What follows belongs to an exercise in optimizing a design on an open flow for small area; a production flow would make more cautious choices.
In this exercise RTL edits were held to simulation tests only and were not proved equivalent to the original.
The series may have gaps, and a smaller design here may also do less where the tests do not look.

Fig. 1: run 1, metal 1
Drawn at 2 px/um.
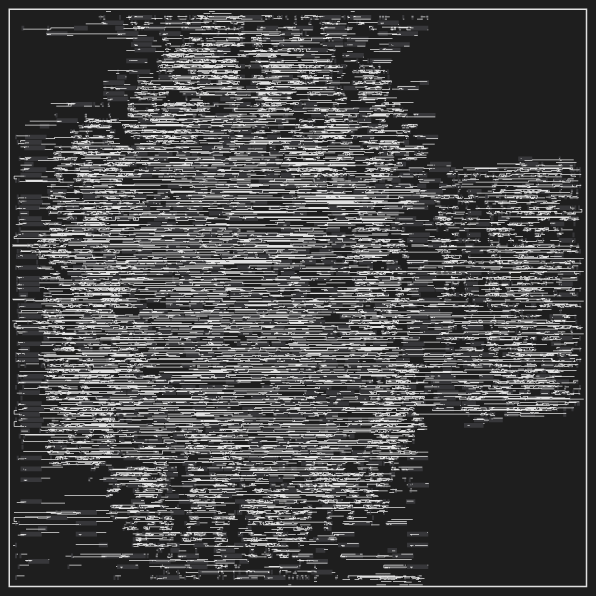
Fig. 2: run 1, metal 2
Drawn at 2 px/um.
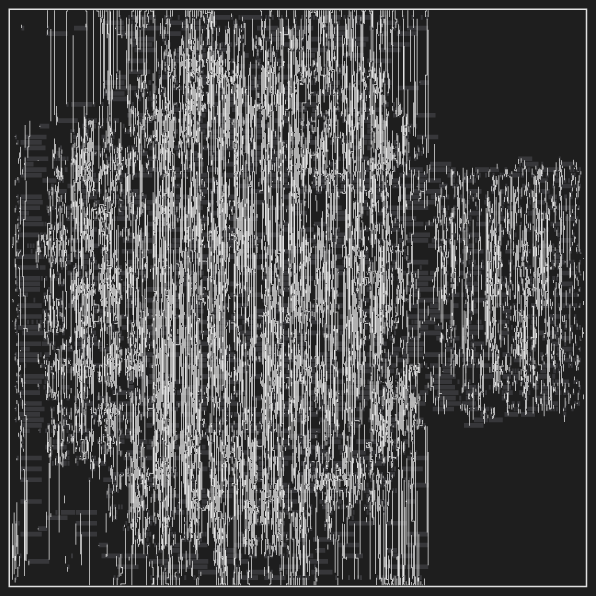
Fig. 3: run 1, M3 wires
Drawn at 1.5 px/um.
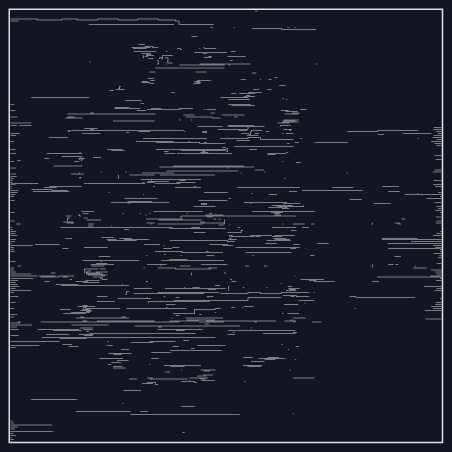
==> flow/design.v, too long to show whole: its modules and the start of the top module <==
// module mac_fa: 4 lines
// module mac_ha: 4 lines
// module mac_unit_Parallel_128_clk: 3385 lines
module mac_unit_Parallel_128_clk
#(
    parameter DATA_WIDTH    = 8,
    parameter VEC_LENGTH    = 16,
	parameter ACC_WIDTH     = DATA_WIDTH + 16,
	parameter RESULT_WIDTH  = 2*DATA_WIDTH
) (
	input  logic                             clk,
	input  logic                             reset,
	input  logic                             mul_en,
	input  logic                             acc_en,
	input  logic                             load_accum,
	input  logic [VEC_LENGTH*DATA_WIDTH-1:0] act,
	input  logic [VEC_LENGTH*DATA_WIDTH-1:0] w_in,
	input  logic signed [ACC_WIDTH-1:0]      accum_prev,
	output logic signed [RESULT_WIDTH-1:0]   result
);
  // ...
==> flow/flow/run.sh <==
#!/bin/bash
# Standard ORFS layout (standard.sh, standard synthesis unchanged), with these
# changes to how the layout is made:
#  - the port buffers that global placement puts on every input and output are the
#    smallest buffer cell instead of the default delay buffer;
#  - the buffers ABC put in during synthesis are removed at floorplan (the resizer
#    puts back what timing and slew need);
#  - clock tree synthesis adds no dummy loads.
set -euo pipefail
export BUFFER_PORTS_ARGS="-buffer_cell sky130_fd_sc_hd__buf_1"
export REMOVE_ABC_BUFFERS=1
export CTS_ARGS="-sink_clustering_enable -repair_clock_nets -dont_use_dummy_load -buf_list {sky130_fd_sc_hd__clkbuf_4 sky130_fd_sc_hd__clkbuf_8}"
bash standard.sh > standard.log 2>&1
==> flow/standard.sh <==
#!/bin/bash
# synth_recipe.tcl (not shown) runs the flow's synth.tcl, then flattens the netlist and writes it again
# the make line also repeats each setting of config.mk as NAME=value (left out here)
make -C /OpenROAD-flow-scripts/flow DESIGN_CONFIG=/design/flow/config.mk WORK_HOME=/design/flow/orfs CLKGATE_MAP_FILE= SYNTH_SCRIPT=/design/flow/synth_recipe.tcl "${@:-finish}"
==> flow/config.mk <==
export PLATFORM = sky130hd
export DESIGN_NAME = mac_unit_Parallel_128_clk
export DESIGN_NICKNAME = mac_unit_Parallel_128_clk
export VERILOG_FILES = /design/flow/design.v
export SDC_FILE = /design/flow/constraint.sdc
export NUM_CORES = 4
export LEC_CHECK = 0
export ABC_AREA = 1
export CAP_MARGIN = 20
export CORE_MARGIN = 2
export CORE_UTILIZATION = 40
export CTS_BUF_LIST = sky130_fd_sc_hd__clkbuf_4 sky130_fd_sc_hd__clkbuf_8
export GPL_TIMING_DRIVEN = 0
export SETUP_SLACK_MARGIN = 0.15
export SLEW_MARGIN = 20
export SYNTH_HIERARCHICAL = 1
export SYNTH_MINIMUM_KEEP_SIZE = 0
==> flow/constraint.sdc <==
create_clock -name core_clock -period 8.0 [get_ports {clk}]
set_input_delay 1.6000 -clock core_clock [delete_from_list [all_inputs] [get_ports {clk}]]
set_output_delay 1.6000 -clock core_clock [all_outputs]
set_load 0.01 [all_outputs]
==> reports/metrics.cfg, run 1 <==
[placement]
pre_cts_slack_ps=438.8
gp_congestion=1.042

[die]
die_y_um=287.9
initial_core_util=0.4022

[worst_setup_path]
cp_top_family=adder cells
critical_path_class=register to register
cp.buffers_inverters=0
startpoint_type=register
path_common_cell=fa_1
cp.arrival_ps=7630
crit_path_end_kind=register
r2r_slack_ps=700
cp_num_cells=14

[logic_synthesis]
synth.distinct_cells=33
synthFlopType=edfxtp_1
synth_edf_count=160
synth_area_um2=32240
ys_seq_area_frac=0.1776
yosys_warnings=7
async_flop_share=0
syn-instance-count=3418

[clock_network]
cts_setup_buffers=0
clock_sinks=206
cts-root-buf=clkbuf_8
clk_latency_ps=630

[cells_and_area]
largest_register_ffs=128
fillers=8008
drive_gt1_frac=0.02161
fin_nets=4606
synthToLayoutAreaGrowth_pct=8.100
final_util=0.4348

[sta]
period_minus_slack_ps=7301
setup_ws_ps=698.8
skew_ps=43.19
rsz0062_at_grt=false
hold_viol_final=0
maxSlewHeadroom=0.4352
worst_pin_slew_ps=847.1
fmax_ghz=0.1370
slew_viol_final=0

[grt]
grtUsageTotal=0.2727
grt_first_pass_wirelength_mm=164.6

[detailed_routing]
drc=0
routedWlPerCell_um=23.81

[hold_path]
hold_depth=2

[outcome]
status=finished clean

-- Fig. 1 (at the start) --
share of all routed wire: 40%
longest straight run: 63.0 um
M1 GR Usage: 0.3511
vias: 25,910

-- Fig. 2 (at the start) --
share of all routed wire: 48%
wire length on this layer: 53.6 mm
nets with wire on the layer: 3,828
Post-Route WL: 112.3 mm
met2 Use GR: 0.4531

-- Fig. 3 (at the start) --
longest straight run: 116 um
share of all routed wire: 6.4%
wire length on this layer: 7,150 um
main direction: horizontal

-- run 1: layout by cell type, fill, tap and decap left out, types with 3 or more instances in the layout --
master	netlist	routed
buf_1	4	296
xor2_1	415	415
edfxtp_1	160	160
ha_1	50	50
o21ai_0	174	174
o22ai_1	336	336
a21oi_2	17	17
inv_1	311	310
nand2_2	3	3
a211oi_1	49	49
buf_12	0	6
nand3_1	44	44
a21boi_0	17	17
nand2_1	480	480
dfxtp_1	46	46
buf_2	69	3
nor2_2	3	3
clkbuf_8	0	41
conb_1	1	4
nor2_1	305	305
a21oi_1	227	227
nor3_1	3	3
fa_1	614	614
clkinv_1	32	32
nand4_1	5	5
-- run 1: Yosys cell counts (24+ instances only) --
cell	instances	area [um^2]
a211oi_1	49	367.9
a21oi_1	227	1136
buf_2	69	345.3
clkbuf_1	24	90.09
clkinv_1	32	120.1
dfxtp_1	46	920.9
edfxtp_1	160	4805
fa_1	614	12290
ha_1	50	625.6
inv_1	311	1167
nand2_1	480	1802
nand3_1	44	220.2
nor2_1	305	1145
o21ai_0	174	870.8
o22ai_1	336	2102
xor2_1	415	3635
-- run 1: worst min-delay path: cells and delay by family (launching register included) --
kind | cells | cell delay, ps
flops | 1 | 290
compound gates | 1 | 50
buf+inv | 1 | 60
-- run 1: area by class of cell --
type | instances | area (um^2) | share of cell area
Multi-Input combinational cell | 2758 | 24660 | 0.7077
Sequential cell | 206 | 5725 | 0.1643
Tap cell | 1060 | 1326 | 0.03806
Inverter | 343 | 1287 | 0.03694
Timing Repair Buffer | 307 | 1279 | 0.03669
Clock buffer | 41 | 564.3 | 0.01619
Antenna cell | 2 | 5.005 | 0.0001436
-- run 1: per-layer routing --
metal | wire, um | global-route usage
met5 | 13 | 0
met4 | 6540 | 0.1337
met1 | 45020 | 0.3511
met3 | 7150 | 0.03621
met2 | 53560 | 0.4531
-- run 1: kinds of logic (layout without fill, tap and decap cells) --
kind of cell / Yosys count / after routing / share of synthesized area
flip-flops: 206 / 206 / 0.1776
multiplexers: 1 / 1 / 0.0003493
AO/OA/AOI/OAI: 828 / 828 / 0.1490
adder cells (fa/ha/maj): 664 / 664 / 0.4007
buffers and inverters: 457 / 691 / 0.05787
XOR/XNOR: 416 / 416 / 0.1130
AND/OR/NAND/NOR: 845 / 845 / 0.1014
other: 1 / 6 / 0.0001163
-- run 1: metrics by stage --
step,cell area [um^2],std cells,setup TNS [ps]
final,34850,4717,0
after global routing,34850,4717,0
after CTS,34840,4715,0
after detailed placement,34280,4674,0
after global placement,34120,4667,-95790
after floorplan,31670,3307,0
==> inputs of run 2 (changes only) <==
==> flow/flow/run.sh (replaced) <==
#!/bin/bash
# Standard ORFS layout (standard.sh, standard synthesis unchanged), with these
# changes to how the layout is made:
#  - the port buffers that global placement puts on every input and output are the
#    smallest buffer cell instead of the default delay buffer;
#  - the buffers ABC put in during synthesis are removed at floorplan (the resizer
#    puts back what timing and slew need);
#  - clock tree synthesis adds no dummy loads and clusters up to 16 sinks per buffer.
set -euo pipefail
export BUFFER_PORTS_ARGS="-buffer_cell sky130_fd_sc_hd__buf_1"
export REMOVE_ABC_BUFFERS=1
export CTS_ARGS="-sink_clustering_enable -repair_clock_nets -dont_use_dummy_load -sink_clustering_size 16 -sink_clustering_max_diameter 100 -buf_list {sky130_fd_sc_hd__clkbuf_4 sky130_fd_sc_hd__clkbuf_8}"
bash standard.sh > standard.log 2>&1
--- a/flow/config.mk
+++ b/flow/config.mk
@@ -8,7 +8,7 @@
 export ABC_AREA = 1
 export CAP_MARGIN = 20
 export CORE_MARGIN = 2
-export CORE_UTILIZATION = 40
+export CORE_UTILIZATION = 60
 export CTS_BUF_LIST = sky130_fd_sc_hd__clkbuf_4 sky130_fd_sc_hd__clkbuf_8
 export GPL_TIMING_DRIVEN = 0
 export SETUP_SLACK_MARGIN = 0.15
Fig. 4: run 2, met4 routing
Drawn at 2 px/um.
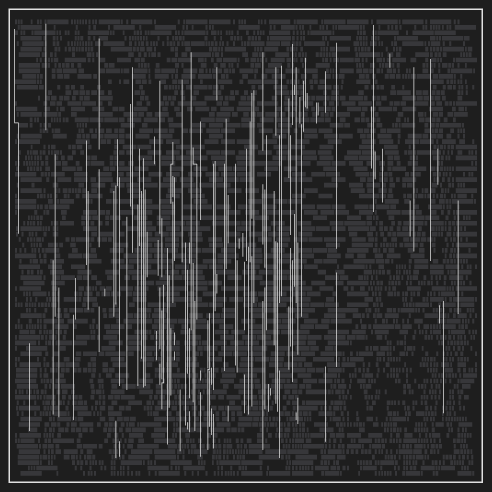
longest straight run: 139 um
main direction: vertical
share of all routed wire: 6.0%
nets with wire on the layer: 121
vias: 26,880
Post-Route WL: 110.1 mm

Fig. 5: run 2, metal 1
Drawn at 2 px/um.
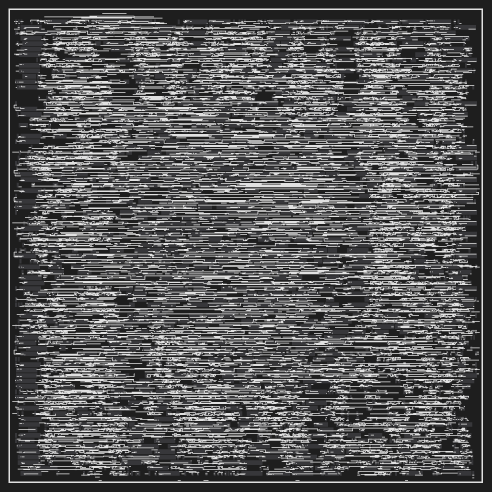
share of all routed wire: 38%
wire length on this layer: 42.1 mm
main direction: horizontal
M1 GR Usage: 0.5408

==> reports/metrics.cfg, run 2 <==
[outcome]
status=finished clean

[worst_setup_path]
cp_top_family=adder cells
crit_path_end_kind=register
r2r_slack_ps=590  ; -110 ps

[logic_synthesis]
synth_compound_area_frac=0.1490  ; unchanged
syn-instance-count=3418  ; unchanged
synthTopCellsByArea=fa_1, edfxtp_1, xor2_1
synth_mux_area_frac=0.0003493  ; unchanged
synth_top_family_by_area=adder cells
synth_fa_ha_area_frac=0.4007  ; unchanged
synth-simple-area-share=0.1014  ; unchanged
synth_common_cells=fa_1, nand2_1, xor2_1
synth_top_area_frac=0.3813  ; unchanged

[clock_network]
clk_latency_ps=610  ; -20 ps
cts_setup_buffers=0  ; unchanged
clock_sinks=206  ; unchanged
cts-root-buf=clkbuf_8

[sta]
slew_viol_final=0  ; unchanged
maxSlewHeadroom=0.3904  ; -0.04483

[hold_path]
hold_depth=2  ; unchanged

[cells_and_area]
drive_gt1_frac=0.01488  ; -0.006738
fin_nets=4581  ; -0.54%

[detailed_routing]
drc=0  ; unchanged

[grt]
grtUsageTotal=0.4013  ; +0.1286

Fig. 6: run 2, M3 wires
Drawn at 2 px/um.
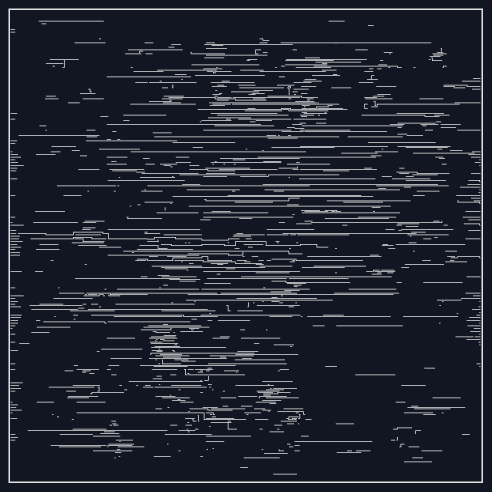
nets with wire on the layer: 702
main direction: horizontal
wire length on this layer: 10,700 um
share of all routed wire: 9.7%
Global Route met3 Usage: 0.06741

[run 2: cell counts after synthesis]
No cell type changed its count.
[run 2: layer usage]
layer	global-route usage	vias to the layer above	routed length [um]	share of wire
met4	0.1865	0	6650	0.060
met3	0.06741	287	10690	0.097
li1	-	11800	-	-
met1	0.5408	13260	42060	0.38
met2	0.6414	1534	50740	0.46
met5	0	-	0	0
[run 2: area by class of cell]
| type | count | area (um^2) |
|---|---|---|
| multi-input cells | 2758 | 24660 |
| fillers | 4406 | 18850 |
| flip-flops and latches | 206 | 5725 |
| inverters | 343 | 1287 |
| repair buffers | 305 | 1231 |
| well taps | 688 | 860.8 |
| clock buffers | 18 | 247.7 |
| diodes | 2 | 5.005 |
[run 2: metrics by stage]
step,cells,TNS [ps]
after floorplan,3307,0
after global placement,4295,-31560
after detailed placement,4300,0
after CTS,4318,0
after global routing,4318,0
final,4320,0
[run 2: cells by family after synthesis]
kind of cell,after synthesis
AOI/OAI and AO/OA,828
other,1
xor gates and xnor gates,416
buffers and inverters,457
and+or+nand+nor,845
adders and majority gates,664
DFF,206
muxes,1
[run 2: tightest hold or removal path: cells and delay by family, from the launching register on]
family                 cells  cell delay, ps
buffers and inverters      1              50
AOI/OAI and AO/OA          1              50
DFF                        1             310
==> inputs of run 3 (changes only) <==
--- a/flow/design.v
+++ b/flow/design.v
@@ -3372,8 +3372,218 @@
 			q_zero <= a_zero;
 		end
 	end
-	wire [19:0] q_sum = q0 + q1;
-	wire [19:0] s_val = q_sum;
+	wire [19:0] q_sum, s_val;
+	wire as1957;
+	wire ac1958;
+	wire as1959;
+	wire ac1960;
+	wire as1961;
+	wire ac1962;
+	wire as1963;
+	wire ac1964;
+	wire as1965;
+	wire ac1966;
+	wire as1967;
+	wire ac1968;
+	wire as1969;
+	wire ac1970;
+	wire as1971;
+	wire ac1972;
+	wire as1973;
+	wire ac1974;
+	wire as1975;
+	wire ac1976;
+	wire as1977;
+	wire ac1978;
+	wire as1979;
+	wire ac1980;
+	wire as1981;
+	wire ac1982;
+	wire as1983;
+	wire ac1984;
+	wire as1985;
+	wire ac1986;
+	wire as1987;
+	wire ac1988;
+	wire as1989;
+	wire ac1990;
+	wire as1991;
+	wire ac1992;
+	wire as1993;
+	wire ac1994;
+	wire as1995;
+	wire ac1996;
+	wire as1997;
+	wire ac1998;
+	wire as1999;
+	wire ac2000;
+	wire as2001;
+	wire ac2002;
+	wire as2003;
+	wire ac2004;
+	wire as2005;
+	wire ac2006;
+	wire as2007;
+	wire ac2008;
+	wire as2009;
+	wire ac2010;
+	wire as2011;
+	wire ac2012;
+	wire as2013;
+	wire ac2014;
+	wire as2015;
+	wire ac2016;
+	wire as2017;
+	wire ac2018;
+	wire as2019;
+	wire ac2020;
+	wire as2021;
+	wire ac2022;
+	wire as2023;
+	wire ac2024;
+	wire as2025;
+	wire ac2026;
+	wire as2027;
+	wire ac2028;
+	wire as2029;
+	wire ac2030;
+	wire as2031;
+	wire ac2032;
+	wire ab2033;
+	wire as2034;
+	wire ac2035;
+	wire as2036;
+	wire ac2037;
+	wire as2038;
+	wire ac2039;
+	wire as2040;
+	wire ac2041;
+	wire as2042;
+	wire ac2043;
+	wire as2044;
+	wire ac2045;
+	wire as2046;
+	wire ac2047;
+	wire as2048;
+	wire ac2049;
+	wire as2050;
+	wire ac2051;
+	wire as2052;
+	wire ac2053;
+	wire as2054;
+	wire ac2055;
+	wire as2056;
+	wire ac2057;
+	wire as2058;
+	wire ac2059;
+	wire as2060;
+	wire ac2061;
+	wire as2062;
+	wire ac2063;
+	wire as2064;
+	wire ac2065;
+	wire [23:0] acc_in, acc_sum;
+	assign acc_in = load_accum ? accum_prev : acc_r;
+	mac_ha u_as1957 (.a(q0[6]), .b(q1[6]), .s(as1957), .co(ac1958));
+	mac_fa u_as1959 (.a(q0[7]), .b(q1[7]), .c(ac1958), .s(as1959), .co(ac1960));
+	mac_fa u_as1961 (.a(q0[8]), .b(q1[8]), .c(ac1960), .s(as1961), .co(ac1962));
+	mac_fa u_as1963 (.a(q0[9]), .b(q1[9]), .c(ac1962), .s(as1963), .co(ac1964));
+	mac_fa u_as1965 (.a(q0[10]), .b(q1[10]), .c(ac1964), .s(as1965), .co(ac1966));
+	mac_fa u_as1967 (.a(q0[11]), .b(q1[11]), .c(ac1966), .s(as1967), .co(ac1968));
+	mac_fa u_as1969 (.a(q0[12]), .b(q1[12]), .c(ac1968), .s(as1969), .co(ac1970));
+	mac_fa u_as1971 (.a(q0[13]), .b(q1[13]), .c(ac1970), .s(as1971), .co(ac1972));
+	mac_fa u_as1973 (.a(q0[14]), .b(q1[14]), .c(ac1972), .s(as1973), .co(ac1974));
+	mac_fa u_as1975 (.a(q0[15]), .b(q1[15]), .c(ac1974), .s(as1975), .co(ac1976));
+	mac_fa u_as1977 (.a(q0[16]), .b(q1[16]), .c(ac1976), .s(as1977), .co(ac1978));
+	mac_fa u_as1979 (.a(q0[17]), .b(q1[17]), .c(ac1978), .s(as1979), .co(ac1980));
+	mac_fa u_as1981 (.a(q0[18]), .b(q1[18]), .c(ac1980), .s(as1981), .co(ac1982));
+	mac_ha u_as1983 (.a(1'b1), .b(ac1982), .s(as1983), .co(ac1984));
+	mac_ha u_as1985 (.a(acc_in[0]), .b(t_r[0]), .s(as1985), .co(ac1986));
+	mac_fa u_as1987 (.a(acc_in[1]), .b(t_r[1]), .c(ac1986), .s(as1987), .co(ac1988));
+	mac_fa u_as1989 (.a(acc_in[2]), .b(t_r[2]), .c(ac1988), .s(as1989), .co(ac1990));
+	mac_fa u_as1991 (.a(acc_in[3]), .b(t_r[3]), .c(ac1990), .s(as1991), .co(ac1992));
+	mac_fa u_as1993 (.a(acc_in[4]), .b(t_r[4]), .c(ac1992), .s(as1993), .co(ac1994));
+	mac_fa u_as1995 (.a(acc_in[5]), .b(t_r[5]), .c(ac1994), .s(as1995), .co(ac1996));
+	mac_fa u_as1997 (.a(acc_in[6]), .b(t_r[6]), .c(ac1996), .s(as1997), .co(ac1998));
+	mac_fa u_as1999 (.a(acc_in[7]), .b(t_r[7]), .c(ac1998), .s(as1999), .co(ac2000));
+	mac_ha u_as2001 (.a(acc_in[8]), .b(t_r[8]), .s(as2001), .co(ac2002));
+	mac_fa u_as2003 (.a(acc_in[9]), .b(t_r[9]), .c(ac2002), .s(as2003), .co(ac2004));
+	mac_fa u_as2005 (.a(acc_in[10]), .b(t_r[10]), .c(ac2004), .s(as2005), .co(ac2006));
+	mac_fa u_as2007 (.a(acc_in[11]), .b(t_r[11]), .c(ac2006), .s(as2007), .co(ac2008));
+	mac_fa u_as2009 (.a(acc_in[12]), .b(t_r[12]), .c(ac2008), .s(as2009), .co(ac2010));
+	mac_fa u_as2011 (.a(acc_in[13]), .b(t_r[13]), .c(ac2010), .s(as2011), .co(ac2012));
+	mac_fa u_as2013 (.a(acc_in[14]), .b(t_r[14]), .c(ac2012), .s(as2013), .co(ac2014));
+	mac_fa u_as2015 (.a(acc_in[15]), .b(t_r[15]), .c(ac2014), .s(as2015), .co(ac2016));
+	mac_ha u_as2017 (.a(as2001), .b(ac2000), .s(as2017), .co(ac2018));
+	mac_ha u_as2019 (.a(as2003), .b(ac2018), .s(as2019), .co(ac2020));
+	mac_ha u_as2021 (.a(as2005), .b(ac2020), .s(as2021), .co(ac2022));
+	mac_ha u_as2023 (.a(as2007), .b(ac2022), .s(as2023), .co(ac2024));
+	mac_ha u_as2025 (.a(as2009), .b(ac2024), .s(as2025), .co(ac2026));
+	mac_ha u_as2027 (.a(as2011), .b(ac2026), .s(as2027), .co(ac2028));
+	mac_ha u_as2029 (.a(as2013), .b(ac2028), .s(as2029), .co(ac2030));
+	mac_ha u_as2031 (.a(as2015), .b(ac2030), .s(as2031), .co(ac2032));
+	assign ab2033 = ac2016 | (ac2000 & as2001 & as2003 & as2005 & as2007 & as2009 & as2011 & as2013 & as2015);
+	mac_ha u_as2034 (.a(acc_in[16]), .b(t_r[16]), .s(as2034), .co(ac2035));
+	mac_fa u_as2036 (.a(acc_in[17]), .b(t_r[17]), .c(ac2035), .s(as2036), .co(ac2037));
+	mac_fa u_as2038 (.a(acc_in[18]), .b(t_r[18]), .c(ac2037), .s(as2038), .co(ac2039));
+	mac_fa u_as2040 (.a(acc_in[19]), .b(t_r[19]), .c(ac2039), .s(as2040), .co(ac2041));
+	mac_fa u_as2042 (.a(acc_in[20]), .b(t_r[19]), .c(ac2041), .s(as2042), .co(ac2043));
+	mac_fa u_as2044 (.a(acc_in[21]), .b(t_r[19]), .c(ac2043), .s(as2044), .co(ac2045));
+	mac_fa u_as2046 (.a(acc_in[22]), .b(t_r[19]), .c(ac2045), .s(as2046), .co(ac2047));
+	mac_fa u_as2048 (.a(acc_in[23]), .b(t_r[19]), .c(ac2047), .s(as2048), .co(ac2049));
+	mac_ha u_as2050 (.a(as2034), .b(ab2033), .s(as2050), .co(ac2051));
+	mac_ha u_as2052 (.a(as2036), .b(ac2051), .s(as2052), .co(ac2053));
+	mac_ha u_as2054 (.a(as2038), .b(ac2053), .s(as2054), .co(ac2055));
+	mac_ha u_as2056 (.a(as2040), .b(ac2055), .s(as2056), .co(ac2057));
+	mac_ha u_as2058 (.a(as2042), .b(ac2057), .s(as2058), .co(ac2059));
+	mac_ha u_as2060 (.a(as2044), .b(ac2059), .s(as2060), .co(ac2061));
+	mac_ha u_as2062 (.a(as2046), .b(ac2061), .s(as2062), .co(ac2063));
+	mac_ha u_as2064 (.a(as2048), .b(ac2063), .s(as2064), .co(ac2065));
+	assign q_sum[0] = q0[0];
+	assign q_sum[1] = q0[1];
+	assign q_sum[2] = q0[2];
+	assign q_sum[3] = q0[3];
+	assign q_sum[4] = q0[4];
+	assign q_sum[5] = q0[5];
+	assign q_sum[6] = as1957;
+	assign q_sum[7] = as1959;
+	assign q_sum[8] = as1961;
+	assign q_sum[9] = as1963;
+	assign q_sum[10] = as1965;
+	assign q_sum[11] = as1967;
+	assign q_sum[12] = as1969;
+	assign q_sum[13] = as1971;
+	assign q_sum[14] = as1973;
+	assign q_sum[15] = as1975;
+	assign q_sum[16] = as1977;
+	assign q_sum[17] = as1979;
+	assign q_sum[18] = as1981;
+	assign q_sum[19] = as1983;
+	assign s_val = q_sum;
+	assign acc_sum[0] = as1985;
+	assign acc_sum[1] = as1987;
+	assign acc_sum[2] = as1989;
+	assign acc_sum[3] = as1991;
+	assign acc_sum[4] = as1993;
+	assign acc_sum[5] = as1995;
+	assign acc_sum[6] = as1997;
+	assign acc_sum[7] = as1999;
+	assign acc_sum[8] = as2017;
+	assign acc_sum[9] = as2019;
+	assign acc_sum[10] = as2021;
+	assign acc_sum[11] = as2023;
+	assign acc_sum[12] = as2025;
+	assign acc_sum[13] = as2027;
+	assign acc_sum[14] = as2029;
+	assign acc_sum[15] = as2031;
+	assign acc_sum[16] = as2050;
+	assign acc_sum[17] = as2052;
+	assign acc_sum[18] = as2054;
+	assign acc_sum[19] = as2056;
+	assign acc_sum[20] = as2058;
+	assign acc_sum[21] = as2060;
+	assign acc_sum[22] = as2062;
+	assign acc_sum[23] = as2064;
 	always @(posedge clk) begin
 		if (reset || (acc_en && q_zero)) begin
 			t_r <= 0;
@@ -3381,12 +3591,11 @@
 			t_r <= s_val;
 		end
 	end
-	wire [23:0] acc_in = load_accum ? accum_prev : acc_r;
 	always @(posedge clk) begin
 		if (reset) begin
 			acc_r <= 0;
 		end else if (acc_en) begin
-			acc_r <= {{4{t_r[19]}}, t_r} + acc_in;
+			acc_r <= acc_sum;
 		end
 	end
 	assign result = acc_r[23:8];
==> flow/flow/run.sh (replaced) <==
#!/bin/bash
set -euo pipefail
export BUFFER_PORTS_ARGS="-buffer_cell sky130_fd_sc_hd__buf_1"
export REMOVE_ABC_BUFFERS=1
export CTS_ARGS="-sink_clustering_enable -repair_clock_nets -dont_use_dummy_load -sink_clustering_size 16 -sink_clustering_max_diameter 100 -buf_list {sky130_fd_sc_hd__clkbuf_4 sky130_fd_sc_hd__clkbuf_8}"

rm -rf myscripts
cp -r "$FLOW_HOME/scripts" myscripts
cp flow/abc_area.script myscripts/abc_area.script
sed "s|^make -C |make SCRIPTS_DIR=$PWD/myscripts -C |" standard.sh > synth_custom.sh
bash synth_custom.sh synth > synth.log 2>&1
bash standard.sh > standard.log 2>&1
==> flow/flow/abc_area.script (new file) <==
strash
dch -f
amap
topo
Fig. 7: run 3, metal 1
Drawn at 2 px/um.
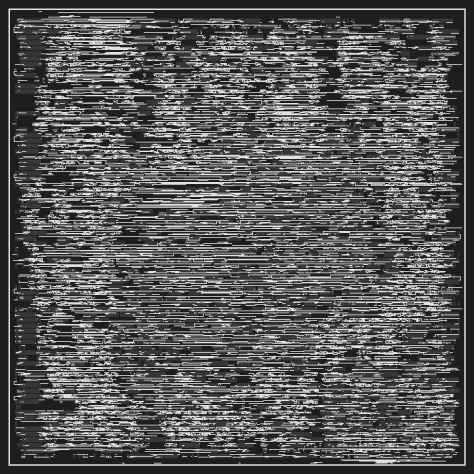
main direction: horizontal
longest straight run: 81.0 um
nets with wire on the layer: 3,977
share of all routed wire: 36%

Fig. 8: run 3, supply voltage drop heat map
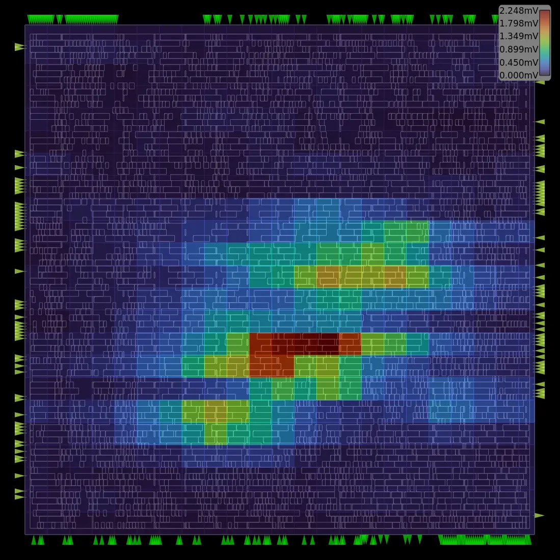

==> reports/metrics.cfg, run 3 <==
[logic_synthesis]
synthTopCellsByArea=fa_1, edfxtp_1, a21oi_1
synth.distinct_cells=20
syn-instance-count=3053  ; -11%
synth_top_area_frac=0.4324  ; +0.05115
yosys_warnings=7
synth_common_cells=fa_1, a21oi_1, nor2_1

[sta]
slew_viol_final=0  ; unchanged
whs_ps=486.2
rsz0062_at_grt=false

[worst_setup_path]
r2r_slack_ps=580  ; about the same
cp_max_fo=25
crit_path_end_kind=register

[clock_network]
clock_sinks=206  ; unchanged
cts-root-buf=clkbuf_8
clk_latency_ps=610  ; about the same
cts_setup_buffers=0  ; unchanged
clk_pin_slew_ps=110
cts_tree=built
clockBufferDepth=3
cts_resized=3

[grt]
grt_first_pass_wirelength_mm=155.2
grtUsageTotal=0.4178  ; +0.01657

[cells_and_area]
drive_gt1_frac=0.008915  ; -0.005961
fin_nets=4332  ; -5.4%
multi_input_area_um2=23410  ; -5.1%
fillers=4090  ; -7.2%
seqCellArea_um2=5725  ; unchanged
stdcell_count=4033  ; -6.6%

[detailed_routing]
drt-total-wl_mm=106.7  ; -3.2%
num_vias=26730  ; -0.53%
drc=0  ; unchanged

[outcome]
status=finished clean

[placement]
dpl.cell_count=4010  ; -6.7%

[hold_path]
hold_depth=2  ; unchanged

Fig. 9: run 3, metal 2
Drawn at 2 px/um.
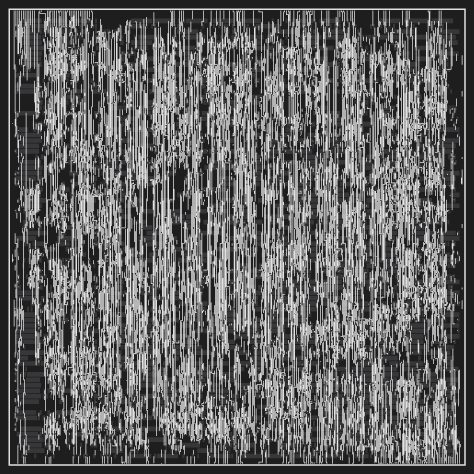
main direction: vertical
longest straight run: 84.0 um
wire length on this layer: 48.9 mm

run 3: cell count changes in the layout (fill, tap and decap cells not counted), moves of 24 or more:
cell,previous run,this run
xor2_1,415,0
nor2_1,305,580
clkinv_1,32,163
o22a_1,0,40
inv_1,310,0
o221a_1,0,24
fa_1,614,645
nand2_1,480,161
o21ai_0,174,66
o22ai_1,336,448
nand3_1,44,1
a21oi_1,227,593
run 3: metal layers:
metal	share of wire	vias to the layer above	GRT usage	wire [um]
li1	-	11820	-	-
met1	0.36	12800	0.5570	38810
met2	0.46	1783	0.6583	48910
met3	0.12	332	0.09267	12320
met4	0.062	0	0.1959	6613
met5	0	-	0	0
run 3: cell families (layout without fill, tap and decap cells):
| logic type | Yosys count | after routing | share of synthesized area |
|---|---|---|---|
| DFF | 206 | 206 | 0.1917 |
| buffers and inverters | 181 | 489 | 0.02476 |
| adders and majority gates | 680 | 680 | 0.4471 |
| and+or+nand+nor | 745 | 745 | 0.09390 |
| other | 1 | 9 | 0.0001256 |
| AOI/OAI and AO/OA | 1240 | 1240 | 0.2424 |
run 3: area by class of cell:
cell class                      instances  area share
Timing Repair Buffer                  307     0.03907
Inverter                              165     0.01942
Multi-Input combinational cell       2670      0.7296
Clock buffer                           17    0.007291
Sequential cell                       206      0.1784
Antenna cell                            4   0.0003119
Tap cell                              664     0.02589
run 3: worst max-delay path, delay by kind of cell:
family          cells  cell delay (ps)
fa+ha+maj          16             4730
buf+inv             2              760
simple gates        3              360
compound gates      2              500
run 3: through the flow:
| stage | instance area, um^2 | setup TNS [ps] | setup WS [ps] |
|---|---|---|---|
| finish | 32090 | 0 | 542.9 |
| global placement | 31710 | -20580 | -796.3 |
| detailed placement | 31830 | -4688 | -1062 |
| floorplan | 29750 | 0 | 694.1 |
| CTS | 32070 | 0 | 329.0 |
| global route | 32090 | 0 | 342.3 |
==> inputs of run 4 (changes only) <==
--- a/flow/design.v
+++ b/flow/design.v
@@ -24,7 +24,7 @@
 	output logic signed [RESULT_WIDTH-1:0]   result
 );
 	logic [127:0] a_r;
-	logic a_zero, q_zero;
+	logic a_zero, q_zero, t_zero;
 	logic [19:0] q0;
 	logic [19:0] q1;
 	logic [19:0] t_r;
@@ -3483,7 +3483,12 @@
 	wire as2064;
 	wire ac2065;
 	wire [23:0] acc_in, acc_sum;
-	assign acc_in = load_accum ? accum_prev : acc_r;
+	wire [19:0] t_in;
+	wire take_t = acc_en & ~reset & ~t_zero;
+	wire take_prev = acc_en & load_accum & ~reset;
+	wire keep_acc = ~(acc_en & load_accum) & ~reset;
+	assign t_in = take_t ? t_r : 20'd0;
+	assign acc_in = ({24{take_prev}} & accum_prev) | ({24{keep_acc}} & acc_r);
 	mac_ha u_as1957 (.a(q0[6]), .b(q1[6]), .s(as1957), .co(ac1958));
 	mac_fa u_as1959 (.a(q0[7]), .b(q1[7]), .c(ac1958), .s(as1959), .co(ac1960));
 	mac_fa u_as1961 (.a(q0[8]), .b(q1[8]), .c(ac1960), .s(as1961), .co(ac1962));
@@ -3498,22 +3503,22 @@
 	mac_fa u_as1979 (.a(q0[17]), .b(q1[17]), .c(ac1978), .s(as1979), .co(ac1980));
 	mac_fa u_as1981 (.a(q0[18]), .b(q1[18]), .c(ac1980), .s(as1981), .co(ac1982));
 	mac_ha u_as1983 (.a(1'b1), .b(ac1982), .s(as1983), .co(ac1984));
-	mac_ha u_as1985 (.a(acc_in[0]), .b(t_r[0]), .s(as1985), .co(ac1986));
-	mac_fa u_as1987 (.a(acc_in[1]), .b(t_r[1]), .c(ac1986), .s(as1987), .co(ac1988));
-	mac_fa u_as1989 (.a(acc_in[2]), .b(t_r[2]), .c(ac1988), .s(as1989), .co(ac1990));
-	mac_fa u_as1991 (.a(acc_in[3]), .b(t_r[3]), .c(ac1990), .s(as1991), .co(ac1992));
-	mac_fa u_as1993 (.a(acc_in[4]), .b(t_r[4]), .c(ac1992), .s(as1993), .co(ac1994));
-	mac_fa u_as1995 (.a(acc_in[5]), .b(t_r[5]), .c(ac1994), .s(as1995), .co(ac1996));
-	mac_fa u_as1997 (.a(acc_in[6]), .b(t_r[6]), .c(ac1996), .s(as1997), .co(ac1998));
-	mac_fa u_as1999 (.a(acc_in[7]), .b(t_r[7]), .c(ac1998), .s(as1999), .co(ac2000));
-	mac_ha u_as2001 (.a(acc_in[8]), .b(t_r[8]), .s(as2001), .co(ac2002));
-	mac_fa u_as2003 (.a(acc_in[9]), .b(t_r[9]), .c(ac2002), .s(as2003), .co(ac2004));
-	mac_fa u_as2005 (.a(acc_in[10]), .b(t_r[10]), .c(ac2004), .s(as2005), .co(ac2006));
-	mac_fa u_as2007 (.a(acc_in[11]), .b(t_r[11]), .c(ac2006), .s(as2007), .co(ac2008));
-	mac_fa u_as2009 (.a(acc_in[12]), .b(t_r[12]), .c(ac2008), .s(as2009), .co(ac2010));
-	mac_fa u_as2011 (.a(acc_in[13]), .b(t_r[13]), .c(ac2010), .s(as2011), .co(ac2012));
-	mac_fa u_as2013 (.a(acc_in[14]), .b(t_r[14]), .c(ac2012), .s(as2013), .co(ac2014));
-	mac_fa u_as2015 (.a(acc_in[15]), .b(t_r[15]), .c(ac2014), .s(as2015), .co(ac2016));
+	mac_ha u_as1985 (.a(acc_in[0]), .b(t_in[0]), .s(as1985), .co(ac1986));
+	mac_fa u_as1987 (.a(acc_in[1]), .b(t_in[1]), .c(ac1986), .s(as1987), .co(ac1988));
+	mac_fa u_as1989 (.a(acc_in[2]), .b(t_in[2]), .c(ac1988), .s(as1989), .co(ac1990));
+	mac_fa u_as1991 (.a(acc_in[3]), .b(t_in[3]), .c(ac1990), .s(as1991), .co(ac1992));
+	mac_fa u_as1993 (.a(acc_in[4]), .b(t_in[4]), .c(ac1992), .s(as1993), .co(ac1994));
+	mac_fa u_as1995 (.a(acc_in[5]), .b(t_in[5]), .c(ac1994), .s(as1995), .co(ac1996));
+	mac_fa u_as1997 (.a(acc_in[6]), .b(t_in[6]), .c(ac1996), .s(as1997), .co(ac1998));
+	mac_fa u_as1999 (.a(acc_in[7]), .b(t_in[7]), .c(ac1998), .s(as1999), .co(ac2000));
+	mac_ha u_as2001 (.a(acc_in[8]), .b(t_in[8]), .s(as2001), .co(ac2002));
+	mac_fa u_as2003 (.a(acc_in[9]), .b(t_in[9]), .c(ac2002), .s(as2003), .co(ac2004));
+	mac_fa u_as2005 (.a(acc_in[10]), .b(t_in[10]), .c(ac2004), .s(as2005), .co(ac2006));
+	mac_fa u_as2007 (.a(acc_in[11]), .b(t_in[11]), .c(ac2006), .s(as2007), .co(ac2008));
+	mac_fa u_as2009 (.a(acc_in[12]), .b(t_in[12]), .c(ac2008), .s(as2009), .co(ac2010));
+	mac_fa u_as2011 (.a(acc_in[13]), .b(t_in[13]), .c(ac2010), .s(as2011), .co(ac2012));
+	mac_fa u_as2013 (.a(acc_in[14]), .b(t_in[14]), .c(ac2012), .s(as2013), .co(ac2014));
+	mac_fa u_as2015 (.a(acc_in[15]), .b(t_in[15]), .c(ac2014), .s(as2015), .co(ac2016));
 	mac_ha u_as2017 (.a(as2001), .b(ac2000), .s(as2017), .co(ac2018));
 	mac_ha u_as2019 (.a(as2003), .b(ac2018), .s(as2019), .co(ac2020));
 	mac_ha u_as2021 (.a(as2005), .b(ac2020), .s(as2021), .co(ac2022));
@@ -3523,14 +3528,14 @@
 	mac_ha u_as2029 (.a(as2013), .b(ac2028), .s(as2029), .co(ac2030));
 	mac_ha u_as2031 (.a(as2015), .b(ac2030), .s(as2031), .co(ac2032));
 	assign ab2033 = ac2016 | (ac2000 & as2001 & as2003 & as2005 & as2007 & as2009 & as2011 & as2013 & as2015);
-	mac_ha u_as2034 (.a(acc_in[16]), .b(t_r[16]), .s(as2034), .co(ac2035));
-	mac_fa u_as2036 (.a(acc_in[17]), .b(t_r[17]), .c(ac2035), .s(as2036), .co(ac2037));
-	mac_fa u_as2038 (.a(acc_in[18]), .b(t_r[18]), .c(ac2037), .s(as2038), .co(ac2039));
-	mac_fa u_as2040 (.a(acc_in[19]), .b(t_r[19]), .c(ac2039), .s(as2040), .co(ac2041));
-	mac_fa u_as2042 (.a(acc_in[20]), .b(t_r[19]), .c(ac2041), .s(as2042), .co(ac2043));
-	mac_fa u_as2044 (.a(acc_in[21]), .b(t_r[19]), .c(ac2043), .s(as2044), .co(ac2045));
-	mac_fa u_as2046 (.a(acc_in[22]), .b(t_r[19]), .c(ac2045), .s(as2046), .co(ac2047));
-	mac_fa u_as2048 (.a(acc_in[23]), .b(t_r[19]), .c(ac2047), .s(as2048), .co(ac2049));
+	mac_ha u_as2034 (.a(acc_in[16]), .b(t_in[16]), .s(as2034), .co(ac2035));
+	mac_fa u_as2036 (.a(acc_in[17]), .b(t_in[17]), .c(ac2035), .s(as2036), .co(ac2037));
+	mac_fa u_as2038 (.a(acc_in[18]), .b(t_in[18]), .c(ac2037), .s(as2038), .co(ac2039));
+	mac_fa u_as2040 (.a(acc_in[19]), .b(t_in[19]), .c(ac2039), .s(as2040), .co(ac2041));
+	mac_fa u_as2042 (.a(acc_in[20]), .b(t_in[19]), .c(ac2041), .s(as2042), .co(ac2043));
+	mac_fa u_as2044 (.a(acc_in[21]), .b(t_in[19]), .c(ac2043), .s(as2044), .co(ac2045));
+	mac_fa u_as2046 (.a(acc_in[22]), .b(t_in[19]), .c(ac2045), .s(as2046), .co(ac2047));
+	mac_fa u_as2048 (.a(acc_in[23]), .b(t_in[19]), .c(ac2047), .s(as2048), .co(ac2049));
 	mac_ha u_as2050 (.a(as2034), .b(ab2033), .s(as2050), .co(ac2051));
 	mac_ha u_as2052 (.a(as2036), .b(ac2051), .s(as2052), .co(ac2053));
 	mac_ha u_as2054 (.a(as2038), .b(ac2053), .s(as2054), .co(ac2055));
@@ -3585,18 +3590,19 @@
 	assign acc_sum[22] = as2062;
 	assign acc_sum[23] = as2064;
 	always @(posedge clk) begin
-		if (reset || (acc_en && q_zero)) begin
-			t_r <= 0;
+		if (reset) begin
+			t_zero <= 1'b1;
 		end else if (acc_en) begin
-			t_r <= s_val;
+			t_zero <= q_zero;
 		end
 	end
 	always @(posedge clk) begin
-		if (reset) begin
-			acc_r <= 0;
-		end else if (acc_en) begin
-			acc_r <= acc_sum;
+		if (acc_en) begin
+			t_r <= s_val;
 		end
 	end
+	always @(posedge clk) begin
+		acc_r <= acc_sum;
+	end
 	assign result = acc_r[23:8];
 endmodule
Fig. 10: run 4, metal 2
Drawn at 2 px/um.
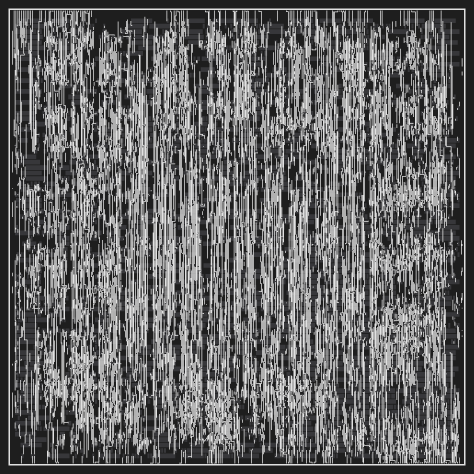
Post-Route WL: 107.0 mm
met2 Use GR: 0.6683
vias: 26,430

Fig. 11: run 4, supply voltage drop heat map
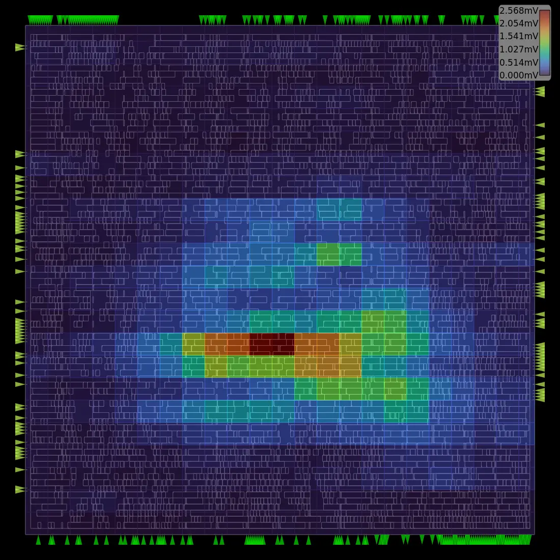

==> reports/metrics.cfg, run 4 <==
[worst_setup_path]
r2r_slack_ps=640  ; +60 ps
cp_max_fo=24  ; -4.0%
crit_path_end_kind=register
critPathRequiredTime_ps=8510

[detailed_routing]
wl_met3_mm=11.97  ; -2.9%
dr.pass1.iters=8
wl_met1_mm=39.23  ; +1.1%
maxUsedRoutingLayer=met5
routedWlPerCell_um=26.50
drc=0  ; unchanged
wl_met2_mm=49.42  ; +1.0%

[clock_network]
cts_tree=built
clk_latency_ps=620  ; about the same
clockBufferDepth=3  ; unchanged
cts_resized=0  ; -3
clk_pin_slew_ps=100  ; about the same
cts-root-buf=clkbuf_8
clock_sinks=207  ; +0.49%
cts_setup_buffers=0  ; unchanged

[outcome]
status=finished clean

[grt]
grt_first_pass_wirelength_mm=155.1  ; about the same
grtUsageTotal=0.4201  ; +0.002260

[cells_and_area]
drive_gt1_frac=0.006823  ; -0.002092
fillers=4015  ; -1.8%
final_cell_mix=fa_1, a21oi_1, nor2_1, o22ai_1, buf_1
fin_nets=4338  ; +0.14%
fin_area_um2=32030  ; -0.18%

[die]
num_rows=81
io-pin-count=301

[logic_synthesis]
synth_edf_count=180
synth.distinct_cells=21  ; +5.0%
synth_top_area_frac=0.4326  ; about the same
syn-instance-count=3061  ; +0.26%
synth_common_cells=fa_1, a21oi_1, nor2_1
synthTopCellsByArea=fa_1, edfxtp_1, a21oi_1
yosys_warnings=7  ; unchanged

[sta]
setup_ws_ps=411.3  ; -131.6 ps
slew_viol_final=0  ; unchanged
setup_tns_ps=0  ; unchanged
rsz0062_at_grt=false

[hold_path]
hold_depth=0  ; -2

[placement]
pre_cts_slack_ps=-162.0  ; +899.9 ps

Fig. 12: run 4, M3 wires
Drawn at 2 px/um.
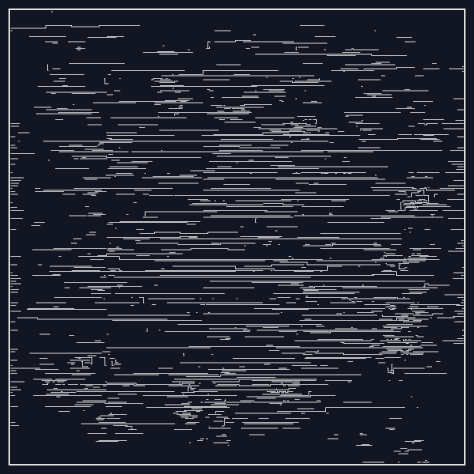
Global Route met3 Usage: 0.08789

[run 4: layout make-up]
type / instances / area, um^2 / area share
diodes: 2 / 5.005 / 0.0001562
clock buffers: 17 / 234.0 / 0.007304
inverters: 211 / 792.0 / 0.02473
multi-input cells: 2631 / 23010 / 0.7182
flip-flops and latches: 207 / 5946 / 0.1856
well taps: 664 / 830.8 / 0.02594
repair buffers: 305 / 1219 / 0.03805
[run 4: cells by family (layout without fill, tap and decap cells)]
group                    after synthesis  after routing  share of synthesized area
AO/OA/AOI/OAI                       1195           1195                     0.2264
AND/OR/NAND/NOR                      751            751                    0.09650
adder cells (fa/ha/maj)              680            680                     0.4473
buffers and inverters                227            533                    0.03056
flip-flops                           207            207                     0.1992
other                                  1              7                  0.0001256
[run 4: stage by stage]
step	hold slack, ps	std cells
global placement	413.2	4013
global route	452.3	4035
detailed placement	413.7	4018
floorplan	400.3	3049
CTS	439.0	4035
finish	432.4	4037
[run 4: routing by layer]
metal	vias to the layer above	track usage
li1	11680	-
met5	-	0
met2	1715	0.6683
met4	2	0.1891
met1	12700	0.5622
met3	333	0.08789
[run 4: critical path, cell delays in order]
cell,delay [ps]
buf_1,430
nand2_1,110
nand2_1,640
o22ai_1,180
ha_1,270
fa_1,400
fa_1,430
fa_1,410
fa_1,400
fa_1,410
fa_1,400
fa_1,490
nand3_1,110
nor3_1,50
or2_0,200
ha_1,180
ha_1,180
ha_1,190
ha_1,190
ha_1,180
ha_1,180
ha_1,190
ha_1,270
==> inputs of run 5 (changes only) <==
==> flow/flow/run.sh (replaced) <==
#!/bin/bash
set -euo pipefail
export BUFFER_PORTS_ARGS="-buffer_cell sky130_fd_sc_hd__buf_1"
export REMOVE_ABC_BUFFERS=1
export CTS_ARGS="-sink_clustering_enable -repair_clock_nets -dont_use_dummy_load -sink_clustering_size 12 -sink_clustering_max_diameter 80 -buf_list {sky130_fd_sc_hd__clkbuf_4 sky130_fd_sc_hd__clkbuf_8}"

rm -rf myscripts
cp -r "$FLOW_HOME/scripts" myscripts
cp flow/abc_area.script myscripts/abc_area.script
sed "s|^make -C |make SCRIPTS_DIR=$PWD/myscripts -C |" standard.sh > synth_custom.sh
bash synth_custom.sh synth > synth.log 2>&1
bash standard.sh > standard.log 2>&1
Fig. 13: run 5, M3 wires
Drawn at 2 px/um.
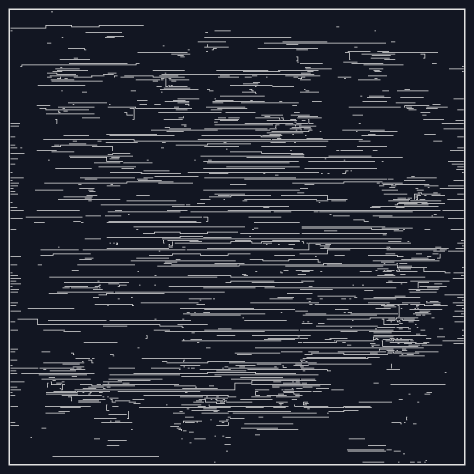
nets with wire on the layer: 809
share of all routed wire: 11%
Post-Route WL: 107.6 mm
Global Route met3 Usage: 0.08531
vias: 26,800

Fig. 14: run 5, supply voltage drop heat map
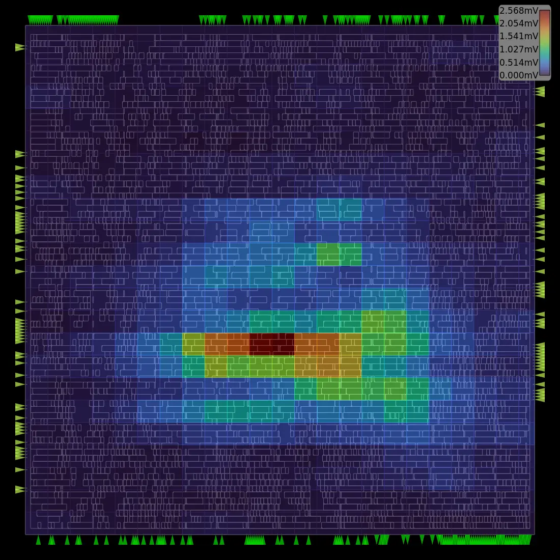

==> reports/metrics.cfg, run 5 <==
[cells_and_area]
fin_area_um2=32090  ; +0.18%
fin_nets=4342  ; +0.092%
final_common_cell=fa_1
final_cell_mix=fa_1, a21oi_1, nor2_1, o22ai_1, buf_1

[detailed_routing]
routedWlPerCell_um=26.63  ; +0.49%
drc=0  ; unchanged
dr.pass1.iters=7  ; -1

[grt]
overflow=0
grt_pass1_vias=25090
grt_first_pass_wirelength_mm=155.4  ; +0.16%
grtUsageTotal=0.4207  ; +0.0005729

[clock_network]
clock_sinks=207  ; unchanged
cts-root-buf=clkbuf_8
cts_tree=built
cts_resized=0  ; unchanged
cts_setup_buffers=0  ; unchanged
clk_latency_ps=620  ; about the same
clockBufferDepth=3  ; unchanged
clk_pin_slew_ps=90  ; about the same

[worst_setup_path]
crit_path_end_kind=register
cp_max_fo=20  ; -17%
r2r_slack_ps=630  ; about the same

[hold_path]
hold_depth=0  ; unchanged

[placement]
place_area_um2=31790

[logic_synthesis]
synth_edf_count=180  ; unchanged
avgSynthCellArea_um2=9.751
synth_top_area_frac=0.4326  ; unchanged
synth.distinct_cells=21  ; unchanged
synthTopCellsByArea=fa_1, edfxtp_1, a21oi_1
yosys_warnings=7  ; unchanged
syn-instance-count=3061  ; unchanged

[sta]
slew_viol_final=0  ; unchanged

[die]
num_rows=81  ; unchanged
io-pin-count=301  ; unchanged

[outcome]
status=finished clean

Fig. 15: run 5, met4 routing
Drawn at 2 px/um.
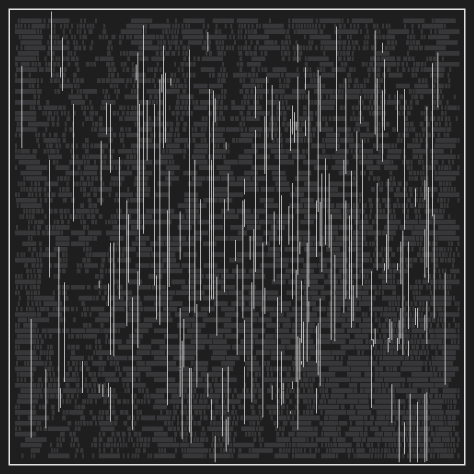
longest straight run: 131 um
main direction: vertical
nets with wire on the layer: 169
share of all routed wire: 6.1%
wire length on this layer: 6,610 um

## run 5: logic make-up after synthesis
group / synth area share
buffers and inverters: 0.03056
AOI/OAI and AO/OA: 0.2264
DFF: 0.1992
adders and majority gates: 0.4473
other: 0.0001256
and+or+nand+nor: 0.09650
## run 5: per-stage QoR
stage | hold WS (ps) | setup WS, ps | utilization | cells
after global routing | 449.3 | 287.0 | 0.6541 | 4039
after global placement | 413.2 | -381.3 | 0.6463 | 4013
after detailed placement | 413.7 | -162.0 | 0.6481 | 4018
after CTS | 429.1 | 475.1 | 0.6540 | 4039
after floorplan | 400.3 | 880.5 | - | 3049
final | 423.5 | 504.4 | 0.6542 | 4041
## run 5: area by class of cell
type                    count  area [um^2]
diodes                      2        5.005
clock buffers              21        289.0
fillers                  4014        16960
inverters                 211        792.0
multi-input cells        2631        23010
flip-flops and latches    207         5946
well taps                 664        830.8
repair buffers            305         1219
## run 5: critical path, stage by stage
cell and delay [ps]:
buf_1 250, buf_6 260, clkinv_1 60, or3_1 590
nor2b_1 130, ha_1 230, fa_1 400, fa_1 420
fa_1 410, fa_1 390, fa_1 410, fa_1 400
fa_1 480, nand3_1 100, nor3_1 50, or2_0 200
ha_1 180, ha_1 190, ha_1 200, ha_1 190
ha_1 180, ha_1 190, ha_1 190, ha_1 270
## run 5: metal layers
layer / global-route usage / vias up / share of wire
met5: 0 / - / 0.00017
met4: 0.1904 / 2 / 0.061
li1: - / 11700 / -
met1: 0.5639 / 12880 / 0.36
met2: 0.6698 / 1842 / 0.46
met3: 0.08531 / 375 / 0.11
--- run 6: outline of the changes from run 5 ---
flow/design.v: 3608 -> 3602 lines; modules unchanged: 2
  mac_unit_Parallel_128_clk: edited, 3600 -> 3594 lines
--- a/flow/flow/run.sh
+++ b/flow/flow/run.sh
@@ -3,5 +3,5 @@
 export BUFFER_PORTS_ARGS="-buffer_cell sky130_fd_sc_hd__buf_1"
 export REMOVE_ABC_BUFFERS=1
-export CTS_ARGS="-sink_clustering_enable -repair_clock_nets -dont_use_dummy_load -sink_clustering_size 12 -sink_clustering_max_diameter 80 -buf_list {sky130_fd_sc_hd__clkbuf_4 sky130_fd_sc_hd__clkbuf_8}"
+export CTS_ARGS="-sink_clustering_enable -repair_clock_nets -dont_use_dummy_load -sink_clustering_size 16 -sink_clustering_max_diameter 100 -buf_list {sky130_fd_sc_hd__clkbuf_4 sky130_fd_sc_hd__clkbuf_8}"
 
 rm -rf myscripts
Fig. 16: run 6, metal 2
Drawn at 2 px/um.
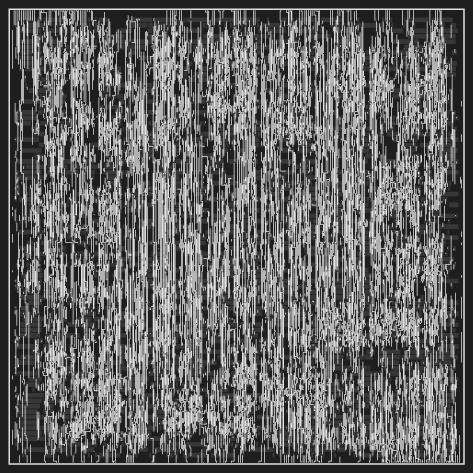
share of all routed wire: 45%
nets with wire on the layer: 3,828
main direction: vertical
wire length on this layer: 49.8 mm
longest straight run: 87.7 um

Fig. 17: run 6, met4 routing
Drawn at 2 px/um.
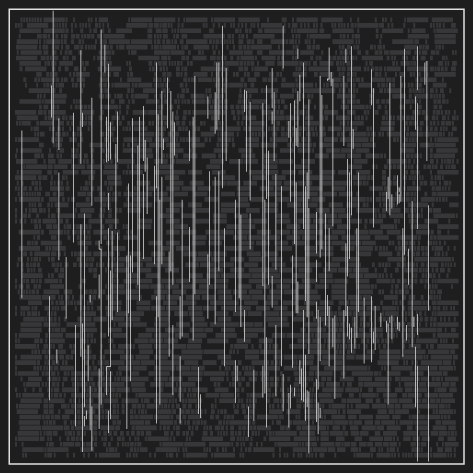
nets with wire on the layer: 189
share of all routed wire: 7.0%
main direction: vertical
wire length on this layer: 7,720 um
longest straight run: 112 um

==> reports/metrics.cfg, run 6 <==
[outcome]
status=finished clean

[detailed_routing]
wl_met1_mm=39.51  ; +0.65%
dr.pass1.iters=9  ; +2
routedWlPerCell_um=26.57  ; -0.20%
wl_met3_mm=12.47  ; +2.1%
drc=0  ; unchanged
drt-total-wl_mm=109.5  ; +1.8%
maxUsedRoutingLayer=met4
wl_met2_mm=49.81  ; +0.62%

[logic_synthesis]
synth_compound_area_frac=0.2433  ; +0.01698
synth_fa_ha_area_frac=0.4489  ; +0.001637
synth_mux_area_frac=0  ; unchanged
synthTopCellsByArea=fa_1, edfxtp_1, a21oi_1
synth_area_um2=29740
synth_edf_count=156  ; -13%
yosys_warnings=7  ; unchanged
synth_top_family_by_area=adder cells
syn-instance-count=3049  ; -0.39%
synth_top_area_frac=0.4342  ; +0.001583
synthFlopType=edfxtp_1
synth_xor_area_frac=0  ; unchanged
synth.distinct_cells=20  ; -4.8%
synth-simple-area-share=0.09428  ; -0.002213
avgSynthCellArea_um2=9.754  ; about the same

[worst_setup_path]
crit_path_end_kind=register
crit_chain=buf_1 -> clkinvlp_4 -> nor2_2 -> nor2_1 -> a21oi_2 -> fa_1 -> fa_1 -> fa_1 -> fa_1 -> fa_1 -> fa_1 -> fa_1 -> fa_1 -> fa_1 -> fa_2 -> fa_2 -> fa_2 -> fa_1
r2r_slack_ps=280  ; -350 ps
critPathSlowestCell=fa_1
slowest_delay_ps=600  ; about the same
cp_max_fo=8  ; -60%
path_common_cell=fa_1

[clock_network]
clockBufferDepth=3  ; unchanged
cts_tree=built
clock_sinks=202  ; -2.4%
clk_latency_ps=630  ; about the same
clk_pin_slew_ps=120  ; +30 ps

[placement]
place_area_um2=31700  ; -0.30%
pre_cts_slack_ps=-1150  ; -987.5 ps
gp_congestion=1.013

[cells_and_area]
fillers=3917  ; -2.4%
fin_area_um2=33350  ; +3.9%
final_cell_mix=fa_1, nor2_1, a21oi_1, o22ai_1, buf_1
fin_nets=4421  ; +1.8%
seqCellArea_um2=5605  ; -5.7%
multi_input_area_um2=24010  ; +4.4%

[grt]
grt_first_pass_wirelength_mm=157.7  ; +1.5%
grtUsageTotal=0.4255  ; +0.004862
overflow=0  ; unchanged

[hold_path]
hold_depth=2  ; +2

[die]
io-pin-count=301  ; unchanged
num_rows=81  ; unchanged

[sta]
skew_ps=42.77
slew_viol_final=0  ; unchanged
whs_ps=477.4  ; +53.88 ps

Fig. 18: run 6, supply voltage drop heat map
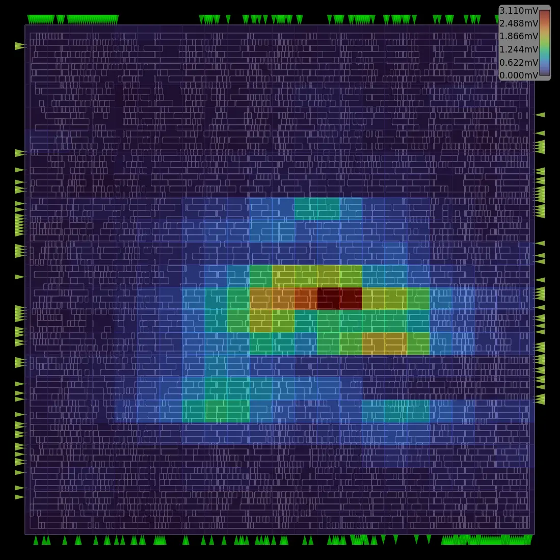

[run 6: final cells by class]
cell class | count | area share
Tap cell | 664 | 0.02491
Sequential cell | 202 | 0.1681
Timing Repair Buffer | 401 | 0.05894
Antenna cell | 3 | 0.0002251
Clock buffer | 16 | 0.006603
Inverter | 165 | 0.02123
Multi-Input combinational cell | 2670 | 0.7200
[run 6: cell families (layout without fill, tap and decap cells)]
family	after synthesis	after routing
other	1	8
adders and majority gates	680	680
DFF	202	202
and+or+nand+nor	745	745
buffers and inverters	181	582
AOI/OAI and AO/OA	1240	1240
[run 6: worst max-delay path, delay by kind of cell]
family,cells,cell delay (ps)
compound gates,1,170
buf+inv,2,370
fa+ha+maj,13,5770
simple gates,2,280
[run 6: routing by layer]
metal  GRT usage  up-vias
li1            -    11980
met1      0.5650    13140
met2      0.6619     1748
met3     0.09408      421
met4      0.2199        0
met5           0        -
[run 6: stage by stage]
step / cells / utilization
floorplan: 3037 / -
global placement: 4001 / 0.6454
detailed placement: 4006 / 0.6476
CTS: 4075 / 0.6686
global route: 4120 / 0.6813
finish: 4121 / 0.6813
[run 6: repair_timing]
item                       4_1_cts  5_1_grt
hold buffers                     0        0
gates resized for setup        178       93
setup buffers                   53       43
pin swaps                       22       17
setup endpoints to repair       11        5
--- run 7: outline of the changes from run 6 ---
flow/design.v: 3602 -> 3727 lines; modules unchanged: 2
  mac_unit_Parallel_128_clk: edited, 3594 -> 3719 lines
Fig. 19: run 7, M3 wires
Drawn at 2 px/um.
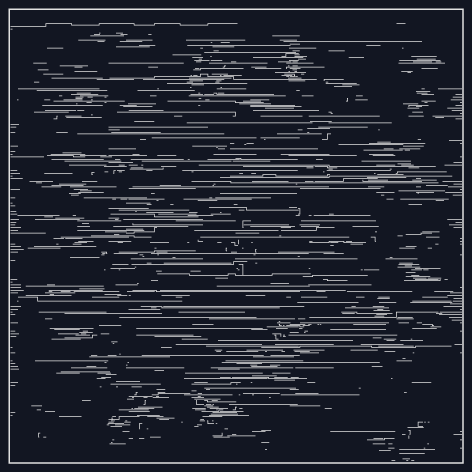
nets with wire on the layer: 694
share of all routed wire: 11%
longest straight run: 104 um
Post-Route WL: 100.7 mm
Global Route met3 Usage: 0.07143
vias: 25,540

Fig. 20: run 7, metal 1
Drawn at 2 px/um.
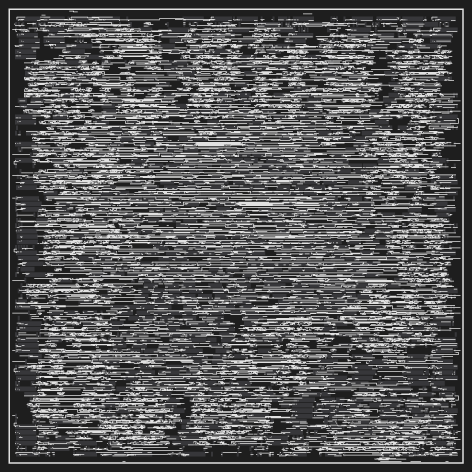
nets with wire on the layer: 3,914
share of all routed wire: 38%
M1 GR Usage: 0.5562

==> reports/metrics.cfg, run 7 <==
[worst_setup_path]
path_common_cell=ha_1
cp_num_cells=23  ; +5
crit_chain=buf_2 -> nand2_1 -> nand2_1 -> o22ai_1 -> ha_1 -> fa_1 -> fa_1 -> fa_1 -> fa_1 -> fa_1 -> fa_1 -> fa_1 -> nand3_1 -> nor3_1 -> or2_0 -> ha_1 -> ha_1 -> ha_1 -> ha_1 -> ha_1 -> ha_1 -> ha_1 -> ha_1
cp_top_family=adder cells
critPathSlowestCell=nand2_1
slowest_delay_ps=680  ; +80 ps
cp.buffers_inverters=1  ; -1
cp_max_fo=24  ; +16

[sta]
whs_ps=435.0  ; -42.35 ps
slew_viol_final=0  ; unchanged
skew_ps=57.33  ; +14.55 ps

[logic_synthesis]
synth_edf_count=180  ; +15%
yosys_warnings=7  ; unchanged
avgSynthCellArea_um2=9.890  ; +1.4%
synth_top_area_frac=0.4361  ; +0.001890
syn-instance-count=2994  ; -1.8%
synthTopCellsByArea=fa_1, edfxtp_1, o22ai_1

[cells_and_area]
final_util=0.6510  ; -0.03030
final_cell_mix=fa_1, a21oi_1, nor2_1, o22ai_1, buf_1
largest_register_ffs=128
fin_nets=4268  ; -3.5%
fillers=3938  ; +0.54%
fin_area_um2=31800  ; -4.6%
multi_input_area_um2=22770  ; -5.2%
seqCellArea_um2=5946  ; +6.1%

[clock_network]
cts_resized=0  ; -100%
clk_latency_ps=620  ; about the same
cts_setup_buffers=0  ; -100%
clockBufferDepth=3  ; unchanged
cts-hold-fix-buffers=0  ; unchanged
cts_tree=built

[grt]
grt_first_pass_wirelength_mm=146.6  ; -7.1%
grtUsageMet2=0.6273  ; -0.03464
globalRoute.busiestLayer=met2

[outcome]
status=finished clean

[detailed_routing]
routedWlPerCell_um=25.34  ; -4.6%
drc=0  ; unchanged
dr.pass1.iters=6  ; -3

[placement]
gp_congestion=1.054  ; +4.1%

Fig. 21: run 7, met4 routing
Drawn at 2 px/um.
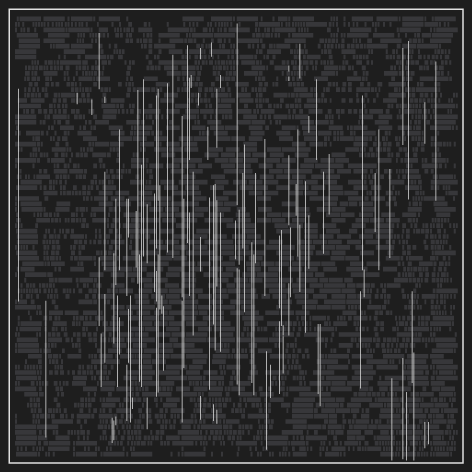
share of all routed wire: 4.9%
nets with wire on the layer: 107
longest straight run: 111 um
main direction: vertical

run 7: cell types whose count changed after synthesis, sizes merged, moves of 46 or more:
cell	delta
clkinv	+46
nor2b	+68
nor2	-52
a21oi	-49
run 7: metal layers:
layer  share of wire  vias up
li1                -    11450
met1            0.38    12300
met2            0.46     1554
met3            0.11      238
met4           0.049        0
met5               0        -
run 7: cell type report:
cell class,instances,area share
multi-input combinational,2564,0.7159
sequential,207,0.1870
timing repair buffer,304,0.03800
tap,664,0.02612
inverter,211,0.02490
clock buffer,18,0.007790
antenna,4,0.0003147
run 7: cells by family (layout without fill, tap and decap cells):
family / after synthesis / after routing / share of synthesized area
compound gates: 1131 / 1131 / 0.2174
fa+ha+maj: 677 / 677 / 0.4496
buf+inv: 227 / 533 / 0.03080
flops: 207 / 207 / 0.2008
other cells: 1 / 9 / 0.0001266
simple gates: 751 / 751 / 0.1013
run 7: stage by stage:
| stage | worst slack, ps | instances |
|---|---|---|
| 4_1_cts | 507.8 | 3968 |
| 3_3_place_gp | -429.8 | 3946 |
| 2_1_floorplan | 880.5 | 2982 |
| 3_5_place_dp | -163.2 | 3950 |
| 5_1_grt | 207.1 | 3971 |
| 6_report | 430.3 | 3972 |
==> inputs of run 8 (changes only) <==
--- a/flow/config.mk
+++ b/flow/config.mk
@@ -8,7 +8,7 @@
 export ABC_AREA = 1
 export CAP_MARGIN = 20
 export CORE_MARGIN = 2
-export CORE_UTILIZATION = 60
+export CORE_UTILIZATION = 70
 export CTS_BUF_LIST = sky130_fd_sc_hd__clkbuf_4 sky130_fd_sc_hd__clkbuf_8
 export GPL_TIMING_DRIVEN = 0
 export SETUP_SLACK_MARGIN = 0.15
Fig. 22: run 8, metal 2
Drawn at 3 px/um.
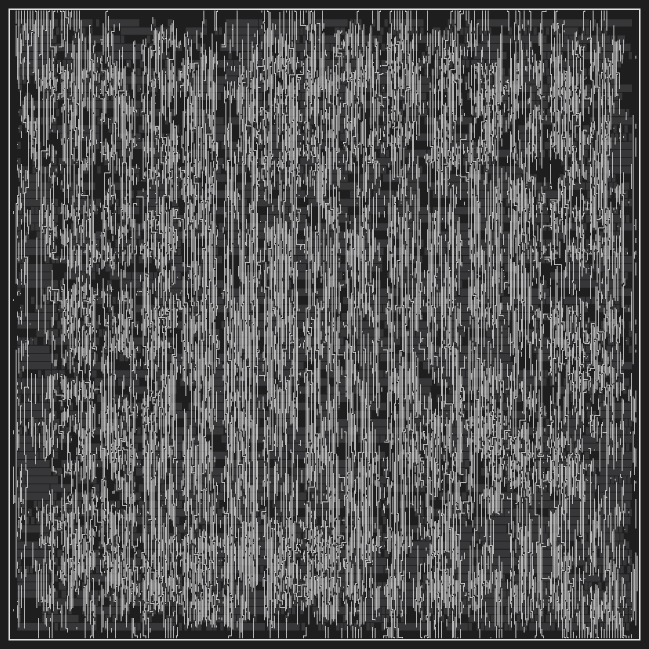
met2 Use GR: 0.6929
vias: 26,260
Post-Route WL: 98.23 mm

Fig. 23: run 8, supply voltage drop heat map
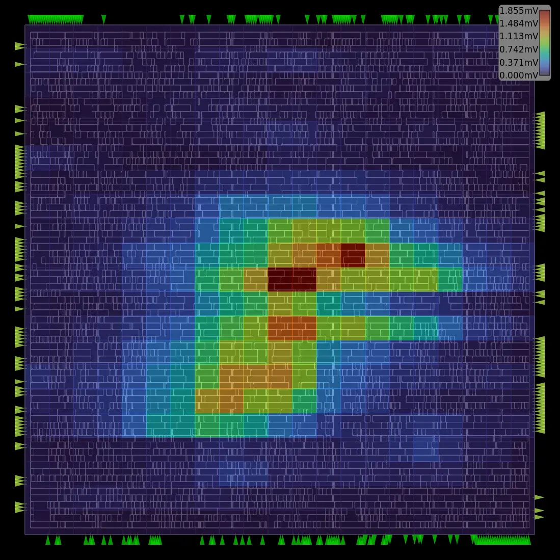

==> reports/metrics.cfg, run 8 <==
[clock_network]
cts_setup_buffers=0  ; unchanged
htree_levels=1
clockBufferDepth=3  ; unchanged
cts_tree=built
clk_latency_ps=620  ; about the same

[grt]
grt_first_pass_wirelength_mm=146.3  ; -0.16%
met3_usage=0.1133  ; +0.04184
grtUsageTotal=0.4539
globalRoute.busiestLayer=met2
gr-usage-met1=0.6138  ; +0.05760

[worst_setup_path]
critPathSlowestCell=nand3_1
cp_max_fo=24  ; unchanged
critPathRequiredTime_ps=8500
path_common_cell=ha_1
cp.buffers_inverters=1  ; unchanged
slowest_delay_ps=780  ; +100 ps
cp_num_cells=22  ; -4.3%
cp_top_family=adder cells
critical_path_class=primary input to register
crit_chain=buf_2 -> nand3_1 -> o22ai_1 -> ha_1 -> fa_1 -> fa_1 -> fa_1 -> fa_1 -> fa_1 -> fa_1 -> fa_1 -> nand3_1 -> nor3_1 -> or2_0 -> ha_1 -> ha_1 -> ha_1 -> ha_1 -> ha_1 -> ha_1 -> ha_1 -> ha_1

[logic_synthesis]
yosys_warnings=7  ; unchanged
synth_edf_count=180  ; unchanged
synth_compound_area_frac=0.2174  ; unchanged
synth_mux_area_frac=0  ; unchanged
yosysTopAreaCell=fa_1
synthTopCellsByArea=fa_1, edfxtp_1, o22ai_1
synth_top_family_by_area=adder cells
synth_xor_area_frac=0  ; unchanged
avgSynthCellArea_um2=9.890  ; unchanged
synth-simple-area-share=0.1013  ; unchanged
syn-instance-count=2994  ; unchanged
synth_fa_ha_area_frac=0.4496  ; unchanged
synth_top_area_frac=0.4361  ; unchanged

[detailed_routing]
drc=0  ; unchanged
dr.pass1.iters=8  ; +2
viasPerCell=6.836
routedWlPerCell_um=25.57  ; +0.88%

[cells_and_area]
fillers=2974  ; -24%
largest_register_ffs=128  ; unchanged
drive_gt1_frac=0.007266
final_cell_mix=fa_1, a21oi_1, nor2_1, o22ai_1, buf_1
diodes=0  ; -4
fin_area_um2=31630  ; -0.56%
fin_nets=4267  ; -0.023%

[outcome]
status=finished clean

[placement]
pre_cts_slack_ps=-214.9  ; -51.71 ps
gp_congestion=1.052  ; -0.22%

[sta]
skew_ps=47.16  ; -10.16 ps
finalSetupViolations=0
slew_viol_final=0  ; unchanged
setup_ws_ps=511.2  ; +80.86 ps
whs_ps=429.1  ; -5.872 ps

[die]
die_area_um2=43960

Fig. 24: run 8, met4 routing
Drawn at 3 px/um.
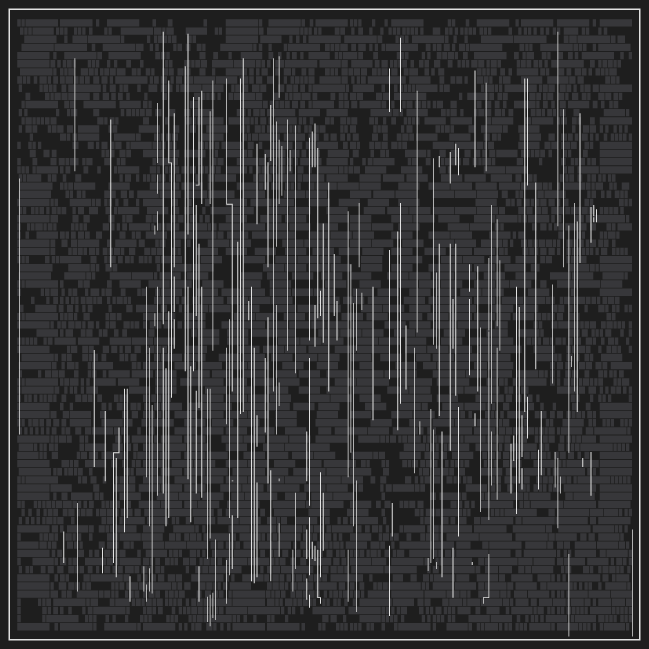
longest straight run: 118 um
wire length on this layer: 6,890 um
main direction: vertical
share of all routed wire: 7.0%

run 8: metal layers:
layer	share of wire	vias up
met3	0.14	394
met4	0.070	4
met1	0.35	12470
met2	0.45	1987
li1	-	11410
met5	0.00027	-
run 8: stage by stage:
step,cells,util
floorplan,2982,-
global placement,3821,0.7480
detailed placement,3825,0.7500
CTS,3842,0.7556
global route,3842,0.7556
finish,3842,0.7556
run 8: layout make-up:
cell class	count	area, um^2	area share
timing repair buffer	304	1209	0.03822
clock buffer	17	234.0	0.007398
tap	539	674.4	0.02132
multi-input combinational	2564	22770	0.7200
inverter	211	792.0	0.02504
sequential	207	5946	0.1880
run 8: kinds of logic after synthesis:
kind of cell	count (synthesis)
adder cells (fa/ha/maj)	677
AO/OA/AOI/OAI	1131
AND/OR/NAND/NOR	751
buffers and inverters	227
other	1
flip-flops	207
run 8: timing repair:
item	4_1_cts	5_1_grt
hold buffers	0	0
setup endpoints to repair	0	1
resized for setup	0	1
==> inputs of run 9 (changes only) <==
==> flow/flow/run.sh (replaced) <==
#!/bin/bash
set -euo pipefail
export BUFFER_PORTS_ARGS="-buffer_cell sky130_fd_sc_hd__buf_1"
export REMOVE_ABC_BUFFERS=1
export CTS_ARGS="-sink_clustering_enable -repair_clock_nets -dont_use_dummy_load -sink_clustering_size 12 -sink_clustering_max_diameter 80 -buf_list {sky130_fd_sc_hd__clkbuf_4 sky130_fd_sc_hd__clkbuf_8}"

rm -rf myscripts
cp -r "$FLOW_HOME/scripts" myscripts
cp flow/abc_area.script myscripts/abc_area.script
sed "s|^make -C |make SCRIPTS_DIR=$PWD/myscripts -C |" standard.sh > synth_custom.sh
bash synth_custom.sh synth > synth.log 2>&1
bash standard.sh > standard.log 2>&1
--- a/flow/config.mk
+++ b/flow/config.mk
@@ -8,7 +8,7 @@
 export ABC_AREA = 1
 export CAP_MARGIN = 20
 export CORE_MARGIN = 2
-export CORE_UTILIZATION = 70
+export CORE_UTILIZATION = 60
 export CTS_BUF_LIST = sky130_fd_sc_hd__clkbuf_4 sky130_fd_sc_hd__clkbuf_8
 export GPL_TIMING_DRIVEN = 0
 export SETUP_SLACK_MARGIN = 0.15
Fig. 25: run 9, M3 wires
Drawn at 2 px/um.
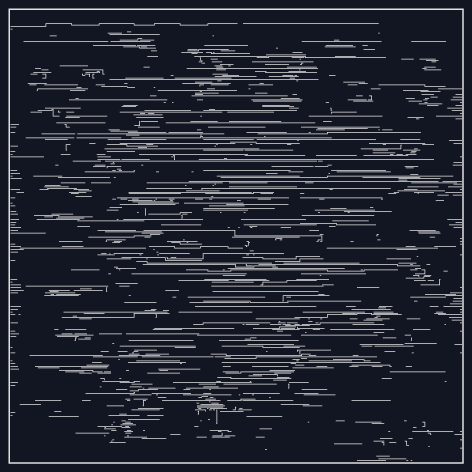
longest straight run: 125 um
share of all routed wire: 11%
wire length on this layer: 11,200 um
nets with wire on the layer: 727

Fig. 26: run 9, metal 2
Drawn at 2 px/um.
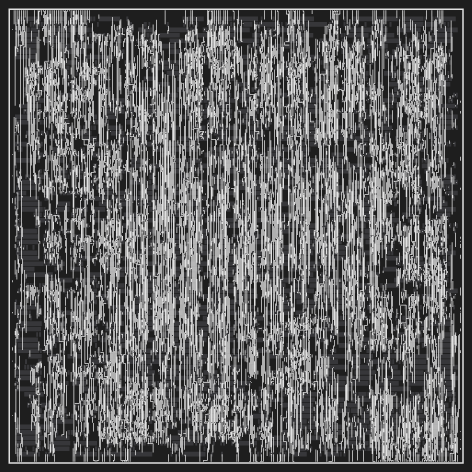
wire length on this layer: 46.3 mm
nets with wire on the layer: 3,673
main direction: vertical
share of all routed wire: 46%

==> reports/metrics.cfg, run 9 <==
[outcome]
status=finished clean

[clock_network]
clk_latency_ps=640  ; +20 ps
cts-hold-fix-buffers=0  ; unchanged
htree_levels=1  ; unchanged
cts_tree=built
clockBufferDepth=3  ; unchanged

[worst_setup_path]
slowest_delay_ps=670  ; -110 ps
crit_chain=buf_2 -> nand2_1 -> nand2_1 -> o22ai_1 -> ha_1 -> fa_1 -> fa_1 -> fa_1 -> fa_1 -> fa_1 -> fa_1 -> fa_1 -> nand3_1 -> nor3_1 -> or2_0 -> ha_1 -> ha_1 -> ha_1 -> ha_1 -> ha_1 -> ha_1 -> ha_1 -> ha_1
critPathRequiredTime_ps=8530  ; +30 ps
critical_path_class=primary input to register
path_common_cell=ha_1

[logic_synthesis]
synth_compound_area_frac=0.2174  ; unchanged
syn-instance-count=2994  ; unchanged
synth_xor_area_frac=0  ; unchanged
yosysTopAreaCell=fa_1
synth_top_family_by_area=adder cells
synth-simple-area-share=0.1013  ; unchanged
synth_fa_ha_area_frac=0.4496  ; unchanged

[cells_and_area]
final_util=0.6524  ; -0.1032
largest_register_ffs=128  ; unchanged
final_cell_mix=fa_1, a21oi_1, nor2_1, o22ai_1, buf_1
fin_nets=4273  ; +0.14%

[placement]
gp_congestion=1.054  ; +0.22%
dpl.cell_count=3950  ; +3.3%

[sta]
slew_viol_final=0  ; unchanged
setup_ws_ps=460.3  ; -50.91 ps
finalSetupViolations=0  ; unchanged
skew_ps=58.75  ; +11.59 ps

[detailed_routing]
routedWlPerCell_um=25.34  ; -0.88%
drc=0  ; unchanged
viasPerCell=6.436  ; -5.8%

[die]
die_area_um2=51140  ; +16%

Fig. 27: run 9, met4 routing
Drawn at 2 px/um.
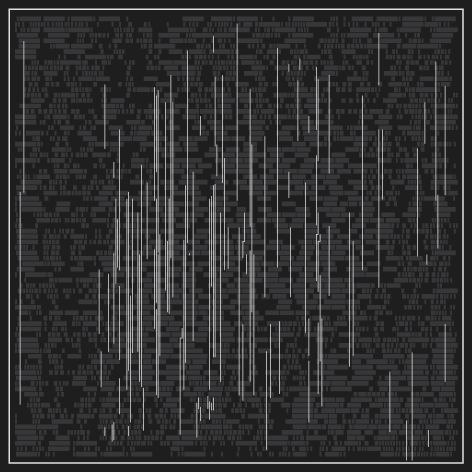
vias: 25,590
Post-Route WL: 100.8 mm

## run 9: cell count changes in the layout (fill, tap and decap cells not counted), sizes merged
cell / change
clkbuf: +6
diode: +3
## run 9: kinds of logic after synthesis
kind of cell	Yosys count
other	1
and+or+nand+nor	751
buffers and inverters	227
adders and majority gates	677
AOI/OAI and AO/OA	1131
DFF	207
## run 9: worst max-delay path, delay by kind of cell
kind	cells	cell delay (ps)
AO/OA/AOI/OAI	1	200
adder cells (fa/ha/maj)	16	4720
buffers and inverters	1	430
AND/OR/NAND/NOR	5	1120
## run 9: cell type report
cell class                 count  area, um^2  area share
inverter                     211       792.0     0.02485
multi-input combinational   2564       22770      0.7144
sequential                   207        5946      0.1866
clock buffer                  23       316.6    0.009933
timing repair buffer         304        1209     0.03793
tap                          664       830.8     0.02607
antenna                        3       7.507   0.0002356
## run 9: layer usage
metal	wire length [um]	share of wire	up-vias	track usage
li1	-	-	11450	-
met1	37940	0.38	12340	0.5463
met2	46260	0.46	1576	0.6200
met3	11210	0.11	232	0.08678
met4	5226	0.052	2	0.1719
met5	118	0.0012	-	0.02053
## run 9: per-stage QoR
step / cell area [um^2] / hold slack [ps]
3_5_place_dp: 31550 / 416.5
5_1_grt: 31870 / 441.5
3_3_place_gp: 31460 / 410.6
4_1_cts: 31860 / 438.2
2_1_floorplan: 29510 / 400.3
6_report: 31870 / 433.2
==> inputs of run 10 (changes only) <==
--- a/flow/design.v
+++ b/flow/design.v
@@ -3054,7 +3054,7 @@
 	mac_fa u_s1249 (.a(c1130), .b(s1243), .c(c1132), .s(s1249), .co(c1250));
 	mac_fa u_s1251 (.a(s1245), .b(s1247), .c(c1134), .s(s1251), .co(c1252));
 	mac_fa u_s1253 (.a(s1249), .b(c1136), .c(s1251), .s(s1253), .co(c1254));
-	mac_ha u_s1255 (.a(c1138), .b(s1253), .s(s1255), .co(c1256));
+	mac_fa u_s1255 (.a(c1138), .b(s1253), .c(c1140), .s(s1255), .co(c1256));
 	mac_fa u_s1257 (.a(p11), .b(p21), .c(p31), .s(s1257), .co(c1258));
 	mac_fa u_s1259 (.a(pn40), .b(p41), .c(p59), .s(s1259), .co(c1260));
 	mac_fa u_s1261 (.a(p69), .b(p79), .c(pn88), .s(s1261), .co(c1262));
@@ -3447,8 +3447,8 @@
 	assign q1_d[4] = 1'b0;
 	assign q0_d[5] = s1139;
 	assign q1_d[5] = 1'b0;
-	assign q0_d[6] = c1140;
-	assign q1_d[6] = s1255;
+	assign q0_d[6] = s1255;
+	assign q1_d[6] = 1'b0;
 	assign q0_d[7] = c1256;
 	assign q1_d[7] = s1391;
 	assign q0_d[8] = c1392;
@@ -3566,9 +3566,9 @@
 	wire ac2086;
 	wire as2087;
 	wire ac2088;
-	wire as2089;
-	wire ac2090;
-	wire ab2091;
+	wire ab2089;
+	wire as2090;
+	wire ac2091;
 	wire as2092;
 	wire ac2093;
 	wire as2094;
@@ -3599,8 +3599,6 @@
 	wire ac2119;
 	wire as2120;
 	wire ac2121;
-	wire as2122;
-	wire ac2123;
 	wire [23:0] acc_in, acc_sum;
 	wire [19:0] t_in;
 	wire take_t = acc_en & ~reset & ~t_zero;
@@ -3608,106 +3606,105 @@
 	wire keep_acc = ~(acc_en & load_accum) & ~reset;
 	assign t_in = take_t ? t_r : 20'd0;
 	assign acc_in = ({24{take_prev}} & accum_prev) | ({24{keep_acc}} & acc_r);
-	mac_ha u_as2015 (.a(q0[6]), .b(q1[6]), .s(as2015), .co(ac2016));
-	mac_fa u_as2017 (.a(q0[7]), .b(q1[7]), .c(ac2016), .s(as2017), .co(ac2018));
-	mac_fa u_as2019 (.a(q0[8]), .b(q1[8]), .c(ac2018), .s(as2019), .co(ac2020));
-	mac_fa u_as2021 (.a(q0[9]), .b(q1[9]), .c(ac2020), .s(as2021), .co(ac2022));
-	mac_fa u_as2023 (.a(q0[10]), .b(q1[10]), .c(ac2022), .s(as2023), .co(ac2024));
-	mac_fa u_as2025 (.a(q0[11]), .b(q1[11]), .c(ac2024), .s(as2025), .co(ac2026));
-	mac_fa u_as2027 (.a(q0[12]), .b(q1[12]), .c(ac2026), .s(as2027), .co(ac2028));
-	mac_fa u_as2029 (.a(q0[13]), .b(q1[13]), .c(ac2028), .s(as2029), .co(ac2030));
-	mac_fa u_as2031 (.a(q0[14]), .b(q1[14]), .c(ac2030), .s(as2031), .co(ac2032));
-	mac_fa u_as2033 (.a(q0[15]), .b(q1[15]), .c(ac2032), .s(as2033), .co(ac2034));
-	mac_fa u_as2035 (.a(q0[16]), .b(q1[16]), .c(ac2034), .s(as2035), .co(ac2036));
-	mac_fa u_as2037 (.a(q0[17]), .b(q1[17]), .c(ac2036), .s(as2037), .co(ac2038));
-	mac_fa u_as2039 (.a(q0[18]), .b(q1[18]), .c(ac2038), .s(as2039), .co(ac2040));
-	mac_ha u_as2041 (.a(1'b1), .b(ac2040), .s(as2041), .co(ac2042));
-	mac_ha u_as2043 (.a(acc_in[0]), .b(t_in[0]), .s(as2043), .co(ac2044));
-	mac_fa u_as2045 (.a(acc_in[1]), .b(t_in[1]), .c(ac2044), .s(as2045), .co(ac2046));
-	mac_fa u_as2047 (.a(acc_in[2]), .b(t_in[2]), .c(ac2046), .s(as2047), .co(ac2048));
-	mac_fa u_as2049 (.a(acc_in[3]), .b(t_in[3]), .c(ac2048), .s(as2049), .co(ac2050));
-	mac_fa u_as2051 (.a(acc_in[4]), .b(t_in[4]), .c(ac2050), .s(as2051), .co(ac2052));
-	mac_fa u_as2053 (.a(acc_in[5]), .b(t_in[5]), .c(ac2052), .s(as2053), .co(ac2054));
-	mac_fa u_as2055 (.a(acc_in[6]), .b(t_in[6]), .c(ac2054), .s(as2055), .co(ac2056));
-	mac_fa u_as2057 (.a(acc_in[7]), .b(t_in[7]), .c(ac2056), .s(as2057), .co(ac2058));
-	mac_ha u_as2059 (.a(acc_in[8]), .b(t_in[8]), .s(as2059), .co(ac2060));
-	mac_fa u_as2061 (.a(acc_in[9]), .b(t_in[9]), .c(ac2060), .s(as2061), .co(ac2062));
-	mac_fa u_as2063 (.a(acc_in[10]), .b(t_in[10]), .c(ac2062), .s(as2063), .co(ac2064));
-	mac_fa u_as2065 (.a(acc_in[11]), .b(t_in[11]), .c(ac2064), .s(as2065), .co(ac2066));
-	mac_fa u_as2067 (.a(acc_in[12]), .b(t_in[12]), .c(ac2066), .s(as2067), .co(ac2068));
-	mac_fa u_as2069 (.a(acc_in[13]), .b(t_in[13]), .c(ac2068), .s(as2069), .co(ac2070));
-	mac_fa u_as2071 (.a(acc_in[14]), .b(t_in[14]), .c(ac2070), .s(as2071), .co(ac2072));
-	mac_fa u_as2073 (.a(acc_in[15]), .b(t_in[15]), .c(ac2072), .s(as2073), .co(ac2074));
-	mac_ha u_as2075 (.a(as2059), .b(ac2058), .s(as2075), .co(ac2076));
+	mac_ha u_as2015 (.a(q0[7]), .b(q1[7]), .s(as2015), .co(ac2016));
+	mac_fa u_as2017 (.a(q0[8]), .b(q1[8]), .c(ac2016), .s(as2017), .co(ac2018));
+	mac_fa u_as2019 (.a(q0[9]), .b(q1[9]), .c(ac2018), .s(as2019), .co(ac2020));
+	mac_fa u_as2021 (.a(q0[10]), .b(q1[10]), .c(ac2020), .s(as2021), .co(ac2022));
+	mac_fa u_as2023 (.a(q0[11]), .b(q1[11]), .c(ac2022), .s(as2023), .co(ac2024));
+	mac_fa u_as2025 (.a(q0[12]), .b(q1[12]), .c(ac2024), .s(as2025), .co(ac2026));
+	mac_fa u_as2027 (.a(q0[13]), .b(q1[13]), .c(ac2026), .s(as2027), .co(ac2028));
+	mac_fa u_as2029 (.a(q0[14]), .b(q1[14]), .c(ac2028), .s(as2029), .co(ac2030));
+	mac_fa u_as2031 (.a(q0[15]), .b(q1[15]), .c(ac2030), .s(as2031), .co(ac2032));
+	mac_fa u_as2033 (.a(q0[16]), .b(q1[16]), .c(ac2032), .s(as2033), .co(ac2034));
+	mac_fa u_as2035 (.a(q0[17]), .b(q1[17]), .c(ac2034), .s(as2035), .co(ac2036));
+	mac_fa u_as2037 (.a(q0[18]), .b(q1[18]), .c(ac2036), .s(as2037), .co(ac2038));
+	mac_ha u_as2039 (.a(1'b1), .b(ac2038), .s(as2039), .co(ac2040));
+	mac_ha u_as2041 (.a(acc_in[0]), .b(t_in[0]), .s(as2041), .co(ac2042));
+	mac_fa u_as2043 (.a(acc_in[1]), .b(t_in[1]), .c(ac2042), .s(as2043), .co(ac2044));
+	mac_fa u_as2045 (.a(acc_in[2]), .b(t_in[2]), .c(ac2044), .s(as2045), .co(ac2046));
+	mac_fa u_as2047 (.a(acc_in[3]), .b(t_in[3]), .c(ac2046), .s(as2047), .co(ac2048));
+	mac_fa u_as2049 (.a(acc_in[4]), .b(t_in[4]), .c(ac2048), .s(as2049), .co(ac2050));
+	mac_fa u_as2051 (.a(acc_in[5]), .b(t_in[5]), .c(ac2050), .s(as2051), .co(ac2052));
+	mac_fa u_as2053 (.a(acc_in[6]), .b(t_in[6]), .c(ac2052), .s(as2053), .co(ac2054));
+	mac_fa u_as2055 (.a(acc_in[7]), .b(t_in[7]), .c(ac2054), .s(as2055), .co(ac2056));
+	mac_ha u_as2057 (.a(acc_in[8]), .b(t_in[8]), .s(as2057), .co(ac2058));
+	mac_fa u_as2059 (.a(acc_in[9]), .b(t_in[9]), .c(ac2058), .s(as2059), .co(ac2060));
+	mac_fa u_as2061 (.a(acc_in[10]), .b(t_in[10]), .c(ac2060), .s(as2061), .co(ac2062));
+	mac_fa u_as2063 (.a(acc_in[11]), .b(t_in[11]), .c(ac2062), .s(as2063), .co(ac2064));
+	mac_fa u_as2065 (.a(acc_in[12]), .b(t_in[12]), .c(ac2064), .s(as2065), .co(ac2066));
+	mac_fa u_as2067 (.a(acc_in[13]), .b(t_in[13]), .c(ac2066), .s(as2067), .co(ac2068));
+	mac_fa u_as2069 (.a(acc_in[14]), .b(t_in[14]), .c(ac2068), .s(as2069), .co(ac2070));
+	mac_fa u_as2071 (.a(acc_in[15]), .b(t_in[15]), .c(ac2070), .s(as2071), .co(ac2072));
+	mac_ha u_as2073 (.a(as2057), .b(ac2056), .s(as2073), .co(ac2074));
+	mac_ha u_as2075 (.a(as2059), .b(ac2074), .s(as2075), .co(ac2076));
 	mac_ha u_as2077 (.a(as2061), .b(ac2076), .s(as2077), .co(ac2078));
 	mac_ha u_as2079 (.a(as2063), .b(ac2078), .s(as2079), .co(ac2080));
 	mac_ha u_as2081 (.a(as2065), .b(ac2080), .s(as2081), .co(ac2082));
 	mac_ha u_as2083 (.a(as2067), .b(ac2082), .s(as2083), .co(ac2084));
 	mac_ha u_as2085 (.a(as2069), .b(ac2084), .s(as2085), .co(ac2086));
 	mac_ha u_as2087 (.a(as2071), .b(ac2086), .s(as2087), .co(ac2088));
-	mac_ha u_as2089 (.a(as2073), .b(ac2088), .s(as2089), .co(ac2090));
-	assign ab2091 = ac2074 | (ac2058 & as2059 & as2061 & as2063 & as2065 & as2067 & as2069 & as2071 & as2073);
-	mac_ha u_as2092 (.a(acc_in[16]), .b(t_in[16]), .s(as2092), .co(ac2093));
-	mac_fa u_as2094 (.a(acc_in[17]), .b(t_in[17]), .c(ac2093), .s(as2094), .co(ac2095));
-	mac_fa u_as2096 (.a(acc_in[18]), .b(t_in[18]), .c(ac2095), .s(as2096), .co(ac2097));
-	mac_fa u_as2098 (.a(acc_in[19]), .b(t_in[19]), .c(ac2097), .s(as2098), .co(ac2099));
-	mac_fa u_as2100 (.a(acc_in[20]), .b(t_in[19]), .c(ac2099), .s(as2100), .co(ac2101));
-	mac_fa u_as2102 (.a(acc_in[21]), .b(t_in[19]), .c(ac2101), .s(as2102), .co(ac2103));
-	mac_fa u_as2104 (.a(acc_in[22]), .b(t_in[19]), .c(ac2103), .s(as2104), .co(ac2105));
-	mac_fa u_as2106 (.a(acc_in[23]), .b(t_in[19]), .c(ac2105), .s(as2106), .co(ac2107));
-	mac_ha u_as2108 (.a(as2092), .b(ab2091), .s(as2108), .co(ac2109));
+	assign ab2089 = ac2072 | (ac2056 & as2057 & as2059 & as2061 & as2063 & as2065 & as2067 & as2069 & as2071);
+	mac_ha u_as2090 (.a(acc_in[16]), .b(t_in[16]), .s(as2090), .co(ac2091));
+	mac_fa u_as2092 (.a(acc_in[17]), .b(t_in[17]), .c(ac2091), .s(as2092), .co(ac2093));
+	mac_fa u_as2094 (.a(acc_in[18]), .b(t_in[18]), .c(ac2093), .s(as2094), .co(ac2095));
+	mac_fa u_as2096 (.a(acc_in[19]), .b(t_in[19]), .c(ac2095), .s(as2096), .co(ac2097));
+	mac_fa u_as2098 (.a(acc_in[20]), .b(t_in[19]), .c(ac2097), .s(as2098), .co(ac2099));
+	mac_fa u_as2100 (.a(acc_in[21]), .b(t_in[19]), .c(ac2099), .s(as2100), .co(ac2101));
+	mac_fa u_as2102 (.a(acc_in[22]), .b(t_in[19]), .c(ac2101), .s(as2102), .co(ac2103));
+	mac_fa u_as2104 (.a(acc_in[23]), .b(t_in[19]), .c(ac2103), .s(as2104), .co(ac2105));
+	mac_ha u_as2106 (.a(as2090), .b(ab2089), .s(as2106), .co(ac2107));
+	mac_ha u_as2108 (.a(as2092), .b(ac2107), .s(as2108), .co(ac2109));
 	mac_ha u_as2110 (.a(as2094), .b(ac2109), .s(as2110), .co(ac2111));
 	mac_ha u_as2112 (.a(as2096), .b(ac2111), .s(as2112), .co(ac2113));
 	mac_ha u_as2114 (.a(as2098), .b(ac2113), .s(as2114), .co(ac2115));
 	mac_ha u_as2116 (.a(as2100), .b(ac2115), .s(as2116), .co(ac2117));
 	mac_ha u_as2118 (.a(as2102), .b(ac2117), .s(as2118), .co(ac2119));
 	mac_ha u_as2120 (.a(as2104), .b(ac2119), .s(as2120), .co(ac2121));
-	mac_ha u_as2122 (.a(as2106), .b(ac2121), .s(as2122), .co(ac2123));
 	assign q_sum[0] = q0[0];
 	assign q_sum[1] = q0[1];
 	assign q_sum[2] = q0[2];
 	assign q_sum[3] = q0[3];
 	assign q_sum[4] = q0[4];
 	assign q_sum[5] = q0[5];
-	assign q_sum[6] = as2015;
-	assign q_sum[7] = as2017;
-	assign q_sum[8] = as2019;
-	assign q_sum[9] = as2021;
-	assign q_sum[10] = as2023;
-	assign q_sum[11] = as2025;
-	assign q_sum[12] = as2027;
-	assign q_sum[13] = as2029;
-	assign q_sum[14] = as2031;
-	assign q_sum[15] = as2033;
-	assign q_sum[16] = as2035;
-	assign q_sum[17] = as2037;
-	assign q_sum[18] = as2039;
-	assign q_sum[19] = as2041;
+	assign q_sum[6] = q0[6];
+	assign q_sum[7] = as2015;
+	assign q_sum[8] = as2017;
+	assign q_sum[9] = as2019;
+	assign q_sum[10] = as2021;
+	assign q_sum[11] = as2023;
+	assign q_sum[12] = as2025;
+	assign q_sum[13] = as2027;
+	assign q_sum[14] = as2029;
+	assign q_sum[15] = as2031;
+	assign q_sum[16] = as2033;
+	assign q_sum[17] = as2035;
+	assign q_sum[18] = as2037;
+	assign q_sum[19] = as2039;
 	assign s_val = q_sum;
-	assign acc_sum[0] = as2043;
-	assign acc_sum[1] = as2045;
-	assign acc_sum[2] = as2047;
-	assign acc_sum[3] = as2049;
-	assign acc_sum[4] = as2051;
-	assign acc_sum[5] = as2053;
-	assign acc_sum[6] = as2055;
-	assign acc_sum[7] = as2057;
-	assign acc_sum[8] = as2075;
-	assign acc_sum[9] = as2077;
-	assign acc_sum[10] = as2079;
-	assign acc_sum[11] = as2081;
-	assign acc_sum[12] = as2083;
-	assign acc_sum[13] = as2085;
-	assign acc_sum[14] = as2087;
-	assign acc_sum[15] = as2089;
-	assign acc_sum[16] = as2108;
-	assign acc_sum[17] = as2110;
-	assign acc_sum[18] = as2112;
-	assign acc_sum[19] = as2114;
-	assign acc_sum[20] = as2116;
-	assign acc_sum[21] = as2118;
-	assign acc_sum[22] = as2120;
-	assign acc_sum[23] = as2122;
+	assign acc_sum[0] = as2041;
+	assign acc_sum[1] = as2043;
+	assign acc_sum[2] = as2045;
+	assign acc_sum[3] = as2047;
+	assign acc_sum[4] = as2049;
+	assign acc_sum[5] = as2051;
+	assign acc_sum[6] = as2053;
+	assign acc_sum[7] = as2055;
+	assign acc_sum[8] = as2073;
+	assign acc_sum[9] = as2075;
+	assign acc_sum[10] = as2077;
+	assign acc_sum[11] = as2079;
+	assign acc_sum[12] = as2081;
+	assign acc_sum[13] = as2083;
+	assign acc_sum[14] = as2085;
+	assign acc_sum[15] = as2087;
+	assign acc_sum[16] = as2106;
+	assign acc_sum[17] = as2108;
+	assign acc_sum[18] = as2110;
+	assign acc_sum[19] = as2112;
+	assign acc_sum[20] = as2114;
+	assign acc_sum[21] = as2116;
+	assign acc_sum[22] = as2118;
+	assign acc_sum[23] = as2120;
 	always @(posedge clk) begin
 		if (reset) begin
 			t_zero <= 1'b1;
==> flow/flow/run.sh (replaced) <==
#!/bin/bash
set -euo pipefail
export BUFFER_PORTS_ARGS="-buffer_cell sky130_fd_sc_hd__buf_1"
export REMOVE_ABC_BUFFERS=1
export CTS_ARGS="-sink_clustering_enable -repair_clock_nets -dont_use_dummy_load -sink_clustering_size 16 -sink_clustering_max_diameter 100 -buf_list {sky130_fd_sc_hd__clkbuf_4 sky130_fd_sc_hd__clkbuf_8}"

rm -rf myscripts
cp -r "$FLOW_HOME/scripts" myscripts
cp flow/abc_area.script myscripts/abc_area.script
sed "s|^make -C |make SCRIPTS_DIR=$PWD/myscripts -C |" standard.sh > synth_custom.sh
bash synth_custom.sh synth > synth.log 2>&1
bash standard.sh > standard.log 2>&1
Fig. 28: run 10, met4 routing
Drawn at 2 px/um.
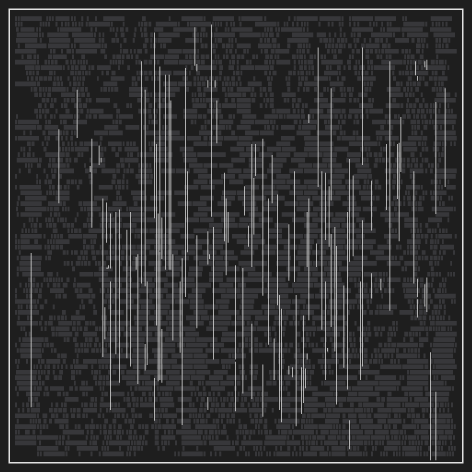
longest straight run: 124 um
wire length on this layer: 5,050 um
share of all routed wire: 5.1%
Post-Route WL: 100.1 mm
vias: 25,470

Fig. 29: run 10, supply voltage drop heat map
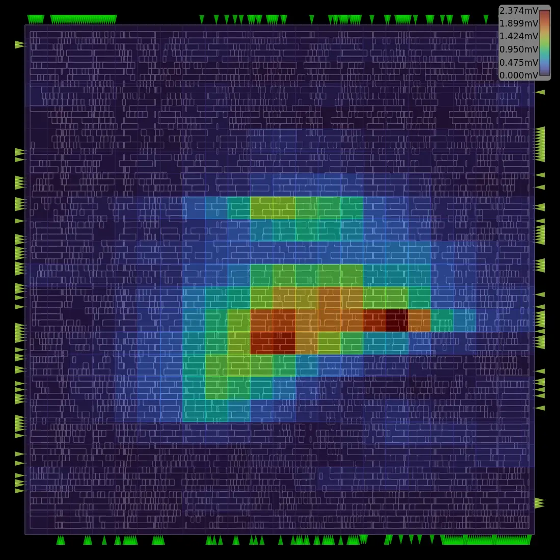

==> reports/metrics.cfg, run 10 <==
[clock_network]
cts_buffers=18
cts-hold-fix-buffers=0  ; unchanged
htree_levels=1  ; unchanged
cts_tree=built
cts_resized=0
clk_latency_ps=600  ; -40 ps
clockBufferDepth=3  ; unchanged

[logic_synthesis]
avgSynthCellArea_um2=9.882
synth_common_cells=fa_1, a21oi_1, nor2_1
yosysTopAreaCell=fa_1
syn-instance-count=2992  ; -0.067%
synth_edf_count=179
synthTopCellsByArea=fa_1, edfxtp_1, o22ai_1

[worst_setup_path]
r2r_cells=14
path_common_cell=ha_1
critPathRequiredTime_ps=8490  ; -40 ps
critical_path_class=primary input to register
cp_top_family=adder cells
cp.buffers_inverters=1  ; unchanged
slowest_delay_ps=600  ; -70 ps
critPathSlowestCell=nand2_1
cp_num_cells=23  ; unchanged
crit_chain=buf_2 -> nand2_1 -> nand2_1 -> o22ai_1 -> ha_1 -> fa_1 -> fa_1 -> fa_1 -> fa_1 -> fa_1 -> fa_1 -> fa_1 -> nand3_1 -> nor3_1 -> or2_0 -> ha_1 -> ha_1 -> ha_1 -> ha_1 -> ha_1 -> ha_1 -> ha_1 -> ha_1

[grt]
grt_pass1_vias=24070
overflow=0

[sta]
finalSetupViolations=0  ; unchanged
skew_ps=66.34  ; +7.588 ps
period_minus_slack_ps=7586
slew_viol_final=0  ; unchanged
rsz0062_at_grt=false

[outcome]
status=finished clean

[die]
initial_core_util=0.6066
num_rows=81
die_area_um2=51070  ; -0.14%

[detailed_routing]
viasPerCell=6.415  ; -0.33%
routedWlPerCell_um=25.21  ; -0.50%
drt_iter0_drc=3162
postRouteAntennaNets=0
drc=0  ; unchanged

[cells_and_area]
fin_area_um2=31790  ; -0.26%
final_util=0.6521  ; about the same
largest_register_ffs=128  ; unchanged
final_common_cell=fa_1
fin_nets=4267  ; -0.14%
drive_gt1_frac=0.007869
fillers=3978
final_cell_mix=fa_1, a21oi_1, nor2_1, o22ai_1, buf_1

[placement]
hpwl_mm=85.67
place_area_um2=31530  ; about the same
gp_congestion=1.066  ; +1.2%

[hold_path]
hold_path.class=register to register

Fig. 30: run 10, metal 2
Drawn at 2 px/um.
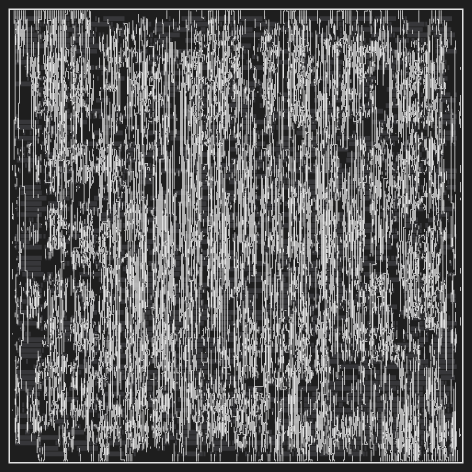
met2 Use GR: 0.6282

run 10: changes by cell type after synthesis:
cell,change
ha_1,-1
edfxtp_1,-1
run 10: cell type report:
class | instances | area (um^2) | share of cell area
Antenna cell | 2 | 5.005 | 0.0001574
Clock buffer | 18 | 247.7 | 0.007793
Sequential cell | 206 | 5916 | 0.1861
Multi-Input combinational cell | 2563 | 22760 | 0.7159
Inverter | 211 | 792.0 | 0.02492
Tap cell | 664 | 830.8 | 0.02614
Timing Repair Buffer | 306 | 1241 | 0.03905
run 10: cells by family after synthesis:
group / count (synthesis) / synth area share
AOI/OAI and AO/OA: 1131 / 0.2177
adders and majority gates: 676 / 0.4498
buffers and inverters: 227 / 0.03085
DFF: 206 / 0.2001
other: 1 / 0.0001268
and+or+nand+nor: 751 / 0.1015
run 10: metrics by stage:
step / hold WS (ps) / instances / setup WS (ps)
final: 430.3 / 3970 / 414.1
after global routing: 433.4 / 3969 / 157.6
after CTS: 428.5 / 3967 / 459.6
after detailed placement: 405.6 / 3949 / -192.9
after global placement: 414.5 / 3944 / -442.9
after floorplan: 400.3 / 2980 / 880.5
run 10: worst register-to-register path, cell delays in order, from the launching register on:
cell and delay, ps:
edfxtp_1 710, o21ai_0 1000, o22ai_1 230, nor2_1 150, a21oi_1 80, fa_1 550, fa_1 510, fa_1 540
fa_1 460, fa_1 430, fa_1 530, fa_1 400, fa_1 470, fa_1 400, fa_1 430
run 10: per-layer routing:
layer / global-route usage / wire, um
met5: 0 / 18
met2: 0.6282 / 46480
met1: 0.5499 / 38170
met4: 0.1624 / 5051
met3: 0.07442 / 10380

-- port drivers added, routing unchanged --
No port has a modelled driver above. Below, the same layouts with a new extraction and two added sets of constraints.
Step 1: set_driving_cell puts a clkbuf_16 on clk and a buf_2 on each other input, an assumption about the parent block.
Step 2 adds t to the input delays and takes it off the output delays; t is the mean of the earliest and latest rising clock arrival at the registers after step 1. Input paths then give back, and output paths get back, about the clock's delay inside the block.
a / b / c = ideal ports / drivers / drivers and shift; a / b = the first two.
run | shift t [ns] | setup slack, ns | worst hold slack (ns) | pins driven straight from the clock port
run 1 | 0.674 | 0.699 / 0.699 / 0.273 | 0.451 / 0.451 / 0.451 | 1
run 2 | 0.645 | 0.593 / 0.593 / 0.367 | 0.454 / 0.454 / 0.454 | 1
run 3 | 0.651 | 0.543 / 0.577 / -0.075 | 0.486 / 0.486 / 0.486 | 1
run 4 | 0.647 | 0.411 / 0.440 / -0.207 | 0.432 / 0.432 / 0.432 | 1
run 5 | 0.669 | 0.504 / 0.537 / -0.132 | 0.423 / 0.423 / 0.423 | 1
run 6 | 0.661 | 0.175 / 0.206 / -0.455 | 0.477 / 0.477 / 0.477 | 1
run 7 | 0.647 | 0.430 / 0.467 / -0.179 | 0.435 / 0.435 / 0.435 | 1
run 8 | 0.651 | 0.511 / 0.543 / -0.108 | 0.429 / 0.429 / 0.429 | 1
run 9 | 0.670 | 0.460 / 0.497 / -0.173 | 0.433 / 0.433 / 0.433 | 1
run 10 | 0.633 | 0.414 / 0.443 / -0.189 | 0.430 / 0.430 / 0.430 | 1
With both steps, setup timing fails in 8 of these runs, where it was met with ideal ports. For run 5, which loses most, drivers alone change the setup slack by +0.033 ns; drivers and shift together by -0.636 ns.
